This is an optimization exercise on Yosys and OpenROAD, whose aim is small area, a short achievable clock period and few clock cycles per item, not a production implementation. In this exercise RTL edits were held to simulation tests only and were not proved equivalent to the original. The series may have gaps, and a smaller design here may also do less where the tests do not look. Power and IR drop assume default switching activity.

## flow/design.v in outline (module list and top-level ports)
// module dot_product_accel: 1861 lines
// module dotp_fa: 5 lines
// module dotp_ha: 4 lines
module dot_product_accel (
    input  logic                 clk,
    input  logic                 rst,
    input  logic                 start,
    output logic                 done,
    input  logic signed [31:0]   a0,
    input  logic signed [31:0]   a1,
    input  logic signed [31:0]   a2,
    input  logic signed [31:0]   a3,
    input  logic signed [31:0]   a4,
    input  logic signed [31:0]   a5,
    input  logic signed [31:0]   a6,
    input  logic signed [31:0]   a7,
    input  logic signed [31:0]   b0,
    input  logic signed [31:0]   b1,
    input  logic signed [31:0]   b2,
    input  logic signed [31:0]   b3,
    input  logic signed [31:0]   b4,
    input  logic signed [31:0]   b5,
    input  logic signed [31:0]   b6,
    input  logic signed [31:0]   b7,
    output logic signed [63:0]   result
);
  // ...
==> flow/run.sh <==
#!/bin/bash
# synth_recipe.tcl (not shown) runs the flow's synth.tcl, then flattens the netlist and writes it again
# the make line also repeats each setting of config.mk as NAME=value (left out here)
make -C /OpenROAD-flow-scripts/flow DESIGN_CONFIG=/design/flow/config.mk WORK_HOME=/design/flow/orfs CLKGATE_MAP_FILE= SYNTH_SCRIPT=/design/flow/synth_recipe.tcl finish
==> flow/config.mk <==
export PLATFORM = sky130hd
export DESIGN_NAME = dot_product_accel
export DESIGN_NICKNAME = dot_product_accel
export VERILOG_FILES = /design/flow/design.v
export SDC_FILE = /design/flow/constraint.sdc
export NUM_CORES = 4
export LEC_CHECK = 0
export CAP_MARGIN = 20
export CORE_MARGIN = 2
export CORE_UTILIZATION = 40
export SLEW_MARGIN = 20
export SYNTH_HIERARCHICAL = 1
==> flow/constraint.sdc <==
create_clock -name core_clock -period 10.5 [get_ports {clk}]
set_input_delay 2.1000 -clock core_clock [delete_from_list [all_inputs] [get_ports {clk}]]
set_output_delay 2.1000 -clock core_clock [all_outputs]
set_load 0.01 [all_outputs]
**Run 1: PDN straps and rails**

Drawn at 1.5 px/um. Pins as bars on the die edge.
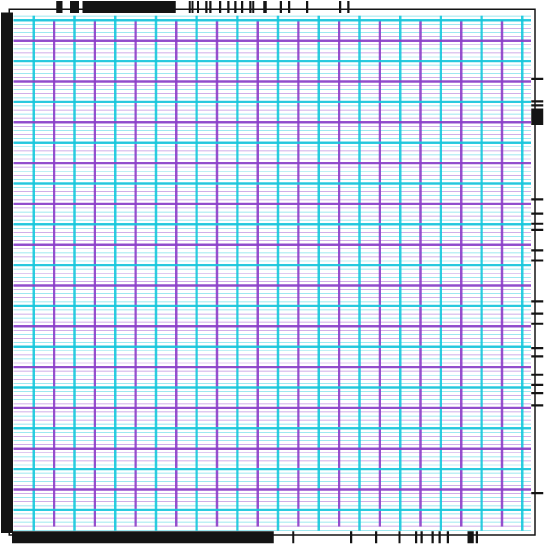
[VDD] purple
[VSS] cyan
met4 straps: 25
rows: 126
met5 straps: 25
signal pins: 580
met1 rails: 127

**Run 1: placed cells, one color a class**

Drawn at 1.5 px/um. Fill, decap, tap and diode cells in gray.
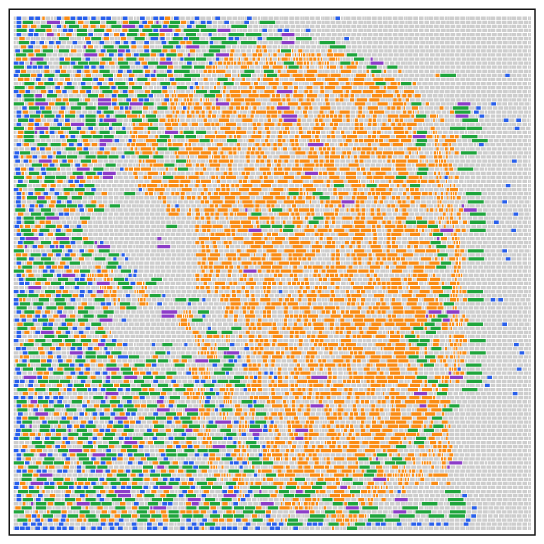
[flip-flops] green | cells: 725 | share of their area: 27%
[other buffers and delay cells] blue | cells: 644 | share of their area: 11%
[clock drivers and dummy loads] purple | cells: 144 | share of their area: 5.0%
[all other logic] orange | cells: 3037 | share of their area: 56%

**Run 1: clock distribution**

Drawn at 1.5 px/um.
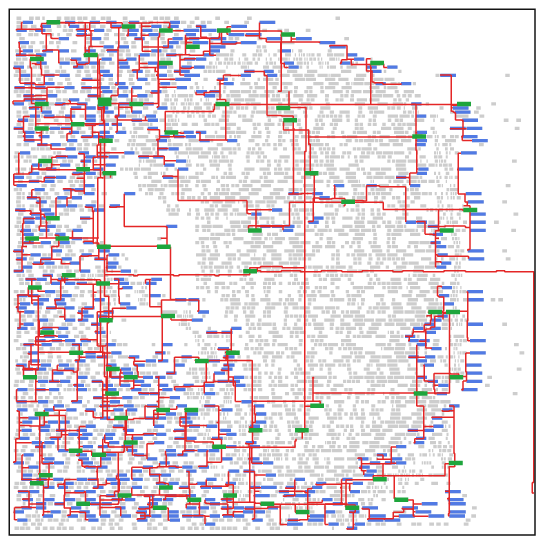
[clock wires] red | length: 10300 um
[flip-flops] blue | count: 725
[cells driving clock nets] green | count: 79
flops lie: spread over the die
routed clock nets: 80

==> summary.txt, run 1 <==
GRT
  – Met1 GRT Util: 31.45%
  – Global routing's busiest layer: met2
  – Grt met3 use: 8.786%
  – GR Util All Layers: 25.45%

Floorplanning
  – Core box area: 118200 um^2
  – DIE WIDTH: between 300 and 400 um
  – FP Rows: 126
  – Die H: 349.6 um

Synthesis
  – Top cells by area, synth: dfxtp_1, fa_1, mux2_2
  – Most instantiated cells after synthesis: dfxtp_1, fa_1, xnor2_1, a22oi_1, mux2_2
  – Top-count cell post-synth: dfxtp_1
  – Synth Area in Compound Gates: 11.60%
  – Synth Flop Type: dfxtp_1
  – Post-synthesis sequential area ratio: 31.72%
  – Warnings from Yosys: 17
  – Mapped Area: roughly 48000 um^2
  – Share of synthesized registers carrying an async set or reset: 0%
  – Xor and xnor fraction of the mapped netlist area: 10.85%
  – Largest family of logic cells by synthesized area: adder cells
  – Top cell type's share of synthesized area: 27.70%

CTS
  – # resized after CTS: 0
  – CTS tree: built
  – # hold bufs at CTS: 0
  – Worst skew pair latency: 680 ps
  – Clock Path Buffers: 3
  – # Post-CTS Setup Buffers: 0
  – TritonCTS buffer count: 79

Pwr
  – Max rail drop VDD: between 300 and 400 uV
  – Net Switching: 10.00 mW
  – Cell internal pwr: approximately 14 mW
  – Clk network pwr share: about an eighth
  – PwrDens: 416.0 nW/um^2
  – Total power: 23.90 mW

Route
  – Met2 WL: ~73000 um
  – # DRC: 0
  – Final WL: approximately 160000 um
  – Wl on met1: 61460 um
  – Drt first pass iters: 6
  – Antenna Violating Nets Remaining: 0
  – Routed length on met3: 17150 um

Layout
  – P&R area growth vs syn: 20.27%
  – Nets: 5700
  – Share of layout cells above drive strength 1: 15.32%
  – Non-filler instance count after layout: slightly above 6000

Placed design
  – RePlAce Congestion: roughly 0.88
  – Area after DPL: 54640 um^2
  – PortBufs: 579

Setup path
  – WP depth: 9
  – Crit. End Element: flip-flop
  – Family with the most delay on the worst path: adder cells
  – R2r setup slk: approximately 5500 ps
  – Worst EP required: 11010 ps
  – Most used cell, CP: fa_1
  – Worst R2R Path Depth: 9
  – Crit path arrival time: 5490 ps

Outcome
  – Status: no timing/DRC/antenna violations

STA
  – Worst slew pin tran: 1195 ps
  – Fmax: 0.2011 GHz
  – Max Clock Skew: between 20 and 30 ps
  – Worst Setup Slack, final: 5527 ps
  – Minimum clock period: 4973 ps
  – Crit share post-route: 47.36%

Min path
  – Hold WC Path Type: reg2reg
Testbench counts for the RTL of run 1, summed over its fixed seeds: cycles 16,000, items 1,600.
==> run 1: cell type report <==
cell class | count | area [um^2]
Multi-Input combinational cell | 2961 | 30920
Clock buffer | 122 | 2455
Timing Repair Buffer | 644 | 6301
Fill cell | 10725 | 60790
Inverter | 76 | 285.3
Antenna cell | 13 | 32.53
Clock inverter | 22 | 320.3
Tap cell | 1536 | 1922
Sequential cell | 725 | 15210
==> run 1: logic make-up (layout without fill, tap and decap cells) <==
| kind of cell | count (synthesis) | count (layout) |
|---|---|---|
| AO/OA/AOI/OAI | 767 | 767 |
| XOR/XNOR | 592 | 592 |
| adder cells (fa/ha/maj) | 698 | 698 |
| buffers and inverters | 453 | 864 |
| flip-flops | 725 | 725 |
| multiplexers | 433 | 433 |
| other | 0 | 13 |
| AND/OR/NAND/NOR | 471 | 471 |
==> run 1: power by group through the flow <==
stage	Combinational, mW	Clock [mW]	Sequential [mW]
2_1_floorplan	12.8	0	3.73
3_3_place_gp	16.5	0	4.04
3_5_place_dp	17.1	0	4.04
4_1_cts	17.2	3.02	3.98
5_1_grt	19.6	3.13	4.03
6_report	17.0	2.95	4.00
==> run 2, diff against run 1 <==
--- a/flow/design.v
+++ b/flow/design.v
@@ -27,7 +27,6 @@
   logic [63:0] acc_s, acc_c;
   logic [3:0]  cnt;
   logic        busy;
-  logic [63:0] res_q;
   always_ff @(posedge clk) begin
     if (start) begin
       ra[0] <= a0; rb[0] <= b0;
@@ -1850,15 +1849,13 @@
       done <= 1'b0;
     end else if (busy) begin
       cnt <= cnt + 4'd1;
-      if (cnt == 4'd8) begin
+      if (cnt == 4'd7) begin
         busy <= 1'b0;
         done <= 1'b1;
       end
     end
   end
-  always_ff @(posedge clk)
-    if (busy && cnt == 4'd8) res_q <= acc_s + acc_c;
-  assign result = res_q;
+  assign result = acc_s + acc_c;
 endmodule
 module dotp_fa (input logic a, input logic b, input logic c,
                 output logic s, output logic co);
--- a/flow/config.mk
+++ b/flow/config.mk
@@ -8,5 +8,6 @@
 export CAP_MARGIN = 20
 export CORE_MARGIN = 2
 export CORE_UTILIZATION = 40
+export SETUP_SLACK_MARGIN = 5
 export SLEW_MARGIN = 20
 export SYNTH_HIERARCHICAL = 1
==> summary.txt, run 2 <==
Layout
  – Leading cell kind: multi-input combinational cells
  – Non-Clock Inverter Count: 70
  – Number of clock buffers in the layout: approximately 110
  – Layout filler cell count: 10388
  – Max FFs per register: between 200 and 300
  – Sequential cell area share: 23.53%
  – Most frequent cells in the layout: dfxtp_1, fa_1, clkdlybuf4s50_1
  – Nets: 5723
  – Fraction of area in multi-input gates: 56.35%
  – P&R area growth vs syn: 23.41%
  – Most common cell after layout, fill and taps aside: dfxtp_1
  – Non-clk buf share: 11.79%
  – # diodes: 5
  – Multi-input gate area: 31940 um^2
  – Clk cell area share: 4.507%
  – Share of layout cells above drive strength 1: 19.94%
  – Non-CTS buffers: ~700
  – Storage cell area: 13340 um^2
  – #MultiIn Comb: 3003

CTS
  – Clock transition at path regs: 60 ps
  – CTS tree: built
  – Clock Path Buffers: 3
  – # hold bufs at CTS: 0
  – Worst skew pair latency: around 660 ps
  – Clk sink count: 661
  – CTS root buffer: clkbuf_16
  – # Post-CTS Setup Buffers: 39
  – TritonCTS buffer count: 76
  – # resized after CTS: 290
  – Htree depth: 3

STA
  – Worst slew pin tran: 1177 ps
  – Max Transition Viols Final: 0
  – Final setup vio count: 0
  – Aggregate negative setup slack: 0 ps
  – Hold Vio Cnt, Final: 0
  – Slew Limit Headroom: 21.50%
  – RSZ-0062 raised after global routing: true
  – Minimum clock period: a little under 6000 ps
  – Fmax: around 0.17 GHz
  – Worst Setup Slack, final: 4616 ps
  – Crit share post-route: 56.04%

Pwr
  – Clk network pwr share: 11.0%
  – Max rail drop VDD: 445.8 uV
  – Seq pwr: 3.60 mW
  – Combinational Power Share: ~74%
  – Net Switching: 10.70 mW
  – Comb pwr: 18.4 mW
  – Leakage Power: approximately 22 nW
  – PwrDens: 435.6 nW/um^2
  – Sw frac: a little over two fifths
  – Top power group: combinational logic
  – Cell internal pwr: 14.00 mW
  – Seq pwr share: approximately 15%

Setup path
  – Worst R2R Path Depth: 9
  – Worst EP required: 8400 ps
  – Critical Path Fanout Max: 6
  – R2r setup slk: between 5000 and 6000 ps
  – Crit path arrival time: 3780 ps
  – Type of the worst setup path: reg2out
  – Crit. End Element: output pin
  – Worst setup SP type: flip-flop

Placed design
  – DP Worst Slack: about 3900 ps
  – PortBufs: 579
  – RePlAce Congestion: 0.8736
  – Post-DP HPWL: 109700 um

Synthesis
  – Mapped Avg Cell Area: 11.18 um^2
  – Largest family of logic cells by synthesized area: adder cells
  – Synth Flop Type: dfxtp_1
  – Top cell type's share of synthesized area: 28.81%
  – Share of synthesized registers carrying an async set or reset: 0%
  – Top cells by area, synth: dfxtp_1, fa_1, mux2_2
  – Synth Area in Compound Gates: a little under an eighth
  – Cell type with the largest total area after synthesis: dfxtp_1
  – Post-synthesis sequential area ratio: 28.81%
  – Syn nets: 5322
  – Cells after Synth: 4110
  – Most instantiated cells after synthesis: dfxtp_1, fa_1, xnor2_1, a22oi_1, mux2_2
  – Post-Synth Simple-Gate Area: about 5.9%
  – Adder-Cell Fraction of Synth Area: between 20% and 30%
  – Top-count cell post-synth: dfxtp_1
  – Post-synth cell types: 64
  – Multiplexer share of the synthesized area: 10.61%
  – Warnings from Yosys: 17
  – Xor and xnor fraction of the mapped netlist area: 11.23%
  – Number of enable flip-flop cells after synthesis: 0
  – Mapped Area: approximately 46000 um^2
  – Synth Register Bits: 661

Route
  – DR vias/cell: 5.556
  – WL/cell: 25.77 um
  – Drt first pass iters: 7
  – DR vias: 33808
  – # DRC: 0
  – Antenna Violating Nets Remaining: 0
  – Final WL: between 150000 and 200000 um
  – Starting DRT DRC Count: 3208

GRT
  – GR Util All Layers: 26.28%
  – First-pass GRT wire length: 232100 um
  – Initial antenna violation count: 19
  – Gr ovfl total: 0
  – Largest net degree at the start of global routing: around 200
  – Vias in the first global route: approximately 35000

Floorplanning
  – I/O pins: 580
  – TAP cells: 1512
  – Initial core utilization: 40.23%
  – FP Rows: around 120
  – Core box area: 114200 um^2
  – Die area: 117600 um^2

Job
  – Max-cap violations: 0

Min path
  – Hold WC Path Type: reg2reg
  – Hold Path Stages: 1

Outcome
  – Status: no timing/DRC/antenna violations
Testbench counts for the RTL of run 2, summed over its fixed seeds: cycles 14,400, items 1,600.
[run 2: stage by stage]
| step | cells | instance area (um^2) | utilization (%) | power, mW | hold slack (ps) |
|---|---|---|---|---|---|
| detailed placement | 5886 | 52740 | 46.18 | 21.71 | 439.8 |
| floorplan | 4110 | 45930 | - | 16.41 | 407.6 |
| global route | 6082 | 56680 | 49.64 | 27.45 | 454.9 |
| global placement | 5886 | 52740 | 46.18 | 21.27 | 436.5 |
| finish | 6085 | 56690 | 49.64 | 24.70 | 446.5 |
| CTS | 6060 | 56290 | 49.29 | 24.71 | 442.5 |
[run 2: per-layer routing]
layer | up-vias | GRT usage (%) | wire length [um]
met2 | 1728 | 41.59 | 71410
li1 | 14914 | - | -
met4 | 30 | 8.706 | 5069
met1 | 16780 | 33.28 | 62640
met5 | - | 0 | 175
met3 | 356 | 9.447 | 17500
[run 2: worst max-delay path, cell delays in order (launching register included)]
cell and delay (ps):
dfxtp_1 330, ha_1 490, and3_1 300, and2_1 220, nand2_1 180, nor2_4 280, or4b_4 590, a21boi_4 220
buf_6 120, nand2b_4 110, xor2_1 140, buf_2 150
**Run 2: clock routing**

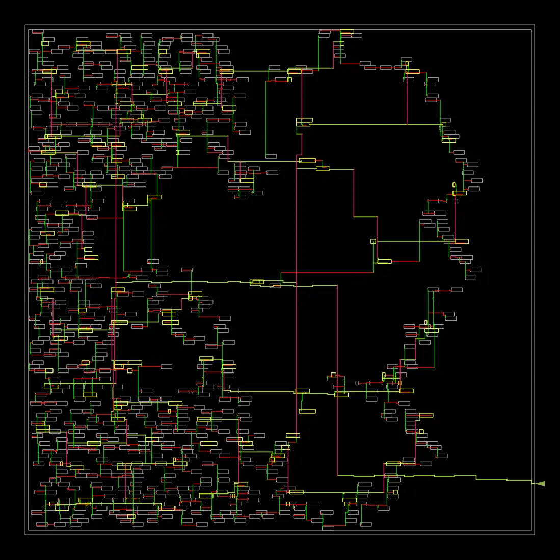
Max Clock Skew: 33.78 ps
seq_cells: 661
P_clk: 2.72 mW

**Run 2: clock distribution**

Drawn at 1.5 px/um.
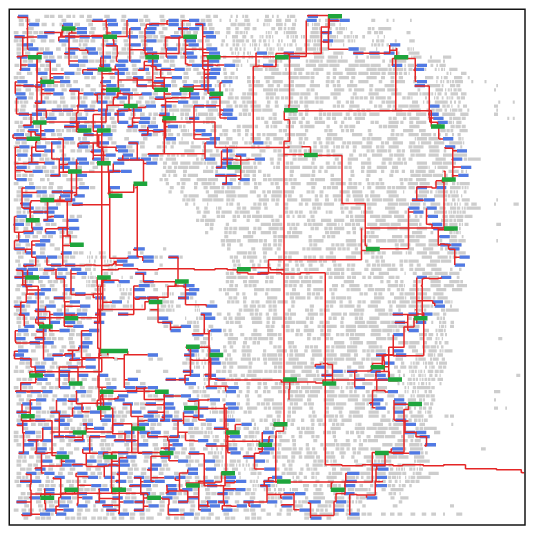
[clock wires] red | length: 9640 um
[cells driving clock nets] green | count: 76
[flip-flops] blue | count: 661
flops lie: spread over the die
routed clock nets: 77

**Run 2: top view of the die**

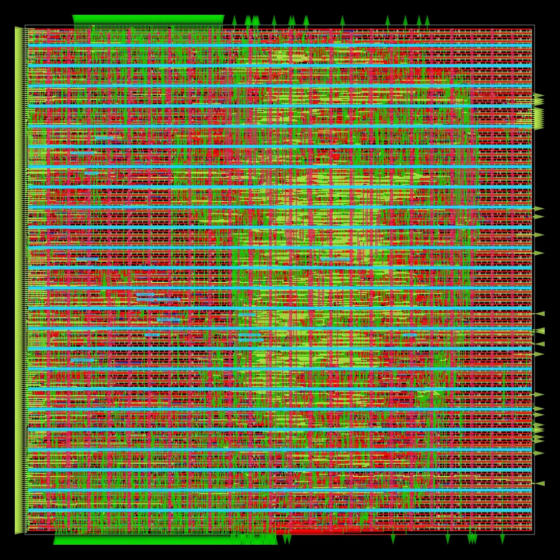
DIE WIDTH: 342.9 um
Core Util, Final: 49.64%

==> run 3: too many edits to list; what changed since run 2 <==
flow/design.v: 1868 -> 1867 lines; modules unchanged: 2
  dot_product_accel: edited, 1858 -> 1857 lines
==> flow/flow/run.sh (new file) <==
#!/bin/bash
# Own layout flow: the standard ORFS flow (standard.sh, unchanged
# synthesis), with buf_1 port buffers and timing repair aimed at a tighter
# setup target than the clock period. The constraints are the standard flow's.
# Each tool's output goes to standard_flow.log and ORFS's own logs.
export BUFFER_PORTS_ARGS="-buffer_cell sky130_fd_sc_hd__buf_1"
export SETUP_SLACK_MARGIN=${SETUP_MARGIN_OVERRIDE:-6.5}
bash standard.sh > standard_flow.log 2>&1
==> flow/standard.sh (new file) <==
#!/bin/bash
# synth_recipe.tcl (not shown) runs the flow's synth.tcl, then flattens the netlist and writes it again
# the make line also repeats each setting of config.mk as NAME=value (left out here)
make -C /OpenROAD-flow-scripts/flow DESIGN_CONFIG=/design/flow/config.mk WORK_HOME=/design/flow/orfs CLKGATE_MAP_FILE= SYNTH_SCRIPT=/design/flow/synth_recipe.tcl "${@:-finish}"
--- a/flow/config.mk
+++ b/flow/config.mk
@@ -9,5 +9,4 @@
 export CORE_MARGIN = 2
 export CORE_UTILIZATION = 40
-export SETUP_SLACK_MARGIN = 5
 export SLEW_MARGIN = 20
 export SYNTH_HIERARCHICAL = 1
removed: flow/run.sh
==> summary.txt, run 3 <==
Setup path
  – Critical Path Fanout Max: 16
  – CP cell instances: buf_12, a22oi_1, xnor2_1, fa_1, fa_1, fa_2, fa_2, fa_2, fa_1
  – Worst EP required: 11030 ps
  – Worst R2R Path Depth: 9
  – Slowest stage cell, crit path: fa_2
  – R2r setup slk: about 6400 ps
  – Crit. End Element: flip-flop
  – Crit path arrival time: 4640 ps
  – Type of the worst setup path: reg2reg
  – Worst setup SP type: flip-flop
  – CP max stage delay: 560 ps

CTS
  – CTS tree: built
  – Htree depth: 3
  – # Post-CTS Setup Buffers: approximately 150
  – # resized after CTS: 335
  – Clk sink count: 727
  – # hold bufs at CTS: 0
  – CTS root buffer: clkbuf_16
  – Clock transition at path regs: ~60 ps
  – Clock Path Buffers: 3

Route
  – Top sig layer: met5
  – DR vias: 36616
  – # DRC: 0
  – WL/cell: ~28 um
  – Met2 WL: 77770 um
  – DR vias/cell: 5.724
  – Starting DRT DRC Count: 4406
  – Antenna Violating Nets Remaining: 0
  – Final WL: 177500 um
  – Wl on met1: 65910 um
  – Drt first pass iters: 10
  – Routed length on met3: 24030 um

STA
  – Max Transition Viols Final: 0
  – Fmax: between 0.2 and 0.25 GHz
  – Aggregate negative setup slack: 0 ps
  – Minimum clock period: 4106 ps
  – Worst slew pin tran: between 1000 and 1500 ps
  – RSZ-0062 raised after global routing: true
  – Worst Setup Slack, final: 6394 ps
  – Final setup vio count: 0
  – Hold_ws: 446.8 ps
  – Hold Vio Cnt, Final: 0
  – Max Clock Skew: 46.53 ps
  – Slew Limit Headroom: 30.10%

Synthesis
  – Top cells by area, synth: dfxtp_1, fa_1, mux2_2
  – Syn nets: 5385
  – Top cell type's share of synthesized area: 27.70%
  – Synth Register Bits: 727
  – Post-synthesis sequential area ratio: 31.71%
  – Cell type with the largest total area after synthesis: dfxtp_1
  – Mapped Area: approximately 48000 um^2
  – Most instantiated cells after synthesis: dfxtp_1, fa_1, xnor2_1, a22oi_1, mux2_2
  – Top-count cell post-synth: dfxtp_1
  – Warnings from Yosys: 9
  – Number of enable flip-flop cells after synthesis: 64
  – Mapped Avg Cell Area: ~11 um^2
  – Share of synthesized registers carrying an async set or reset: 0%
  – Synth Flop Type: dfxtp_1
  – Cells after Synth: 4171
  – Post-synth cell types: 62

GRT
  – Grt met3 use: 12.03%
  – Met1 GRT Util: approximately 35%
  – Initial antenna violation count: 10
  – Global routing's busiest layer: met2
  – First-pass GRT wire length: between 200000 and 300000 um
  – Met2 Use GR: 43.31%
  – Vias in the first global route: 37850
  – GR Util All Layers: between 20 and 30%
  – Gr ovfl total: 0
  – Largest net degree at the start of global routing: 160

Placed design
  – DP Cell Count: 6024
  – RePlAce Congestion: 0.8972
  – Post-DP HPWL: roughly 110000 um
  – DP Worst Slack: 5891 ps

Layout
  – Layout filler cell count: 10576
  – P&R area growth vs syn: 23.46%
  – Most common cell after layout, fill and taps aside: dfxtp_1
  – Max FFs per register: 256
  – Share of layout cells above drive strength 1: 24.67%
  – Post-route cell area: between 50000 and 60000 um^2
  – Nets: 5937
  – Most frequent cells in the layout: dfxtp_1, buf_1, xnor2_1
  – Non-filler instance count after layout: 6397

Pwr
  – Net Switching: 11.23 mW
  – P_clk: 2.93 mW
  – Clk network pwr share: 11.6%
  – Leakage Power: about 22 nW
  – Combinational Power Share: 71.4%
  – PwrDens: 427.7 nW/um^2
  – Seq pwr share: between 10% and 20%
  – Max rail drop VDD: between 400 and 500 uV
  – Cell internal pwr: 14.07 mW
  – Total power: 25.30 mW
  – Sw frac: 44.38%
  – Comb pwr: 18.1 mW
  – Top power group: combinational logic

Floorplanning
  – I/O pins: a little under 600
  – FP Rows: 126
  – Die area: 122600 um^2
  – Die H: ~350 um
  – Initial core utilization: 40.48%

Min path
  – Hold WC Path Type: reg2reg
  – Hold Path Stages: 1

Job
  – Max-cap violations: 0

Outcome
  – Status: no timing/DRC/antenna violations
Testbench counts for the RTL of run 3, summed over its fixed seeds: cycles 16,000, items 1,600.
run 3: cell count changes in the layout (fill, tap and decap cells not counted), moves of 64 or more:
cell | previous run | this run
clkdlybuf4s50_1 | 530 | 0
a22oi_2 | 0 | 83
buf_1 | 0 | 578
fa_1 | 547 | 403
fa_2 | 1 | 145
edfxtp_1 | 0 | 64
a22oi_1 | 496 | 413
buf_12 | 5 | 92
run 3: cells by family (layout without fill, tap and decap cells):
group,Yosys count,after routing,share of synthesized area (%)
AO/OA/AOI/OAI,786,786,11.63
flip-flops,727,727,31.71
adder cells (fa/ha/maj),699,699,26.84
XOR/XNOR,593,593,10.84
AND/OR/NAND/NOR,494,494,5.373
buffers and inverters,439,1055,3.441
multiplexers,433,433,10.17
other,0,10,0
run 3: critical path: cells and delay by family (launching register included):
kind            cells  cell delay (ps)
fa+ha+maj           6             2950
flops               1              410
compound gates      1              100
xor+xnor            1              260
buf+inv             1              200
run 3: layout make-up:
cell class	count	area, um^2	share of cell area, %
tap	1600	2002	3.384
clock inverter	29	414.1	0.7000
multi-input combinational	3005	32100	54.26
antenna	10	25.02	0.04230
clock buffer	117	2352	3.976
sequential	727	15440	26.09
inverter	58	217.7	0.3680
timing repair buffer	851	6615	11.18
**Run 3: clock routing**

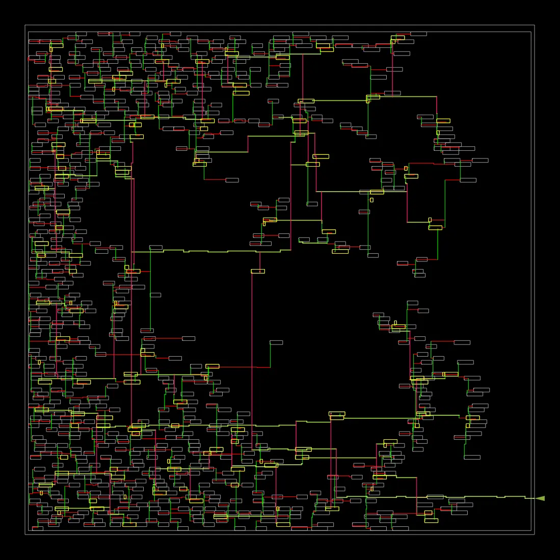
TritonCTS buffer count: 80
number of clock buffers in the layout: 117

**Run 3: placed cells, one color a class**

Drawn at 1.5 px/um. Fill, decap, tap and diode cells in gray.
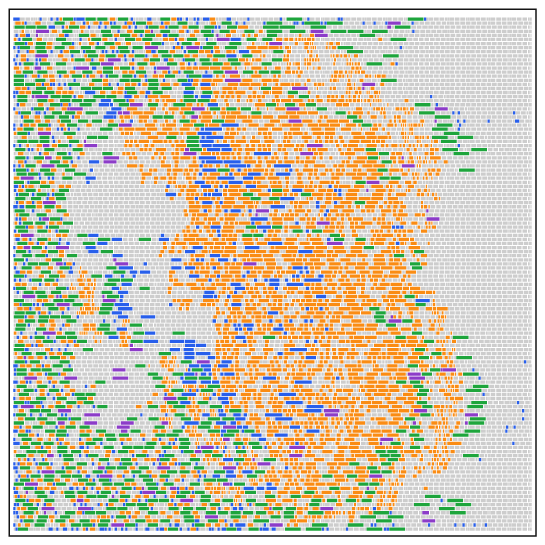
[all other logic] orange | cells: 3063 | share of their area: 57%
[flip-flops] green | cells: 727 | share of their area: 27%
[other buffers and delay cells] blue | cells: 851 | share of their area: 12%
[clock drivers and dummy loads] purple | cells: 146 | share of their area: 4.8%
Core Util, Final: 49.97%
core box area: 118400 um^2
sequential cell area share: 26.09%

**Run 3: PDN straps and rails**

Drawn at 1.5 px/um. Pins as bars on the die edge.
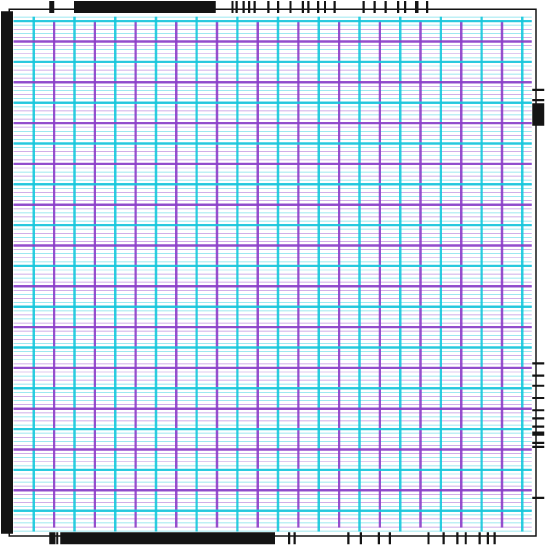
[VDD] purple
[VSS] cyan
signal pins: 580
met1 rails: 127
met5 straps: 25
met4 straps: 25
rows: 126

==> run 4, diff against run 3 <==
--- a/flow/design.v
+++ b/flow/design.v
@@ -1853,7 +1853,7 @@
     end
   end
   always_ff @(posedge clk)
-    if (busy && cnt == 4'd8) res_q <= acc_s + acc_c;
+    res_q <= acc_s + acc_c;
   assign result = res_q;
 endmodule
 module dotp_fa (input logic a, input logic b, input logic c,
--- a/flow/config.mk
+++ b/flow/config.mk
@@ -7,6 +7,6 @@
 export LEC_CHECK = 0
 export CAP_MARGIN = 20
 export CORE_MARGIN = 2
-export CORE_UTILIZATION = 40
+export CORE_UTILIZATION = 65
 export SLEW_MARGIN = 20
 export SYNTH_HIERARCHICAL = 1
==> summary.txt, run 4 <==
Setup path
  – Family with the most delay on the worst path: adder cells
  – Crit. End Element: flip-flop
  – CP max stage delay: 590 ps
  – Worst setup SP type: flip-flop
  – Worst path bufs/invs: 2
  – R2r setup slk: 6320 ps
  – Slowest stage cell, crit path: fa_2
  – Type of the worst setup path: reg2reg
  – WP depth: 10

CTS
  – Clock transition at path regs: roughly 60 ps
  – Worst skew pair latency: 690 ps

Synthesis
  – Mapped Area: 47080 um^2
  – Share of synthesized registers carrying an async set or reset: 0%
  – Cell type with the largest total area after synthesis: dfxtp_1
  – Most instantiated cells after synthesis: dfxtp_1, fa_1, xnor2_1, a22oi_1, mux2_2
  – Cells after Synth: 4118
  – Post-Synth Simple-Gate Area: around 5.3%
  – Mapped Avg Cell Area: ~11 um^2
  – Synth Area in Compound Gates: 11.65%
  – Top-count cell post-synth: dfxtp_1
  – Warnings from Yosys: 9
  – Xor and xnor fraction of the mapped netlist area: 11.05%
  – Top cell type's share of synthesized area: between 30 and 40%
  – Top cells by area, synth: dfxtp_1, fa_1, mux2_2
  – Multiplexer share of the synthesized area: 10.35%

Layout
  – Share of layout cells above drive strength 1: 24.45%
  – Most frequent cells in the layout: dfxtp_1, buf_1, xnor2_1
  – P&R area growth vs syn: 21.40%
  – Non-filler instance count after layout: 5679
  – Post-route cell area: 57150 um^2
  – Nets: 5855

Route
  – # DRC: 0
  – Wl on met1: 59720 um
  – Routed length on met3: 26170 um
  – Top sig layer: met5
  – Starting DRT DRC Count: 5337

Placed design
  – RePlAce Congestion: 0.9629
  – Post-DP HPWL: 106100 um

STA
  – Max Transition Viols Final: 0
  – Final setup vio count: 0
  – Hold Vio Cnt, Final: 0
  – Slew Limit Headroom: 39.69%
  – Aggregate negative setup slack: 0 ps
  – Worst slew pin tran: 895.1 ps
  – Fmax: 0.2392 GHz
  – RSZ-0062 raised after global routing: true

GRT
  – Vias in the first global route: ~37000
  – Grt met3 use: 17.43%
  – Met2 Use GR: approximately two thirds
  – Largest net degree at the start of global routing: approximately 120
  – Initial antenna violation count: 41
  – First-pass GRT wire length: 234000 um

Pwr
  – Leakage Power: 22.03 nW
  – Seq pwr share: 17.2%
  – Net Switching: 11.23 mW
  – Cell internal pwr: 13.81 mW
  – Sw frac: 44.85%
  – Total power: roughly 25 mW

Outcome
  – Status: no timing/DRC/antenna violations

Min path
  – Hold WC Path Type: reg2reg

Floorplanning
  – DIE WIDTH: around 270 um
  – Core box area: approximately 72000 um^2
Testbench counts for the RTL of run 4, summed over its fixed seeds: cycles 16,000, items 1,600.
[run 4: cell types whose count changed after synthesis, moves of 6 or more]
cell and change:
clkbuf_1 -12, edfxtp_1 -64, nor2_1 -17, o21bai_1 -6, dfxtp_1 +64, nor3_1 -8
a21o_1 -7, o21ai_0 -7
[run 4: layout make-up]
type	count	area, um^2	area share [%]
Clock inverter	33	471.7	0.8253
Inverter	57	214.0	0.3744
Antenna cell	26	65.06	0.1138
Clock buffer	107	2188	3.829
Multi-Input combinational cell	2968	32060	56.10
Timing Repair Buffer	811	6185	10.82
Tap cell	950	1189	2.080
Sequential cell	727	14780	25.85
[run 4: logic make-up after synthesis]
kind of cell             Yosys count
buffers and inverters            423
AO/OA/AOI/OAI                    766
AND/OR/NAND/NOR                  476
flip-flops                       727
multiplexers                     433
XOR/XNOR                         594
adder cells (fa/ha/maj)          699
[run 4: timing repair]
action,4_1_cts,5_1_grt
pin swaps,30,191
gates resized for setup,249,342
buffers inserted,20,76
setup endpoints to repair,68,134
gates cloned,23,33
**Run 4: metal layers overlaid**

Drawn at 1.5 px/um.
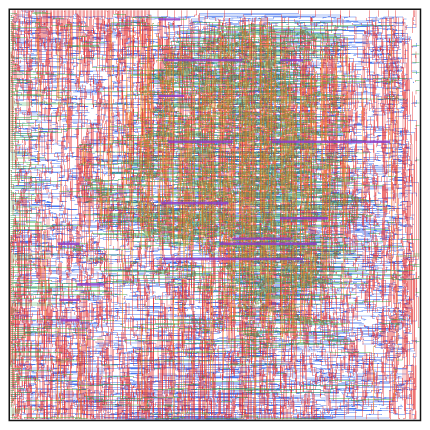
[met2] red | wire length: 75.3 mm
[met5] purple | wire length: 530 um
[met4] orange | wire length: 14500 um
[met3] green | wire length: 26.2 mm
[met1] blue | wire length: 59.7 mm
GR Util All Layers: 42.13%
DR vias: 37689
final WL: 176200 um
WL/cell: 31.03 um

**Run 4: clock routing**

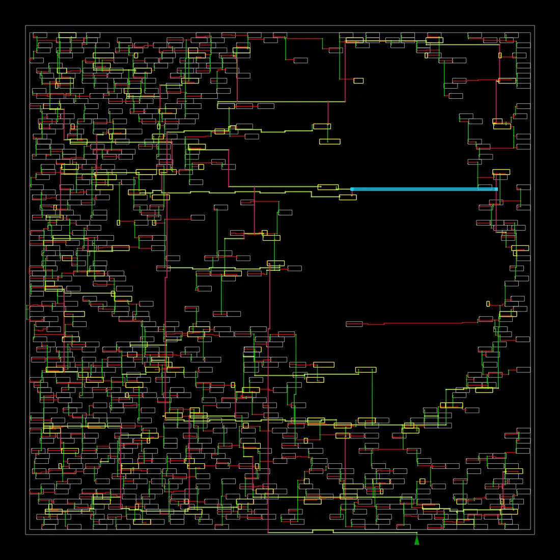
clk sink count: 727
P_clk: 2.86 mW
TritonCTS buffer count: 76

**Run 4: top view of the die**

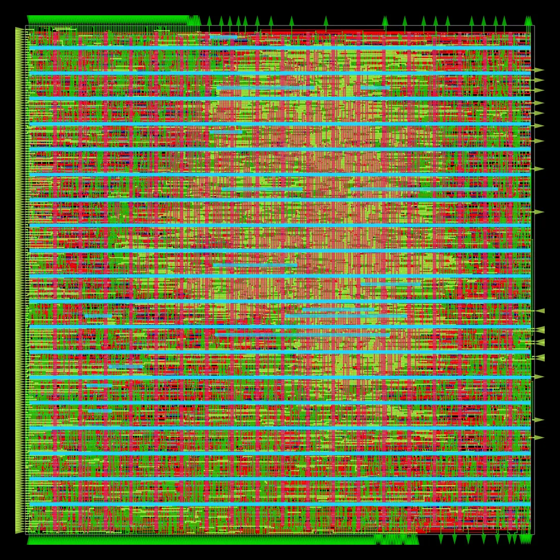
die area: 74590 um^2
Core Util, Final: 79.81%
Die H: 273.1 um

==> run 5, diff against run 4 <==
--- a/flow/config.mk
+++ b/flow/config.mk
@@ -8,5 +8,7 @@
 export CAP_MARGIN = 20
 export CORE_MARGIN = 2
 export CORE_UTILIZATION = 65
+export CTS_BUF_LIST = sky130_fd_sc_hd__clkbuf_4 sky130_fd_sc_hd__clkbuf_8
+export CTS_CLUSTER_SIZE = 24
 export SLEW_MARGIN = 20
 export SYNTH_HIERARCHICAL = 1
==> summary.txt, run 5 <==
Outcome
  – Status: no timing/DRC/antenna violations

Route
  – Routed length on met3: ~24000 um
  – DR vias/cell: 6.445
  – Antenna Violating Nets Remaining: 0
  – Starting DRT DRC Count: 4607
  – # DRC: 0
  – Drt first pass iters: 13

Setup path
  – Crit. End Element: flip-flop
  – Family with the most delay on the worst path: adder cells
  – Worst setup SP type: flip-flop
  – CP cell instances: buf_12, a22oi_1, xnor2_1, fa_1, fa_1, fa_2, fa_1, fa_2, fa_1
  – Worst R2R Path Depth: 9
  – R2r setup slk: 6350 ps
  – Critical Path Fanout Max: 16
  – Type of the worst setup path: reg2reg
  – Crit path arrival time: 4800 ps
  – Slowest stage cell, crit path: fa_1
  – WP depth: 9
  – CP max stage delay: ~630 ps
  – Worst path bufs/invs: 1

Pwr
  – Net Switching: 10.94 mW
  – Max rail drop VDD: 572.0 uV
  – Seq pwr share: about 18%
  – Top power group: combinational logic
  – Total power: 24.33 mW
  – Seq pwr: roughly 4.3 mW
  – Leakage Power: 21.75 nW
  – Combinational Power Share: 71.2%
  – P_clk: around 2.7 mW
  – Comb pwr: 17.3 mW
  – Sw frac: 44.97%
  – Clk network pwr share: 11.2%
  – Cell internal pwr: 13.39 mW
  – PwrDens: between 400 and 500 nW/um^2

CTS
  – Clock Path Buffers: 3
  – CTS root buffer: clkbuf_8
  – TritonCTS buffer count: 115
  – Clk sink count: between 700 and 800
  – Worst skew pair latency: ~800 ps
  – # hold bufs at CTS: 0

Synthesis
  – Synth Register Bits: 727
  – Mapped Avg Cell Area: 11.43 um^2
  – Top cells by area, synth: dfxtp_1, fa_1, mux2_2
  – Post-synthesis sequential area ratio: 30.91%
  – Most instantiated cells after synthesis: dfxtp_1, fa_1, xnor2_1, a22oi_1, mux2_2
  – Cell type with the largest total area after synthesis: dfxtp_1
  – Top cell type's share of synthesized area: a little under a third
  – Cells after Synth: between 4000 and 5000
  – Syn nets: about 5300
  – Warnings from Yosys: 9
  – Mapped Area: 47080 um^2

Floorplanning
  – Die H: around 270 um
  – Die area: 74590 um^2
  – FP Rows: 98
  – Core box area: 71610 um^2
  – DIE WIDTH: 273.1 um
  – I/O pins: 580
  – Initial core utilization: 65.74%

GRT
  – Gr ovfl total: 0
  – Met1 GRT Util: 52.50%
  – Largest net degree at the start of global routing: 122
  – Met2 Use GR: 65.46%
  – First-pass GRT wire length: roughly 240000 um
  – Global routing's busiest layer: met2
  – Initial antenna violation count: 37

Min path
  – Hold WC Path Type: reg2reg
  – Hold Path Stages: 1

STA
  – Max Transition Viols Final: 0
  – Crit share post-route: 39.54%
  – Fmax: 0.2408 GHz
  – Worst Setup Slack, final: 6348 ps
  – Minimum clock period: 4152 ps
  – Hold_ws: 424.6 ps
  – Aggregate negative setup slack: 0 ps
  – Final setup vio count: 0
  – RSZ-0062 raised after global routing: true

Layout
  – Non-filler instance count after layout: 5696
  – Max FFs per register: 256
  – Most common cell after layout, fill and taps aside: dfxtp_1
  – Core Util, Final: 78.30%
  – Layout filler cell count: 4619
  – Nets: 5850
  – Post-route cell area: between 50000 and 60000 um^2

Placed design
  – DP Cell Count: 5360
  – RePlAce Congestion: approximately 0.96
  – Post-DP HPWL: between 100000 and 150000 um
  – PortBufs: 579

Job
  – Max-cap violations: 0
run 5: changes by cell type in the layout (fill, tap and decap cells not counted), moves of 14 or more:
cell / change
clkbuf_16: -88
xnor2_2: -18
xnor2_1: +18
clkbuf_8: +119
clkbuf_1: -14
clkbuf_4: +40
buf_4: -33
a22oi_2: -48
fa_2: -46
fa_1: +46
a22oi_1: +48
run 5: cells by family after synthesis:
family	share of synthesized area (%)
compound gates	11.65
flops	30.91
fa+ha+maj	27.32
xor+xnor	11.05
simple gates	5.345
mux	10.35
buf+inv	3.373
run 5: final cells by class:
| type | instances | area, um^2 | share of cell area (%) |
|---|---|---|---|
| Tap cell | 950 | 1189 | 2.120 |
| Timing Repair Buffer | 767 | 5668 | 10.11 |
| Antenna cell | 25 | 62.56 | 0.1116 |
| Clock inverter | 26 | 419.2 | 0.7476 |
| Inverter | 57 | 214.0 | 0.3816 |
| Sequential cell | 727 | 14740 | 26.30 |
| Multi-Input combinational cell | 2968 | 31600 | 56.36 |
| Clock buffer | 176 | 2172 | 3.874 |
run 5: what timing repair did:
action / in CTS / in global routing
buffers inserted: 34 / 26
gates cloned: 28 / 21
endpoints found under the setup margin: 67 / 73
resized for setup: 268 / 184
pin swaps: 46 / 101
**Run 5: clock distribution**

Drawn at 1.5 px/um.
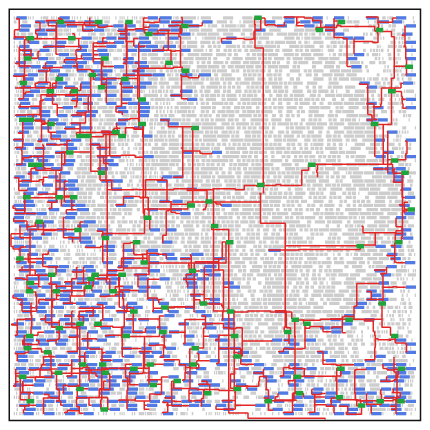
[cells driving clock nets] green | count: 115
[clock wires] red | length: 9560 um
[flip-flops] blue | count: 727
flops lie: spread over the die
routed clock nets: 116

**Run 5: PDN straps and rails**

Drawn at 1.5 px/um. Pins as bars on the die edge.
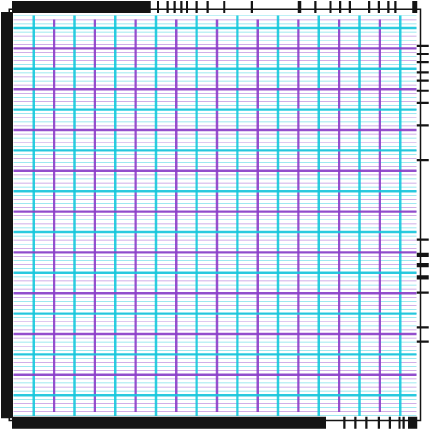
[VSS] cyan
[VDD] purple
rows: 98
signal pins: 580

**Run 5: metal layers overlaid**

Drawn at 1.5 px/um.
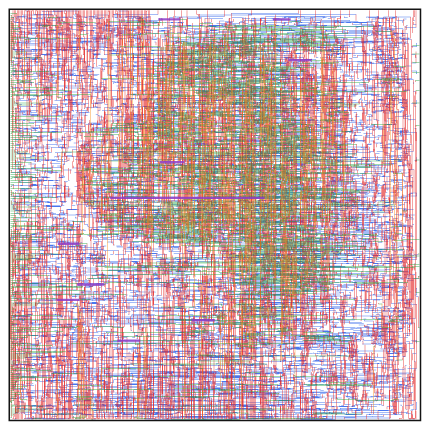
DR vias: 36709
GR Util All Layers: 42.54%
WL/cell: 29.42 um
final WL: 167600 um

## Run 6: large edit since run 5, in outline
flow/design.v: 1867 -> 1462 lines; modules unchanged: 2
  dot_product_accel: edited, 1857 -> 1452 lines
==> summary.txt, run 6 <==
Outcome
  – Status: no timing/DRC/antenna violations

Synthesis
  – Cell type with the largest total area after synthesis: dfxtp_1
  – Synth Area in Compound Gates: ~18%
  – Post-synthesis sequential area ratio: 31.32%
  – Share of synthesized registers carrying an async set or reset: 0%
  – Largest family of logic cells by synthesized area: adder cells
  – Most instantiated cells after synthesis: dfxtp_1, xnor2_1, mux2_2, fa_1, clkbuf_1
  – Multiplexer share of the synthesized area: roughly a tenth
  – Number of enable flip-flop cells after synthesis: 0
  – Post-Synth Simple-Gate Area: 6.242%
  – Mapped Avg Cell Area: 10.81 um^2
  – Top-count cell post-synth: dfxtp_1
  – Post-synth cell types: 76
  – Cells after Synth: 4516
  – Mapped Area: ~50000 um^2
  – Synth Flop Type: dfxtp_1
  – Warnings from Yosys: 9
  – Top cell type's share of synthesized area: a little under a third
  – Top cells by area, synth: dfxtp_1, fa_1, mux2_2
  – Xor and xnor fraction of the mapped netlist area: between 9 and 10%
  – Adder-Cell Fraction of Synth Area: 21.37%
  – Syn nets: approximately 5600
  – Synth Register Bits: 764

Layout
  – # diodes: 16
  – Non-CTS buffers: roughly 660
  – Multi-input gate area: 32070 um^2
  – Non-clk buf share: about 5.6%
  – Leading cell kind: multi-input combinational cells
  – Post-route cell area: 55040 um^2
  – Layout filler cell count: approximately 5300
  – P&R area growth vs syn: 12.72%
  – Most frequent cells in the layout: dfxtp_1, buf_1, xnor2_1
  – Number of clock buffers in the layout: 205
  – Storage cell area: 15420 um^2
  – Share of layout cells above drive strength 1: 17.64%
  – Max FFs per register: 255
  – Nets: 5984
  – Most common cell after layout, fill and taps aside: dfxtp_1
  – Core Util, Final: 73.93%
  – Non-filler instance count after layout: between 5000 and 6000
  – Fraction of area in multi-input gates: 58.27%
  – Non-Clock Inverter Count: 74
  – Seq_cells: 764
  – Clk cell area share: 5.343%
  – #MultiIn Comb: ~3200

GRT
  – First-pass GRT wire length: 237600 um
  – Initial antenna violation count: 23
  – Largest net degree at the start of global routing: 215
  – Gr ovfl total: 0
  – GR Util All Layers: 40.23%
  – Vias in the first global route: 39009

Floorplanning
  – FP Rows: 100
  – Die area: 77330 um^2
  – Initial core utilization: 65.59%
  – TAP cells: 969
  – I/O pins: 580
  – DIE WIDTH: approximately 280 um
  – Die H: 278.1 um

Setup path
  – Crit path arrival time: around 4700 ps
  – CP cell instances: a22o_1, a221oi_1, xnor2_1, fa_2, fa_1, fa_1, fa_2, fa_1
  – R2r setup slk: 6460 ps
  – Worst EP required: between 10000 and 15000 ps
  – Most used cell, CP: fa_1
  – Worst R2R Path Depth: 8
  – Critical Path Fanout Max: 10
  – Type of the worst setup path: reg2reg
  – Crit. End Element: flip-flop
  – Slowest stage cell, crit path: dfxtp_1
  – Worst setup SP type: flip-flop
  – CP max stage delay: 800 ps

Min path
  – Hold Path Stages: 1
  – Hold WC Path Type: reg2reg

Route
  – # DRC: 0
  – WL/cell: 26.94 um
  – Drt first pass iters: 12
  – Starting DRT DRC Count: 5534
  – Final WL: 160600 um
  – Top sig layer: met5
  – DR vias: 39195
  – Met2 WL: 68210 um
  – DR vias/cell: approximately 6.6
  – Antenna Violating Nets Remaining: 0
  – Routed length on met3: 21740 um
  – Wl on met1: 61680 um

Placed design
  – PortBufs: around 580
  – DP Cell Count: 5696
  – DP Worst Slack: 5423 ps
  – RePlAce Congestion: approximately 0.98
  – Area after DPL: around 50000 um^2
  – Post-DP HPWL: 110200 um

CTS
  – # hold bufs at CTS: 0
  – CTS tree: built
  – CTS root buffer: clkbuf_8
  – Clock transition at path regs: 60 ps
  – Clk sink count: between 700 and 800
  – Htree depth: 4
  – Clock Path Buffers: 3

Pwr
  – Net Switching: around 10 mW
  – PwrDens: between 400 and 500 nW/um^2
  – Max rail drop VDD: between 400 and 500 uV
  – Combinational Power Share: ~66%
  – Sw frac: 45.15%
  – Clk network pwr share: 13.2%
  – Leakage Power: 21.66 nW
  – Seq pwr share: 20.6%
  – Total power: 22.80 mW
  – Cell internal pwr: 12.51 mW

STA
  – Hold Vio Cnt, Final: 0
  – RSZ-0062 raised after global routing: true
  – Worst slew pin tran: 1128 ps
  – Aggregate negative setup slack: 0 ps
  – Max Transition Viols Final: 0
  – Fmax: between 0.2 and 0.25 GHz
  – Final setup vio count: 0
  – Hold_ws: 429.2 ps
  – Minimum clock period: between 4000 and 5000 ps
  – Crit share post-route: 38.50%
  – Slew Limit Headroom: ~25%
  – Worst Setup Slack, final: between 6000 and 7000 ps

Job
  – Max-cap violations: 0
Testbench counts for the RTL of run 6, summed over its fixed seeds: cycles 16,000, items 1,600.
-- run 6: timing repair --
item | CTS | global route
endpoints found under the setup margin | 62 | 70
gates resized for setup | 38 | 104
buffers inserted | 2 | 16
cloned | 0 | 0
pin swaps | 3 | 25
hold endpoints to repair | 0 | 0
-- run 6: worst max-delay path: cells and delay by family, from the launching register on --
family | cells | cell delay (ps)
DFF | 1 | 800
xor gates and xnor gates | 1 | 270
AOI/OAI and AO/OA | 2 | 270
adders and majority gates | 5 | 2520
-- run 6: power by group through the flow --
stage | sequential (mW) | combinational, mW | clock, mW
detailed placement | 4.70 | 14.5 | 0
global route | 4.73 | 16.9 | 3.17
floorplan | 4.30 | 10.5 | 0
CTS | 4.64 | 14.6 | 3.05
finish | 4.71 | 15.1 | 3.01
global placement | 4.69 | 13.8 | 0
-- run 6: layer usage --
metal | vias up | track usage, %
met3 | 794 | 18.77
met5 | - | 1.751
met2 | 2645 | 59.90
met1 | 18728 | 50.53
li1 | 17002 | -
met4 | 26 | 15.76
-- run 6: cell families after synthesis --
kind of cell	Yosys count
xor+xnor	506
mux	454
flops	764
compound gates	1106
fa+ha+maj	592
buf+inv	508
simple gates	586
**Run 6: clock routing**

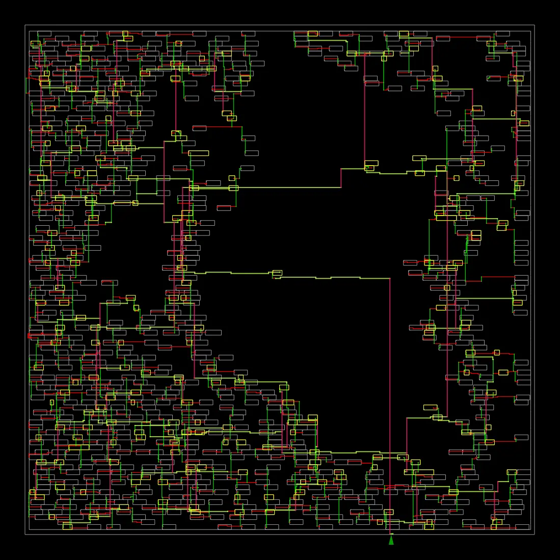
TritonCTS buffer count: 130
worst skew pair latency: 860 ps
P_clk: 3.01 mW
Max Clock Skew: 63.46 ps

**Run 6: placed cells, one color a class**

Drawn at 1.5 px/um. Fill, decap, tap and diode cells in gray.
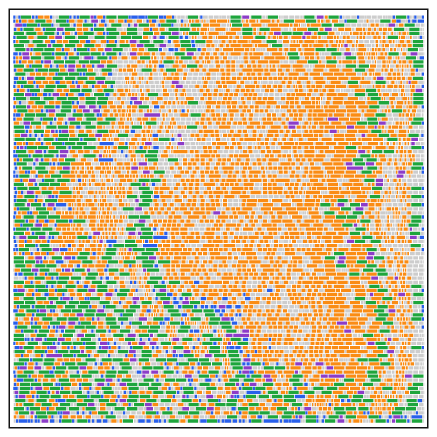
[other buffers and delay cells] blue | cells: 663 | share of their area: 5.7%
[all other logic] orange | cells: 3318 | share of their area: 60%
[clock drivers and dummy loads] purple | cells: 231 | share of their area: 5.5%
[flip-flops] green | cells: 764 | share of their area: 29%
core box area: 74450 um^2
sequential cell area share: 28.03%

**Run 6: clock distribution**

Drawn at 1.5 px/um.
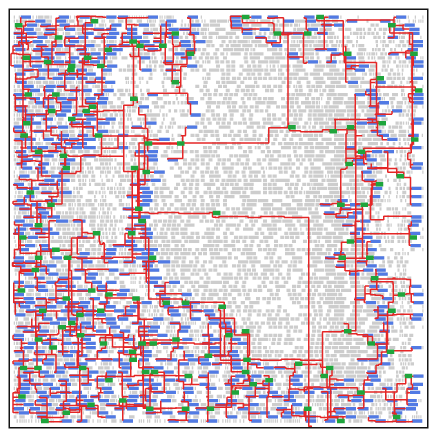
[cells driving clock nets] green | count: 130
[clock wires] red | length: 10200 um
[flip-flops] blue | count: 764
flops lie: spread over the die

==> run 7, diff against run 6 <==
==> flow/flow/run.sh (replaced) <==
#!/bin/bash
# Own layout flow: the standard ORFS flow (standard.sh, unchanged
# synthesis), with buf_1 port buffers and timing repair aimed at a tighter
# setup target than the clock period (the margin in flow/setup_margin).
# The constraints are the standard flow's. Each tool's output goes to standard_flow.log
# and ORFS's own logs.
export BUFFER_PORTS_ARGS="-buffer_cell sky130_fd_sc_hd__buf_1"
export SETUP_SLACK_MARGIN=$(cat flow/setup_margin 2>/dev/null || echo 6.5)
bash standard.sh > standard_flow.log 2>&1
==> flow/flow/setup_margin (new file) <==
6.5
--- a/flow/config.mk
+++ b/flow/config.mk
@@ -7,7 +7,7 @@
 export LEC_CHECK = 0
 export CAP_MARGIN = 20
 export CORE_MARGIN = 2
-export CORE_UTILIZATION = 65
+export CORE_UTILIZATION = 55
 export CTS_BUF_LIST = sky130_fd_sc_hd__clkbuf_4 sky130_fd_sc_hd__clkbuf_8
 export CTS_CLUSTER_SIZE = 24
 export SLEW_MARGIN = 20
==> summary.txt, run 7 <==
Outcome
  – Status: no timing/DRC/antenna violations

Synthesis
  – Synth Register Bits: 764
  – Most instantiated cells after synthesis: dfxtp_1, xnor2_1, mux2_2, fa_1, clkbuf_1
  – Mapped Avg Cell Area: 10.81 um^2
  – Post-synth cell types: 76
  – Mapped Area: between 40000 and 50000 um^2
  – Top cell type's share of synthesized area: 31.32%
  – Top-count cell post-synth: dfxtp_1
  – Share of synthesized registers carrying an async set or reset: 0%
  – Largest family of logic cells by synthesized area: adder cells
  – Multiplexer share of the synthesized area: 10.38%
  – Xor and xnor fraction of the mapped netlist area: 9.076%
  – Top cells by area, synth: dfxtp_1, fa_1, mux2_2
  – Post-Synth Simple-Gate Area: 6.242%
  – Number of enable flip-flop cells after synthesis: 0
  – Adder-Cell Fraction of Synth Area: 21.37%
  – Post-synthesis sequential area ratio: a little under a third
  – Cells after Synth: around 4500
  – Synth Area in Compound Gates: 17.68%
  – Synth Flop Type: dfxtp_1
  – Syn nets: between 5000 and 6000
  – Warnings from Yosys: 9
  – Cell type with the largest total area after synthesis: dfxtp_1

Layout
  – Nets: approximately 6000
  – Most common cell after layout, fill and taps aside: dfxtp_1
  – Most frequent cells in the layout: dfxtp_1, buf_1, xnor2_1
  – Multi-input gate area: 32090 um^2
  – Storage cell area: 15420 um^2
  – Layout filler cell count: 7467
  – Share of layout cells above drive strength 1: 17.85%
  – Max FFs per register: 255
  – P&R area growth vs syn: 12.78%

GRT
  – Initial antenna violation count: 23
  – First-pass GRT wire length: 239200 um
  – Largest net degree at the start of global routing: 189
  – GR Util All Layers: a little over a third
  – Vias in the first global route: 37810
  – Gr ovfl total: 0

CTS
  – Htree depth: 4
  – Clk sink count: about 760
  – # hold bufs at CTS: 0
  – CTS root buffer: clkbuf_8
  – CTS tree: built
  – Clock transition at path regs: ~60 ps
  – Clock Path Buffers: 3
  – TritonCTS buffer count: 132

Route
  – # DRC: 0
  – Starting DRT DRC Count: 3899
  – Antenna Violating Nets Remaining: 0
  – DR vias/cell: 6.209
  – Drt first pass iters: 9

Pwr
  – Net Switching: 9.963 mW
  – Comb pwr: 14.7 mW
  – Sw frac: around 45%
  – Seq pwr: 4.72 mW
  – Max rail drop VDD: 327.1 uV
  – Cell internal pwr: ~12 mW
  – PwrDens: around 400 nW/um^2
  – Combinational Power Share: 66.0%
  – Leakage Power: roughly 22 nW
  – Top power group: combinational logic
  – Seq pwr share: 21.2%

Job
  – Max-cap violations: 0

Min path
  – Hold WC Path Type: reg2reg
  – Hold Path Stages: 1

Setup path
  – Worst EP required: 11150 ps
  – Crit path arrival time: 4740 ps
  – Worst R2R Path Depth: 8
  – Worst path bufs/invs: 1
  – R2r setup slk: 6520 ps
  – Type of the worst setup path: in2reg
  – Family with the most delay on the worst path: compound AO/OA/AOI/OAI gates
  – CP cell instances: buf_12, ha_4, fa_2, a211oi_4, o211a_1, o31ai_4, o21ai_2, o211a_1, o41a_1, o21bai_1, a21o_1, o41ai_2, o22ai_1
  – WP depth: 13
  – Crit. End Element: flip-flop
  – Most used cell, CP: o211a_1
  – Worst setup SP type: input pin
  – CP max stage delay: 420 ps
  – Slowest stage cell, crit path: fa_2
  – Critical Path Fanout Max: 4

STA
  – Worst Setup Slack, final: roughly 6400 ps
  – RSZ-0062 raised after global routing: true
  – Hold Vio Cnt, Final: 0
  – Worst slew pin tran: about 1000 ps
  – Crit share post-route: 39.00%
  – Final setup vio count: 0
  – Slew Limit Headroom: 33.22%
  – Fmax: 0.2442 GHz
  – Max Transition Viols Final: 0
  – Minimum clock period: 4095 ps
  – Aggregate negative setup slack: 0 ps

Placed design
  – DP Worst Slack: 5521 ps
  – Post-DP HPWL: around 110000 um
  – RePlAce Congestion: 0.9215
  – PortBufs: 579

Floorplanning
  – DIE WIDTH: 302.0 um
  – Die area: 91180 um^2
  – FP Rows: 109
  – Initial core utilization: 55.34%
  – Core box area: 88240 um^2
  – I/O pins: a little under 600
[run 7: cell counts after synthesis]
Identical to the previous run, type by type.
[run 7: per-layer routing]
| layer | up-vias | track usage, % | part of all wire [%] |
|---|---|---|---|
| met4 | 18 | 10.17 | 3.3 |
| met5 | - | 0.2588 | 0.10 |
| li1 | 17000 | - | - |
| met3 | 481 | 14.50 | 12 |
| met2 | 2141 | 52.59 | 43 |
| met1 | 18566 | 45.30 | 41 |
[run 7: area by class of cell]
| class | instances | area share (%) |
|---|---|---|
| antenna | 18 | 0.08179 |
| clock buffer | 199 | 4.474 |
| clock inverter | 29 | 0.5385 |
| inverter | 74 | 0.5044 |
| multi-input combinational | 3244 | 58.27 |
| sequential | 764 | 28.01 |
| tap | 1165 | 2.647 |
| timing repair buffer | 660 | 5.476 |
[run 7: through the flow]
step                      hold slack (ps)  total power, mW  instance area, um^2  std cells
final                               447.4            22.26                55070       6153
after global routing                452.4            24.67                55040       6142
after CTS                           450.3            22.01                54410       6124
after detailed placement            440.3            19.13                51530       5894
after global placement              434.9            18.77                51530       5894
after floorplan                     434.0            14.83                48950       4516
[run 7: timing repair]
action,CTS,global route
resized for setup,35,121
endpoints found under the setup margin,38,165
pin swaps,4,26
setup buffers,2,11
**Run 7: clock distribution**

Drawn at 1.5 px/um.
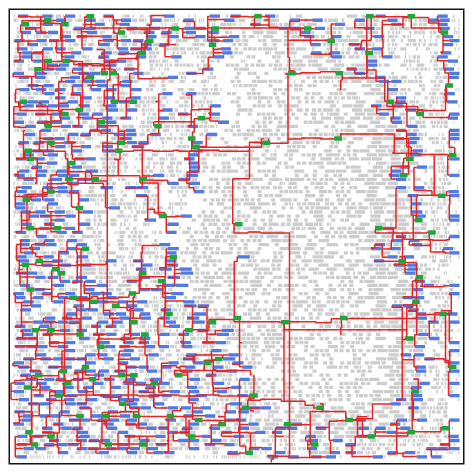
[clock wires] red | length: 10600 um
[flip-flops] blue | count: 764
[cells driving clock nets] green | count: 132
flops lie: spread over the die
routed clock nets: 133
worst skew pair latency: 840 ps
P_clk: 2.85 mW
Max Clock Skew: 46.94 ps
Clk network pwr share: 12.8%

**Run 7: metal layers overlaid**

Drawn at 1.5 px/um.
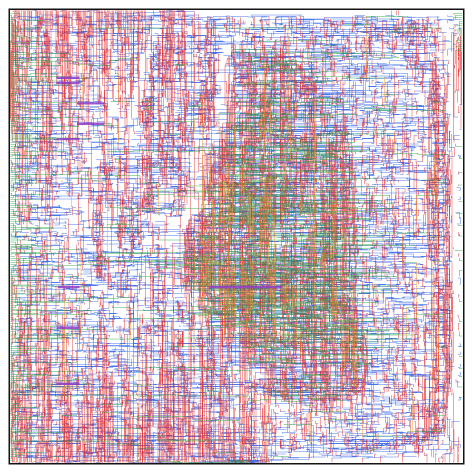
[met2] red | wire length: 69.5 mm
[met4] orange | wire length: 5360 um
[met3] green | wire length: 19800 um
[met5] purple | wire length: 162 um
[met1] blue | wire length: 66.3 mm
DR vias: 38206
final WL: 161100 um
WL/cell: 26.18 um

**Run 7: top view of the die**

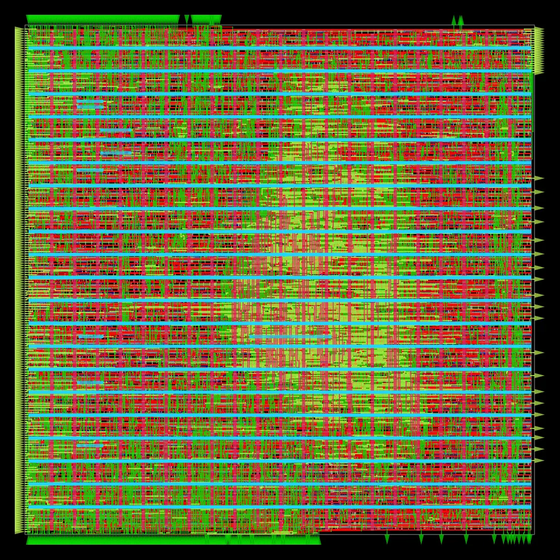
Core Util, Final: 62.41%
Die H: 302.0 um

==> run 8, diff against run 7 <==
==> flow/flow/setup_margin (replaced) <==
6.0
--- a/flow/config.mk
+++ b/flow/config.mk
@@ -7,7 +7,7 @@
 export LEC_CHECK = 0
 export CAP_MARGIN = 20
 export CORE_MARGIN = 2
-export CORE_UTILIZATION = 55
+export CORE_UTILIZATION = 65
 export CTS_BUF_LIST = sky130_fd_sc_hd__clkbuf_4 sky130_fd_sc_hd__clkbuf_8
 export CTS_CLUSTER_SIZE = 24
 export SLEW_MARGIN = 20
==> summary.txt, run 8 <==
STA
  – Aggregate negative setup slack: 0 ps
  – Fmax: 0.2288 GHz
  – Minimum clock period: about 4400 ps
  – Max Transition Viols Final: 0
  – Hold Vio Cnt, Final: 0
  – Slew Limit Headroom: approximately 27%
  – Crit share post-route: a little over two fifths
  – Final setup vio count: 0
  – Hold_ws: 424.7 ps
  – Worst slew pin tran: 1098 ps
  – RSZ-0062 raised after global routing: false

GRT
  – Vias in the first global route: 38602
  – First-pass GRT wire length: 235300 um
  – Largest net degree at the start of global routing: ~180
  – Gr ovfl total: 0
  – Initial antenna violation count: 20

Setup path
  – Worst R2R Path Depth: 9
  – Most used cell, CP: fa_1
  – Type of the worst setup path: reg2reg
  – Worst setup SP type: flip-flop
  – Crit. End Element: flip-flop
  – Critical Path Fanout Max: 21
  – Family with the most delay on the worst path: adder cells
  – Worst EP required: ~11000 ps
  – R2r setup slk: 6130 ps
  – Worst path bufs/invs: 2
  – CP max stage delay: 770 ps
  – Slowest stage cell, crit path: dfxtp_1
  – CP cell instances: buf_4, o41ai_1, xnor2_1, inv_1, fa_1, fa_1, fa_1, fa_1, fa_1
  – WP depth: 9
  – Crit path arrival time: approximately 5000 ps

Pwr
  – Clk network pwr share: 12.6%
  – Combinational Power Share: about 66%
  – Sw frac: a little under half
  – Cell internal pwr: 12.18 mW
  – Net Switching: 10.04 mW
  – Total power: 22.22 mW
  – Leakage Power: 21.28 nW
  – Seq pwr share: a little over a fifth
  – PwrDens: 411.8 nW/um^2
  – Max rail drop VDD: between 400 and 500 uV

Floorplanning
  – Core box area: 74450 um^2
  – Initial core utilization: 65.59%
  – I/O pins: 580
  – Die area: 77330 um^2
  – FP Rows: 100
  – TAP cells: 969
  – DIE WIDTH: 278.1 um
  – Die H: 278.1 um

Layout
  – Storage cell area: 15350 um^2
  – Share of layout cells above drive strength 1: 15.45%
  – Non-clk buf share: slightly above 5%
  – Leading cell kind: multi-input combinational cells
  – Multi-input gate area: roughly 32000 um^2
  – Layout filler cell count: 5470
  – Non-CTS buffers: approximately 650
  – Most frequent cells in the layout: dfxtp_1, buf_1, xnor2_1
  – Clk cell area share: 5.070%
  – Max FFs per register: 255
  – Non-Clock Inverter Count: 74
  – Most common cell after layout, fill and taps aside: dfxtp_1
  – #MultiIn Comb: 3244
  – Sequential cell area share: 28.44%
  – Nets: 5957
  – # diodes: 15
  – P&R area growth vs syn: 10.53%
  – Core Util, Final: 72.49%
  – Fraction of area in multi-input gates: between 50 and 60%

Synthesis
  – Most instantiated cells after synthesis: dfxtp_1, xnor2_1, mux2_2, fa_1, clkbuf_1
  – Syn nets: 5623
  – Number of enable flip-flop cells after synthesis: 0
  – Post-synthesis sequential area ratio: 31.32%
  – Warnings from Yosys: 9
  – Mapped Area: 48830 um^2
  – Synth Register Bits: 764
  – Synth Flop Type: dfxtp_1
  – Share of synthesized registers carrying an async set or reset: 0%
  – Top cell type's share of synthesized area: 31.32%
  – Top cells by area, synth: dfxtp_1, fa_1, mux2_2
  – Post-synth cell types: 76
  – Mapped Avg Cell Area: 10.81 um^2
  – Top-count cell post-synth: dfxtp_1
  – Cells after Synth: about 4500
  – Cell type with the largest total area after synthesis: dfxtp_1

Placed design
  – PortBufs: 579
  – Post-DP HPWL: 110300 um
  – RePlAce Congestion: 0.9627

Min path
  – Hold Path Stages: 1
  – Hold WC Path Type: reg2reg

CTS
  – CTS tree: built
  – Clock Path Buffers: 3
  – # hold bufs at CTS: 0
  – Clock transition at path regs: 60 ps
  – CTS root buffer: clkbuf_8
  – Htree depth: 3

Route
  – Antenna Violating Nets Remaining: 0
  – # DRC: 0
  – Starting DRT DRC Count: 5809
  – DR vias/cell: about 6.6
  – Drt first pass iters: 14

Job
  – Max-cap violations: 0

Outcome
  – Status: no timing/DRC/antenna violations
[run 8: per-stage QoR]
stage | setup WS [ps] | cells | cell area, um^2
finish | 6129 | 5929 | 53970
CTS | 6003 | 5913 | 53890
global route | 6002 | 5925 | 53960
floorplan | 6029 | 4516 | 48830
global placement | 5305 | 5697 | 51160
detailed placement | 5222 | 5697 | 51160
[run 8: power groups by stage]
stage                     Sequential [mW]  Combinational, mW  Clock (mW)
after floorplan                      4.30               10.5           0
after global placement               4.71               13.7           0
after detailed placement             4.72               14.4           0
after CTS                            4.66               14.4        2.83
after global routing                 4.76               16.4        2.96
final                                4.74               14.7        2.80
[run 8: kinds of logic after synthesis]
group / synth area share (%)
flops: 31.32
fa+ha+maj: 21.37
simple gates: 6.242
buf+inv: 3.931
compound gates: 17.68
mux: 10.38
xor+xnor: 9.076
[run 8: metal layers]
layer / global-route usage (%) / share of wire, %
met1: 50.90 / 39
met2: 59.40 / 43
met3: 17.46 / 13
met4: 12.77 / 4.2
met5: 3.189 / 0.35
[run 8: repair_timing]
action,4_1_cts,5_1_grt
buffers inserted,0,1
gates resized for setup,0,4
setup endpoints to repair,0,22
endpoints found under the hold margin,0,0
**Run 8: metal layers overlaid**

Drawn at 1.5 px/um.
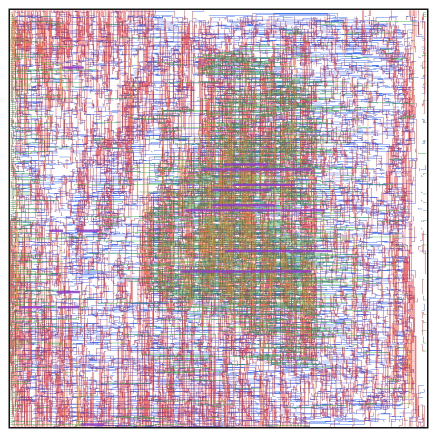
final WL: 157700 um
WL/cell: 26.60 um
DR vias: 39158
GR Util All Layers: 39.57%

**Run 8: clock distribution**

Drawn at 1.5 px/um.
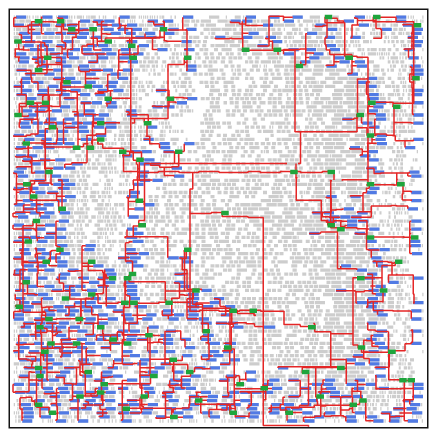
[cells driving clock nets] green | count: 119
[flip-flops] blue | count: 764
[clock wires] red | length: 9690 um
flops lie: spread over the die
routed clock nets: 120
Max Clock Skew: 52.49 ps
worst skew pair latency: 810 ps

**Run 8: clock routing**

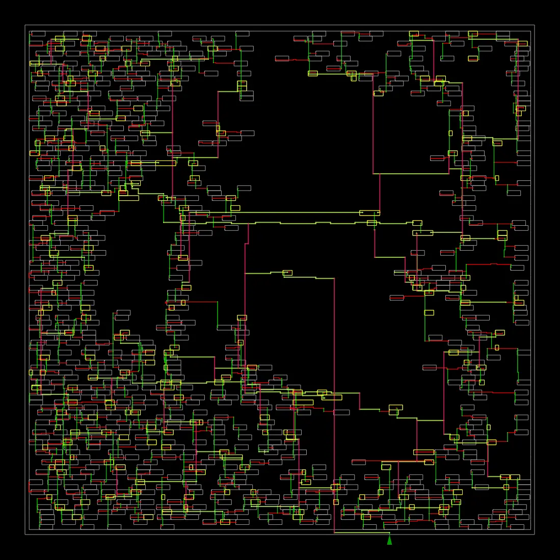
TritonCTS buffer count: 119
number of clock buffers in the layout: 187
seq_cells: 764
P_clk: 2.80 mW
clk sink count: 764

==> run 9: too many edits to list; what changed since run 8 <==
flow/design.v: 1462 -> 1466 lines; modules unchanged: 2
  dot_product_accel: edited, 1452 -> 1456 lines
--- a/flow/config.mk
+++ b/flow/config.mk
@@ -8,5 +8,5 @@
 export CAP_MARGIN = 20
 export CORE_MARGIN = 2
-export CORE_UTILIZATION = 65
+export CORE_UTILIZATION = 55
 export CTS_BUF_LIST = sky130_fd_sc_hd__clkbuf_4 sky130_fd_sc_hd__clkbuf_8
 export CTS_CLUSTER_SIZE = 24
removed: flow/flow/setup_margin
==> summary.txt, run 9 <==
STA
  – Fmax: 0.2520 GHz
  – Final setup vio count: 0
  – Worst slew pin tran: 1046 ps
  – Hold_ws: 421.7 ps
  – Crit share post-route: 37.80%
  – Hold Vio Cnt, Final: 0
  – Aggregate negative setup slack: 0 ps
  – Minimum clock period: 3969 ps
  – Worst Setup Slack, final: 6531 ps
  – Slew Limit Headroom: 30.18%
  – Max Transition Viols Final: 0
  – RSZ-0062 raised after global routing: true

Synthesis
  – Syn nets: about 5800
  – Synth Flop Type: dfxtp_1
  – Top cells by area, synth: dfxtp_1, fa_1, mux2_2
  – Synth Register Bits: 828
  – Post-synth cell types: 87
  – Share of synthesized registers carrying an async set or reset: 0%
  – Post-synthesis sequential area ratio: 32.89%
  – Top cell type's share of synthesized area: 32.89%
  – Most instantiated cells after synthesis: dfxtp_1, xnor2_1, fa_1, mux2_2, a221oi_1
  – Mapped Avg Cell Area: around 11 um^2
  – Mapped Area: 50400 um^2
  – Top-count cell post-synth: dfxtp_1
  – Cell type with the largest total area after synthesis: dfxtp_1
  – Cells after Synth: 4680
  – Number of enable flip-flop cells after synthesis: 0
  – Warnings from Yosys: 9

Pwr
  – Leakage Power: 22.70 nW
  – Seq pwr: 4.95 mW
  – PwrDens: just over 400 nW/um^2
  – Net Switching: 10.32 mW
  – Max rail drop VDD: 311.9 uV
  – P_clk: around 3 mW
  – Comb pwr: 15.1 mW
  – Sw frac: 44.69%
  – Cell internal pwr: 12.78 mW
  – Combinational Power Share: 65.5%
  – Top power group: combinational logic
  – Seq pwr share: 21.4%
  – Total power: 23.10 mW

Layout
  – Non-clk buf share: 5.153%
  – Non-CTS buffers: ~660
  – Non-filler instance count after layout: 6416
  – Leading cell kind: multi-input combinational cells
  – Most frequent cells in the layout: dfxtp_1, buf_1, xnor2_1
  – Storage cell area: around 17000 um^2
  – Post-route cell area: 57180 um^2
  – P&R area growth vs syn: 13.46%
  – Share of layout cells above drive strength 1: about 17%
  – Layout filler cell count: 7653
  – Multi-input gate area: 32370 um^2
  – Sequential cell area share: between 20 and 30%
  – Max FFs per register: 255
  – Non-Clock Inverter Count: ~180
  – # diodes: 16
  – Clk cell area share: 5.218%
  – Fraction of area in multi-input gates: 56.60%
  – Core Util, Final: 62.67%
  – Most common cell after layout, fill and taps aside: dfxtp_1
  – #MultiIn Comb: 3309
  – Seq_cells: 828
  – Nets: 6221

Route
  – Top sig layer: met5
  – DR vias/cell: about 6
  – Antenna Violating Nets Remaining: 0
  – Wl on met1: 65800 um
  – # DRC: 0
  – Met2 WL: 71210 um
  – Starting DRT DRC Count: 4546
  – Routed length on met3: around 19000 um
  – Drt first pass iters: 10

Setup path
  – Worst EP required: approximately 11000 ps
  – Worst R2R Path Depth: 8
  – Critical Path Fanout Max: 8
  – Crit path arrival time: between 4000 and 5000 ps
  – Crit. End Element: flip-flop
  – Type of the worst setup path: reg2reg
  – R2r setup slk: between 6000 and 7000 ps
  – Worst setup SP type: flip-flop

Floorplanning
  – DIE WIDTH: about 300 um
  – TAP cells: 1186
  – Die area: ~94000 um^2
  – Die H: ~310 um
  – I/O pins: 580
  – Core box area: around 91000 um^2
  – FP Rows: 111
  – Initial core utilization: 55.24%

GRT
  – Largest net degree at the start of global routing: ~190
  – Initial antenna violation count: 32
  – Met2 Use GR: 52.00%
  – First-pass GRT wire length: 243300 um
  – Global routing's busiest layer: met2
  – GR Util All Layers: 33.92%
  – Vias in the first global route: about 40000
  – Grt met3 use: between 10% and 20%
  – Gr ovfl total: 0
  – Met1 GRT Util: 44.20%

CTS
  – CTS tree: built
  – Clock Path Buffers: 3
  – Htree depth: 4
  – CTS root buffer: clkbuf_8
  – # hold bufs at CTS: 0
  – TritonCTS buffer count: 141
  – Clock transition at path regs: 60 ps

Placed design
  – PortBufs: 579
  – RePlAce Congestion: 0.9512
  – Post-DP HPWL: approximately 120000 um
  – Area after DPL: 53290 um^2
  – DP Worst Slack: 5308 ps
  – DP Cell Count: slightly above 6000

Min path
  – Hold WC Path Type: reg2reg
  – Hold Path Stages: 1

Job
  – Max-cap violations: 0

Outcome
  – Status: no timing/DRC/antenna violations
Testbench counts for the RTL of run 9, summed over its fixed seeds: cycles 16,000, items 1,600.
[run 9: cell count changes in the layout (fill, tap and decap cells not counted), sizes merged, moves of 14 or more]
cell      previous run  this run
o22ai                5       153
a22o               300       180
inv                 76       175
dfxtp              764       828
mux2i               34        75
a22oi               42         9
xor2                72        99
mux2               420       398
xnor2              434       413
clkbuf             187       207
nor2                93       112
clkinvlp             1        17
nand2              130       144
[run 9: critical path, stage by stage (launching register included)]
cell,delay (ps)
dfxtp_1,510
inv_2,180
a221oi_1,360
xnor2_1,200
fa_1,680
fa_2,530
fa_1,420
fa_1,550
fa_1,420
[run 9: cell families (layout without fill, tap and decap cells)]
group           count (synthesis)  after routing  synth area share (%)
compound gates               1110           1110                 16.69
flops                         828            828                 32.89
simple gates                  622            622                 6.380
fa+ha+maj                     592            592                 20.70
buf+inv                       543           1077                 4.059
xor+xnor                      512            512                 8.897
mux                           473            473                 10.38
other cells                     0             16                     0
[run 9: repair_timing]
item	in CTS	in global routing
gates resized for setup	39	125
cloned	4	0
setup endpoints to repair	71	189
buffers inserted	17	6
pin swaps	1	8
**Run 9: clock distribution**

Drawn at 1.5 px/um.
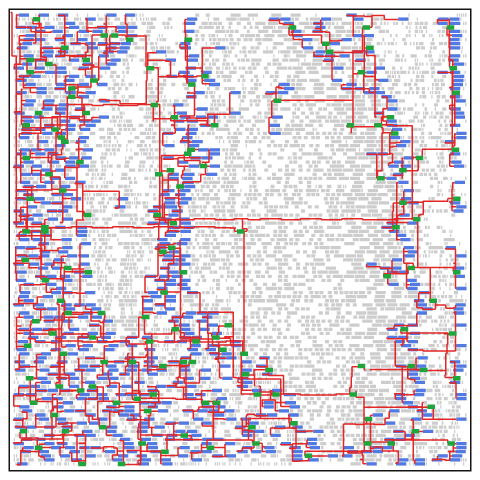
Max Clock Skew: 50.17 ps
worst skew pair latency: 850 ps
Clk network pwr share: 13.1%

**Run 9: metal layers overlaid**

Drawn at 1.5 px/um.
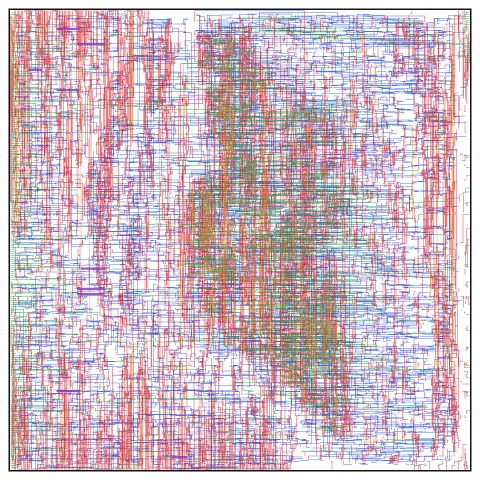
[met3] green | wire length: 18900 um
[met1] blue | wire length: 65.8 mm
[met4] orange | wire length: 5870 um
[met5] purple | wire length: 121 um
[met2] red | wire length: 71.2 mm
DR vias: 39119
final WL: 161900 um
WL/cell: 25.23 um

**Run 9: clock routing**

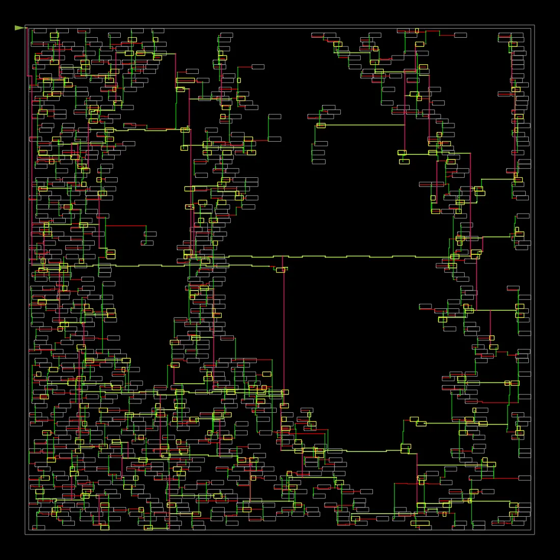
clk sink count: 828
number of clock buffers in the layout: 205

==> run 10, diff against run 9 <==
==> flow/flow/setup_margin (new file) <==
7.0
==> summary.txt, run 10 <==
Outcome
  – Status: no timing/DRC/antenna violations

Synthesis
  – Post-synth cell types: just under 90
  – Warnings from Yosys: 9
  – Mapped Avg Cell Area: 10.77 um^2
  – Synth Register Bits: roughly 830
  – Number of enable flip-flop cells after synthesis: 0
  – Mapped Area: 50400 um^2
  – Cell type with the largest total area after synthesis: dfxtp_1
  – Top cell type's share of synthesized area: 32.89%
  – Post-synthesis sequential area ratio: between 30% and 40%
  – Synth Flop Type: dfxtp_1
  – Syn nets: 5787
  – Share of synthesized registers carrying an async set or reset: 0%
  – Most instantiated cells after synthesis: dfxtp_1, xnor2_1, fa_1, mux2_2, a221oi_1
  – Cells after Synth: 4680
  – Top cells by area, synth: dfxtp_1, fa_1, mux2_2
  – Top-count cell post-synth: dfxtp_1

Setup path
  – Critical Path Fanout Max: 6
  – Type of the worst setup path: reg2reg
  – Most used cell, CP: fa_1
  – Worst path bufs/invs: 2
  – Worst EP required: around 11000 ps
  – Family with the most delay on the worst path: adder cells
  – Worst R2R Path Depth: 10
  – CP cell instances: inv_8, clkbuf_16, o22ai_2, a221oi_2, xnor2_1, fa_2, fa_2, fa_1, fa_1, fa_1
  – R2r setup slk: 6540 ps
  – WP depth: 10
  – Crit path arrival time: 4650 ps
  – Slowest stage cell, crit path: fa_1
  – Crit. End Element: flip-flop

Placed design
  – RePlAce Congestion: 0.9668
  – Area after DPL: roughly 54000 um^2
  – Post-DP HPWL: ~120000 um
  – PortBufs: between 500 and 600

Pwr
  – Total power: 24.63 mW
  – Clk network pwr share: 12.2%
  – Max rail drop VDD: 351.7 uV
  – Cell internal pwr: about 14 mW
  – Combinational Power Share: 67.4%
  – Sw frac: 44.15%
  – Seq pwr share: approximately 20%
  – Net Switching: ~11 mW
  – Leakage Power: roughly 24 nW
  – PwrDens: 395.4 nW/um^2

Layout
  – Storage cell area: 16830 um^2
  – Leading cell kind: multi-input combinational cells
  – Non-CTS buffers: 814
  – # diodes: 11
  – Clk cell area share: approximately 4.7%
  – Most frequent cells in the layout: dfxtp_1, buf_1, mux2_2
  – Multi-input gate area: 35130 um^2
  – Nets: 6376
  – Share of layout cells above drive strength 1: 30.26%
  – Sequential cell area share: 27.03%
  – Non-clk buf share: approximately 8.2%
  – Number of clock buffers in the layout: 206
  – Post-route cell area: 62290 um^2
  – Most common cell after layout, fill and taps aside: dfxtp_1
  – Fraction of area in multi-input gates: 56.40%
  – P&R area growth vs syn: 23.59%
  – #MultiIn Comb: 3309
  – Layout filler cell count: 6936
  – Seq_cells: 828
  – Max FFs per register: 255
  – Non-Clock Inverter Count: roughly 180

CTS
  – Clock transition at path regs: ~60 ps
  – # resized after CTS: 521
  – Clock Path Buffers: 3
  – Htree depth: 4
  – TritonCTS buffer count: approximately 140
  – Clk sink count: 828
  – Worst skew pair latency: between 800 and 900 ps
  – # Post-CTS Setup Buffers: 87
  – CTS root buffer: clkbuf_8
  – # hold bufs at CTS: 0

Floorplanning
  – DIE WIDTH: 306.7 um
  – TAP cells: 1186
  – Core box area: 91250 um^2
  – Die H: 306.7 um
  – Die area: between 90000 and 100000 um^2
  – Initial core utilization: 55.24%

STA
  – Slew Limit Headroom: 31.70%
  – Max Transition Viols Final: 0
  – Fmax: 0.2526 GHz
  – Minimum clock period: 3958 ps
  – Final setup vio count: 0
  – Crit share post-route: 37.70%
  – Max Clock Skew: 59.42 ps
  – Aggregate negative setup slack: 0 ps
  – Hold Vio Cnt, Final: 0
  – Worst slew pin tran: 995.9 ps
  – RSZ-0062 raised after global routing: true

Min path
  – Hold WC Path Type: reg2reg
  – Hold Path Stages: 1

GRT
  – Largest net degree at the start of global routing: approximately 170
  – Grt met3 use: 11.78%
  – Met2 Use GR: 54.97%
  – Gr ovfl total: 0
  – Met1 GRT Util: between 40% and 50%
  – Initial antenna violation count: 21
  – Global routing's busiest layer: met2
  – Vias in the first global route: 40387
  – First-pass GRT wire length: 253200 um

Route
  – Wl on met1: roughly 70000 um
  – Starting DRT DRC Count: 4568
  – Antenna Violating Nets Remaining: 0
  – Routed length on met3: 19230 um
  – # DRC: 0
  – Drt first pass iters: 9
  – Top sig layer: met5
  – DR vias/cell: 6.192
  – Met2 WL: between 70000 and 80000 um

Job
  – Max-cap violations: 0
run 10: cell types whose count changed in the layout (fill, tap and decap cells not counted), sizes merged:
cell	delta
buf	+144
bufinv	+1
diode	-5
inv	-16
clkinvlp	+15
clkbuf	+10
clkinv	-6
bufbuf	+4
run 10: cells by family after synthesis:
group	after synthesis	share of synthesized area, %
AOI/OAI and AO/OA	1110	16.69
DFF	828	32.89
and+or+nand+nor	622	6.380
adders and majority gates	592	20.70
buffers and inverters	543	4.059
xor gates and xnor gates	512	8.897
muxes	473	10.38
run 10: per-stage QoR:
step                utilization (%)  hold slack [ps]  setup slack (ps)  std cells
floorplan                         -            433.9              6263       4680
global placement              59.50            435.7              5249       6129
detailed placement            59.57            439.8              5245       6133
CTS                           66.20            420.4              6716       6478
global route                  68.25            429.7              6519       6559
finish                        68.26            430.2              6542       6563
run 10: power by group through the flow:
stage / Sequential [mW] / Combinational [mW] / Clock (mW)
after floorplan: 4.70 / 11.2 / 0
after global placement: 5.01 / 14.9 / 0
after detailed placement: 5.01 / 15.2 / 0
after CTS: 4.98 / 16.0 / 3.06
after global routing: 5.07 / 18.6 / 3.20
final: 5.03 / 16.6 / 3.00
**Run 10: top view of the die**

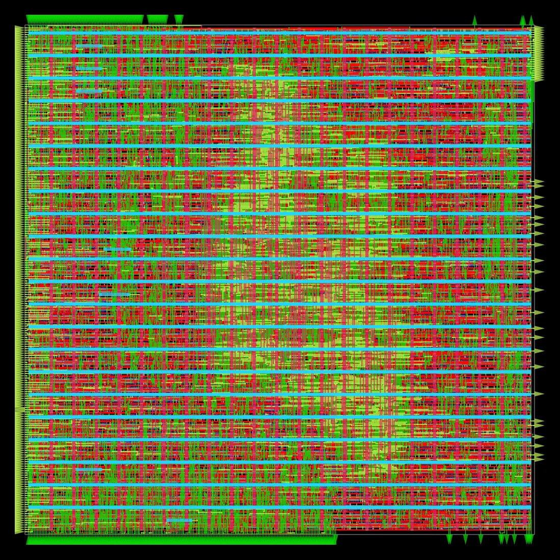
FP Rows: 111
I/O pins: 580
non-filler instance count after layout: 6563
final WL: 173300 um

**Run 10: metal layers overlaid**

Drawn at 1.5 px/um.
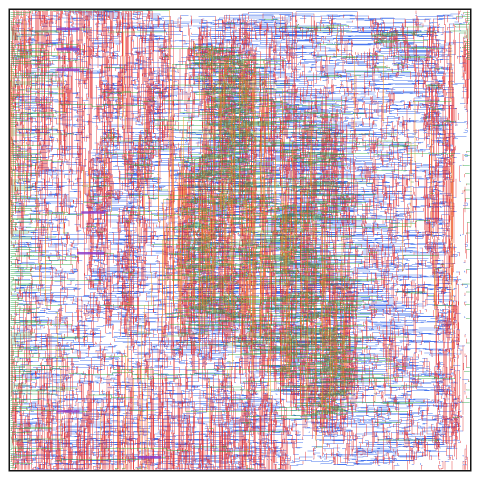
[met2] red | wire length: 75.4 mm
[met1] blue | wire length: 69.6 mm
[met3] green | wire length: 19200 um
[met4] orange | wire length: 9020 um
[met5] purple | wire length: 100 um
DR vias: 40636
WL/cell: 26.41 um
GR Util All Layers: 35.48%

**Run 10: placed cells, one color a class**

Drawn at 1.5 px/um. Fill, decap, tap and diode cells in gray.
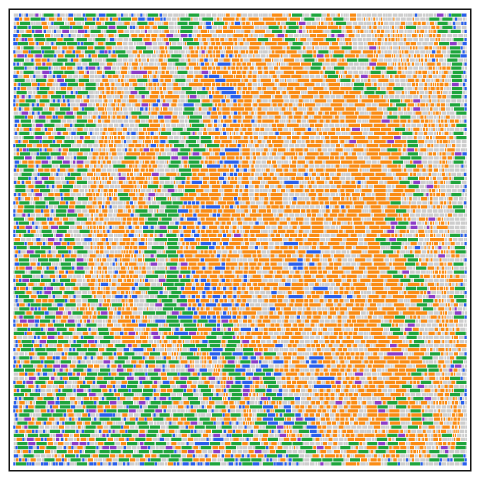
[flip-flops] green | cells: 828 | share of their area: 28%
[all other logic] orange | cells: 3486 | share of their area: 59%
[other buffers and delay cells] blue | cells: 814 | share of their area: 8.4%
[clock drivers and dummy loads] purple | cells: 238 | share of their area: 4.8%


==> gallery <==
Clock distribution.
Drawn at 1.5 px/um.
image #1
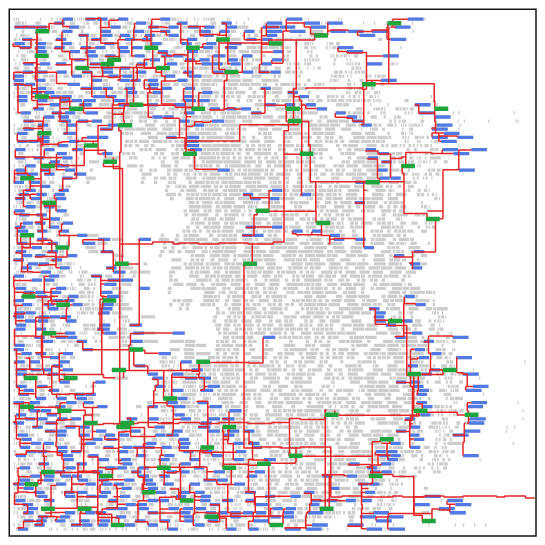
image #2
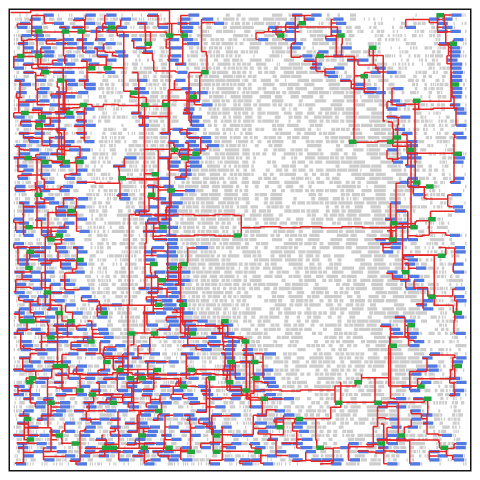
image #3
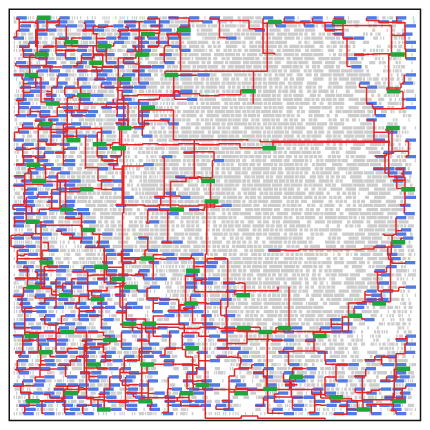
| from | picture |
|---|---|
| run 3 | image #1 |
| run 10 | image #2 |
| run 4 | image #3 |


## Gallery

Placed cells, one color a class.
Drawn at 1.5 px/um. Fill, decap, tap and diode cells in gray.
(a)
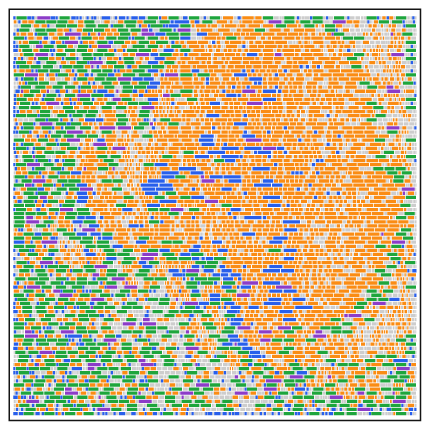
(b)
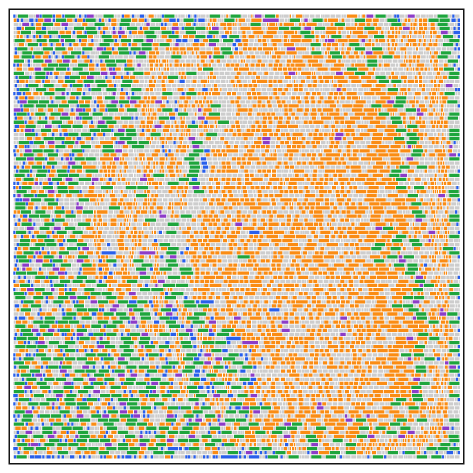
(c)
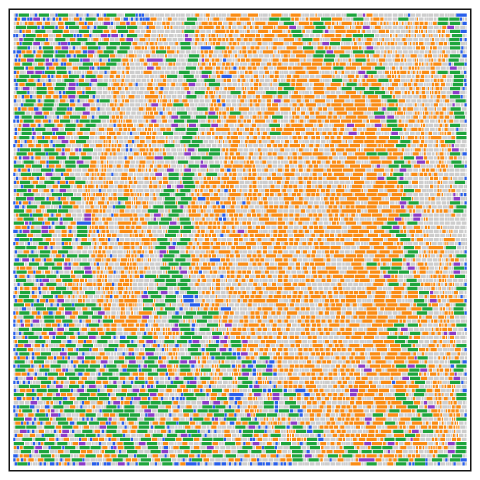
(d)
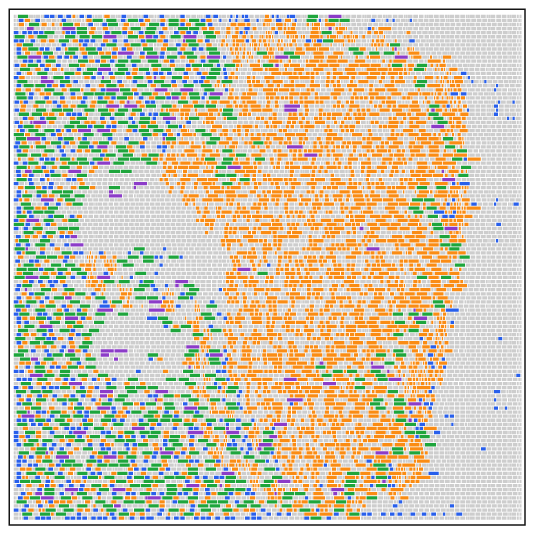
(d) is run 2.
(b) is run 7.
(c) is run 9.
(a) is run 4.

Key to (b):
[other buffers and delay cells] blue | cells: 660 | share of their area: 5.6%
[all other logic] orange | cells: 3318 | share of their area: 60%
[flip-flops] green | cells: 764 | share of their area: 29%
[clock drivers and dummy loads] purple | cells: 228 | share of their area: 5.2%

afterwards: timing with drivers on the ports:
How much do the figures lean on ideal ports? The routed layouts below were timed once more, with nothing changed but the port constraints.
Step 1 (the two cells are an assumption about what drives the block):
set clk [get_ports {clk}]
set_driving_cell -lib_cell sky130_fd_sc_hd__clkbuf_16 $clk
set_driving_cell -lib_cell sky130_fd_sc_hd__buf_2 [delete_from_list [all_inputs] $clk]
Step 2 times the ports against the registers' clock, not the clock port: input delays grow and output delays shrink by t, the midpoint of the rising clock arrivals with the driver on.
a / b / c = ideal ports / drivers / drivers and shift; a / b = the first two.
run | t (ns) | slack for setup (ns) | worst data-port slew with drivers (ns) | cell pins on the clock port's net
run 1 | 0.734 | 5.527 / 5.527 / 5.502 | 0.15 | 1
run 2 | 0.722 | 4.616 / 4.538 / 5.261 | 0.21 | 1
run 3 | 0.748 | 6.394 / 6.394 / 5.909 | 0.13 | 1
run 4 | 0.736 | 6.319 / 6.319 / 6.006 | 0.15 | 1
run 5 | 0.836 | 6.348 / 6.348 / 5.793 | 0.15 | 1
run 6 | 0.891 | 6.457 / 6.457 / 5.653 | 0.14 | 1
run 7 | 0.879 | 6.405 / 6.365 / 5.486 | 0.14 | 1
run 8 | 0.845 | 6.129 / 6.129 / 5.436 | 0.15 | 1
run 9 | 0.904 | 6.531 / 6.531 / 5.679 | 0.18 | 1
run 10 | 0.887 | 6.542 / 6.542 / 5.720 | 0.20 | 1
After both steps setup and hold are still met in every run listed. The setup slack of run 7, which loses most, moves by -0.040 ns with the drivers and by -0.919 ns with both steps.
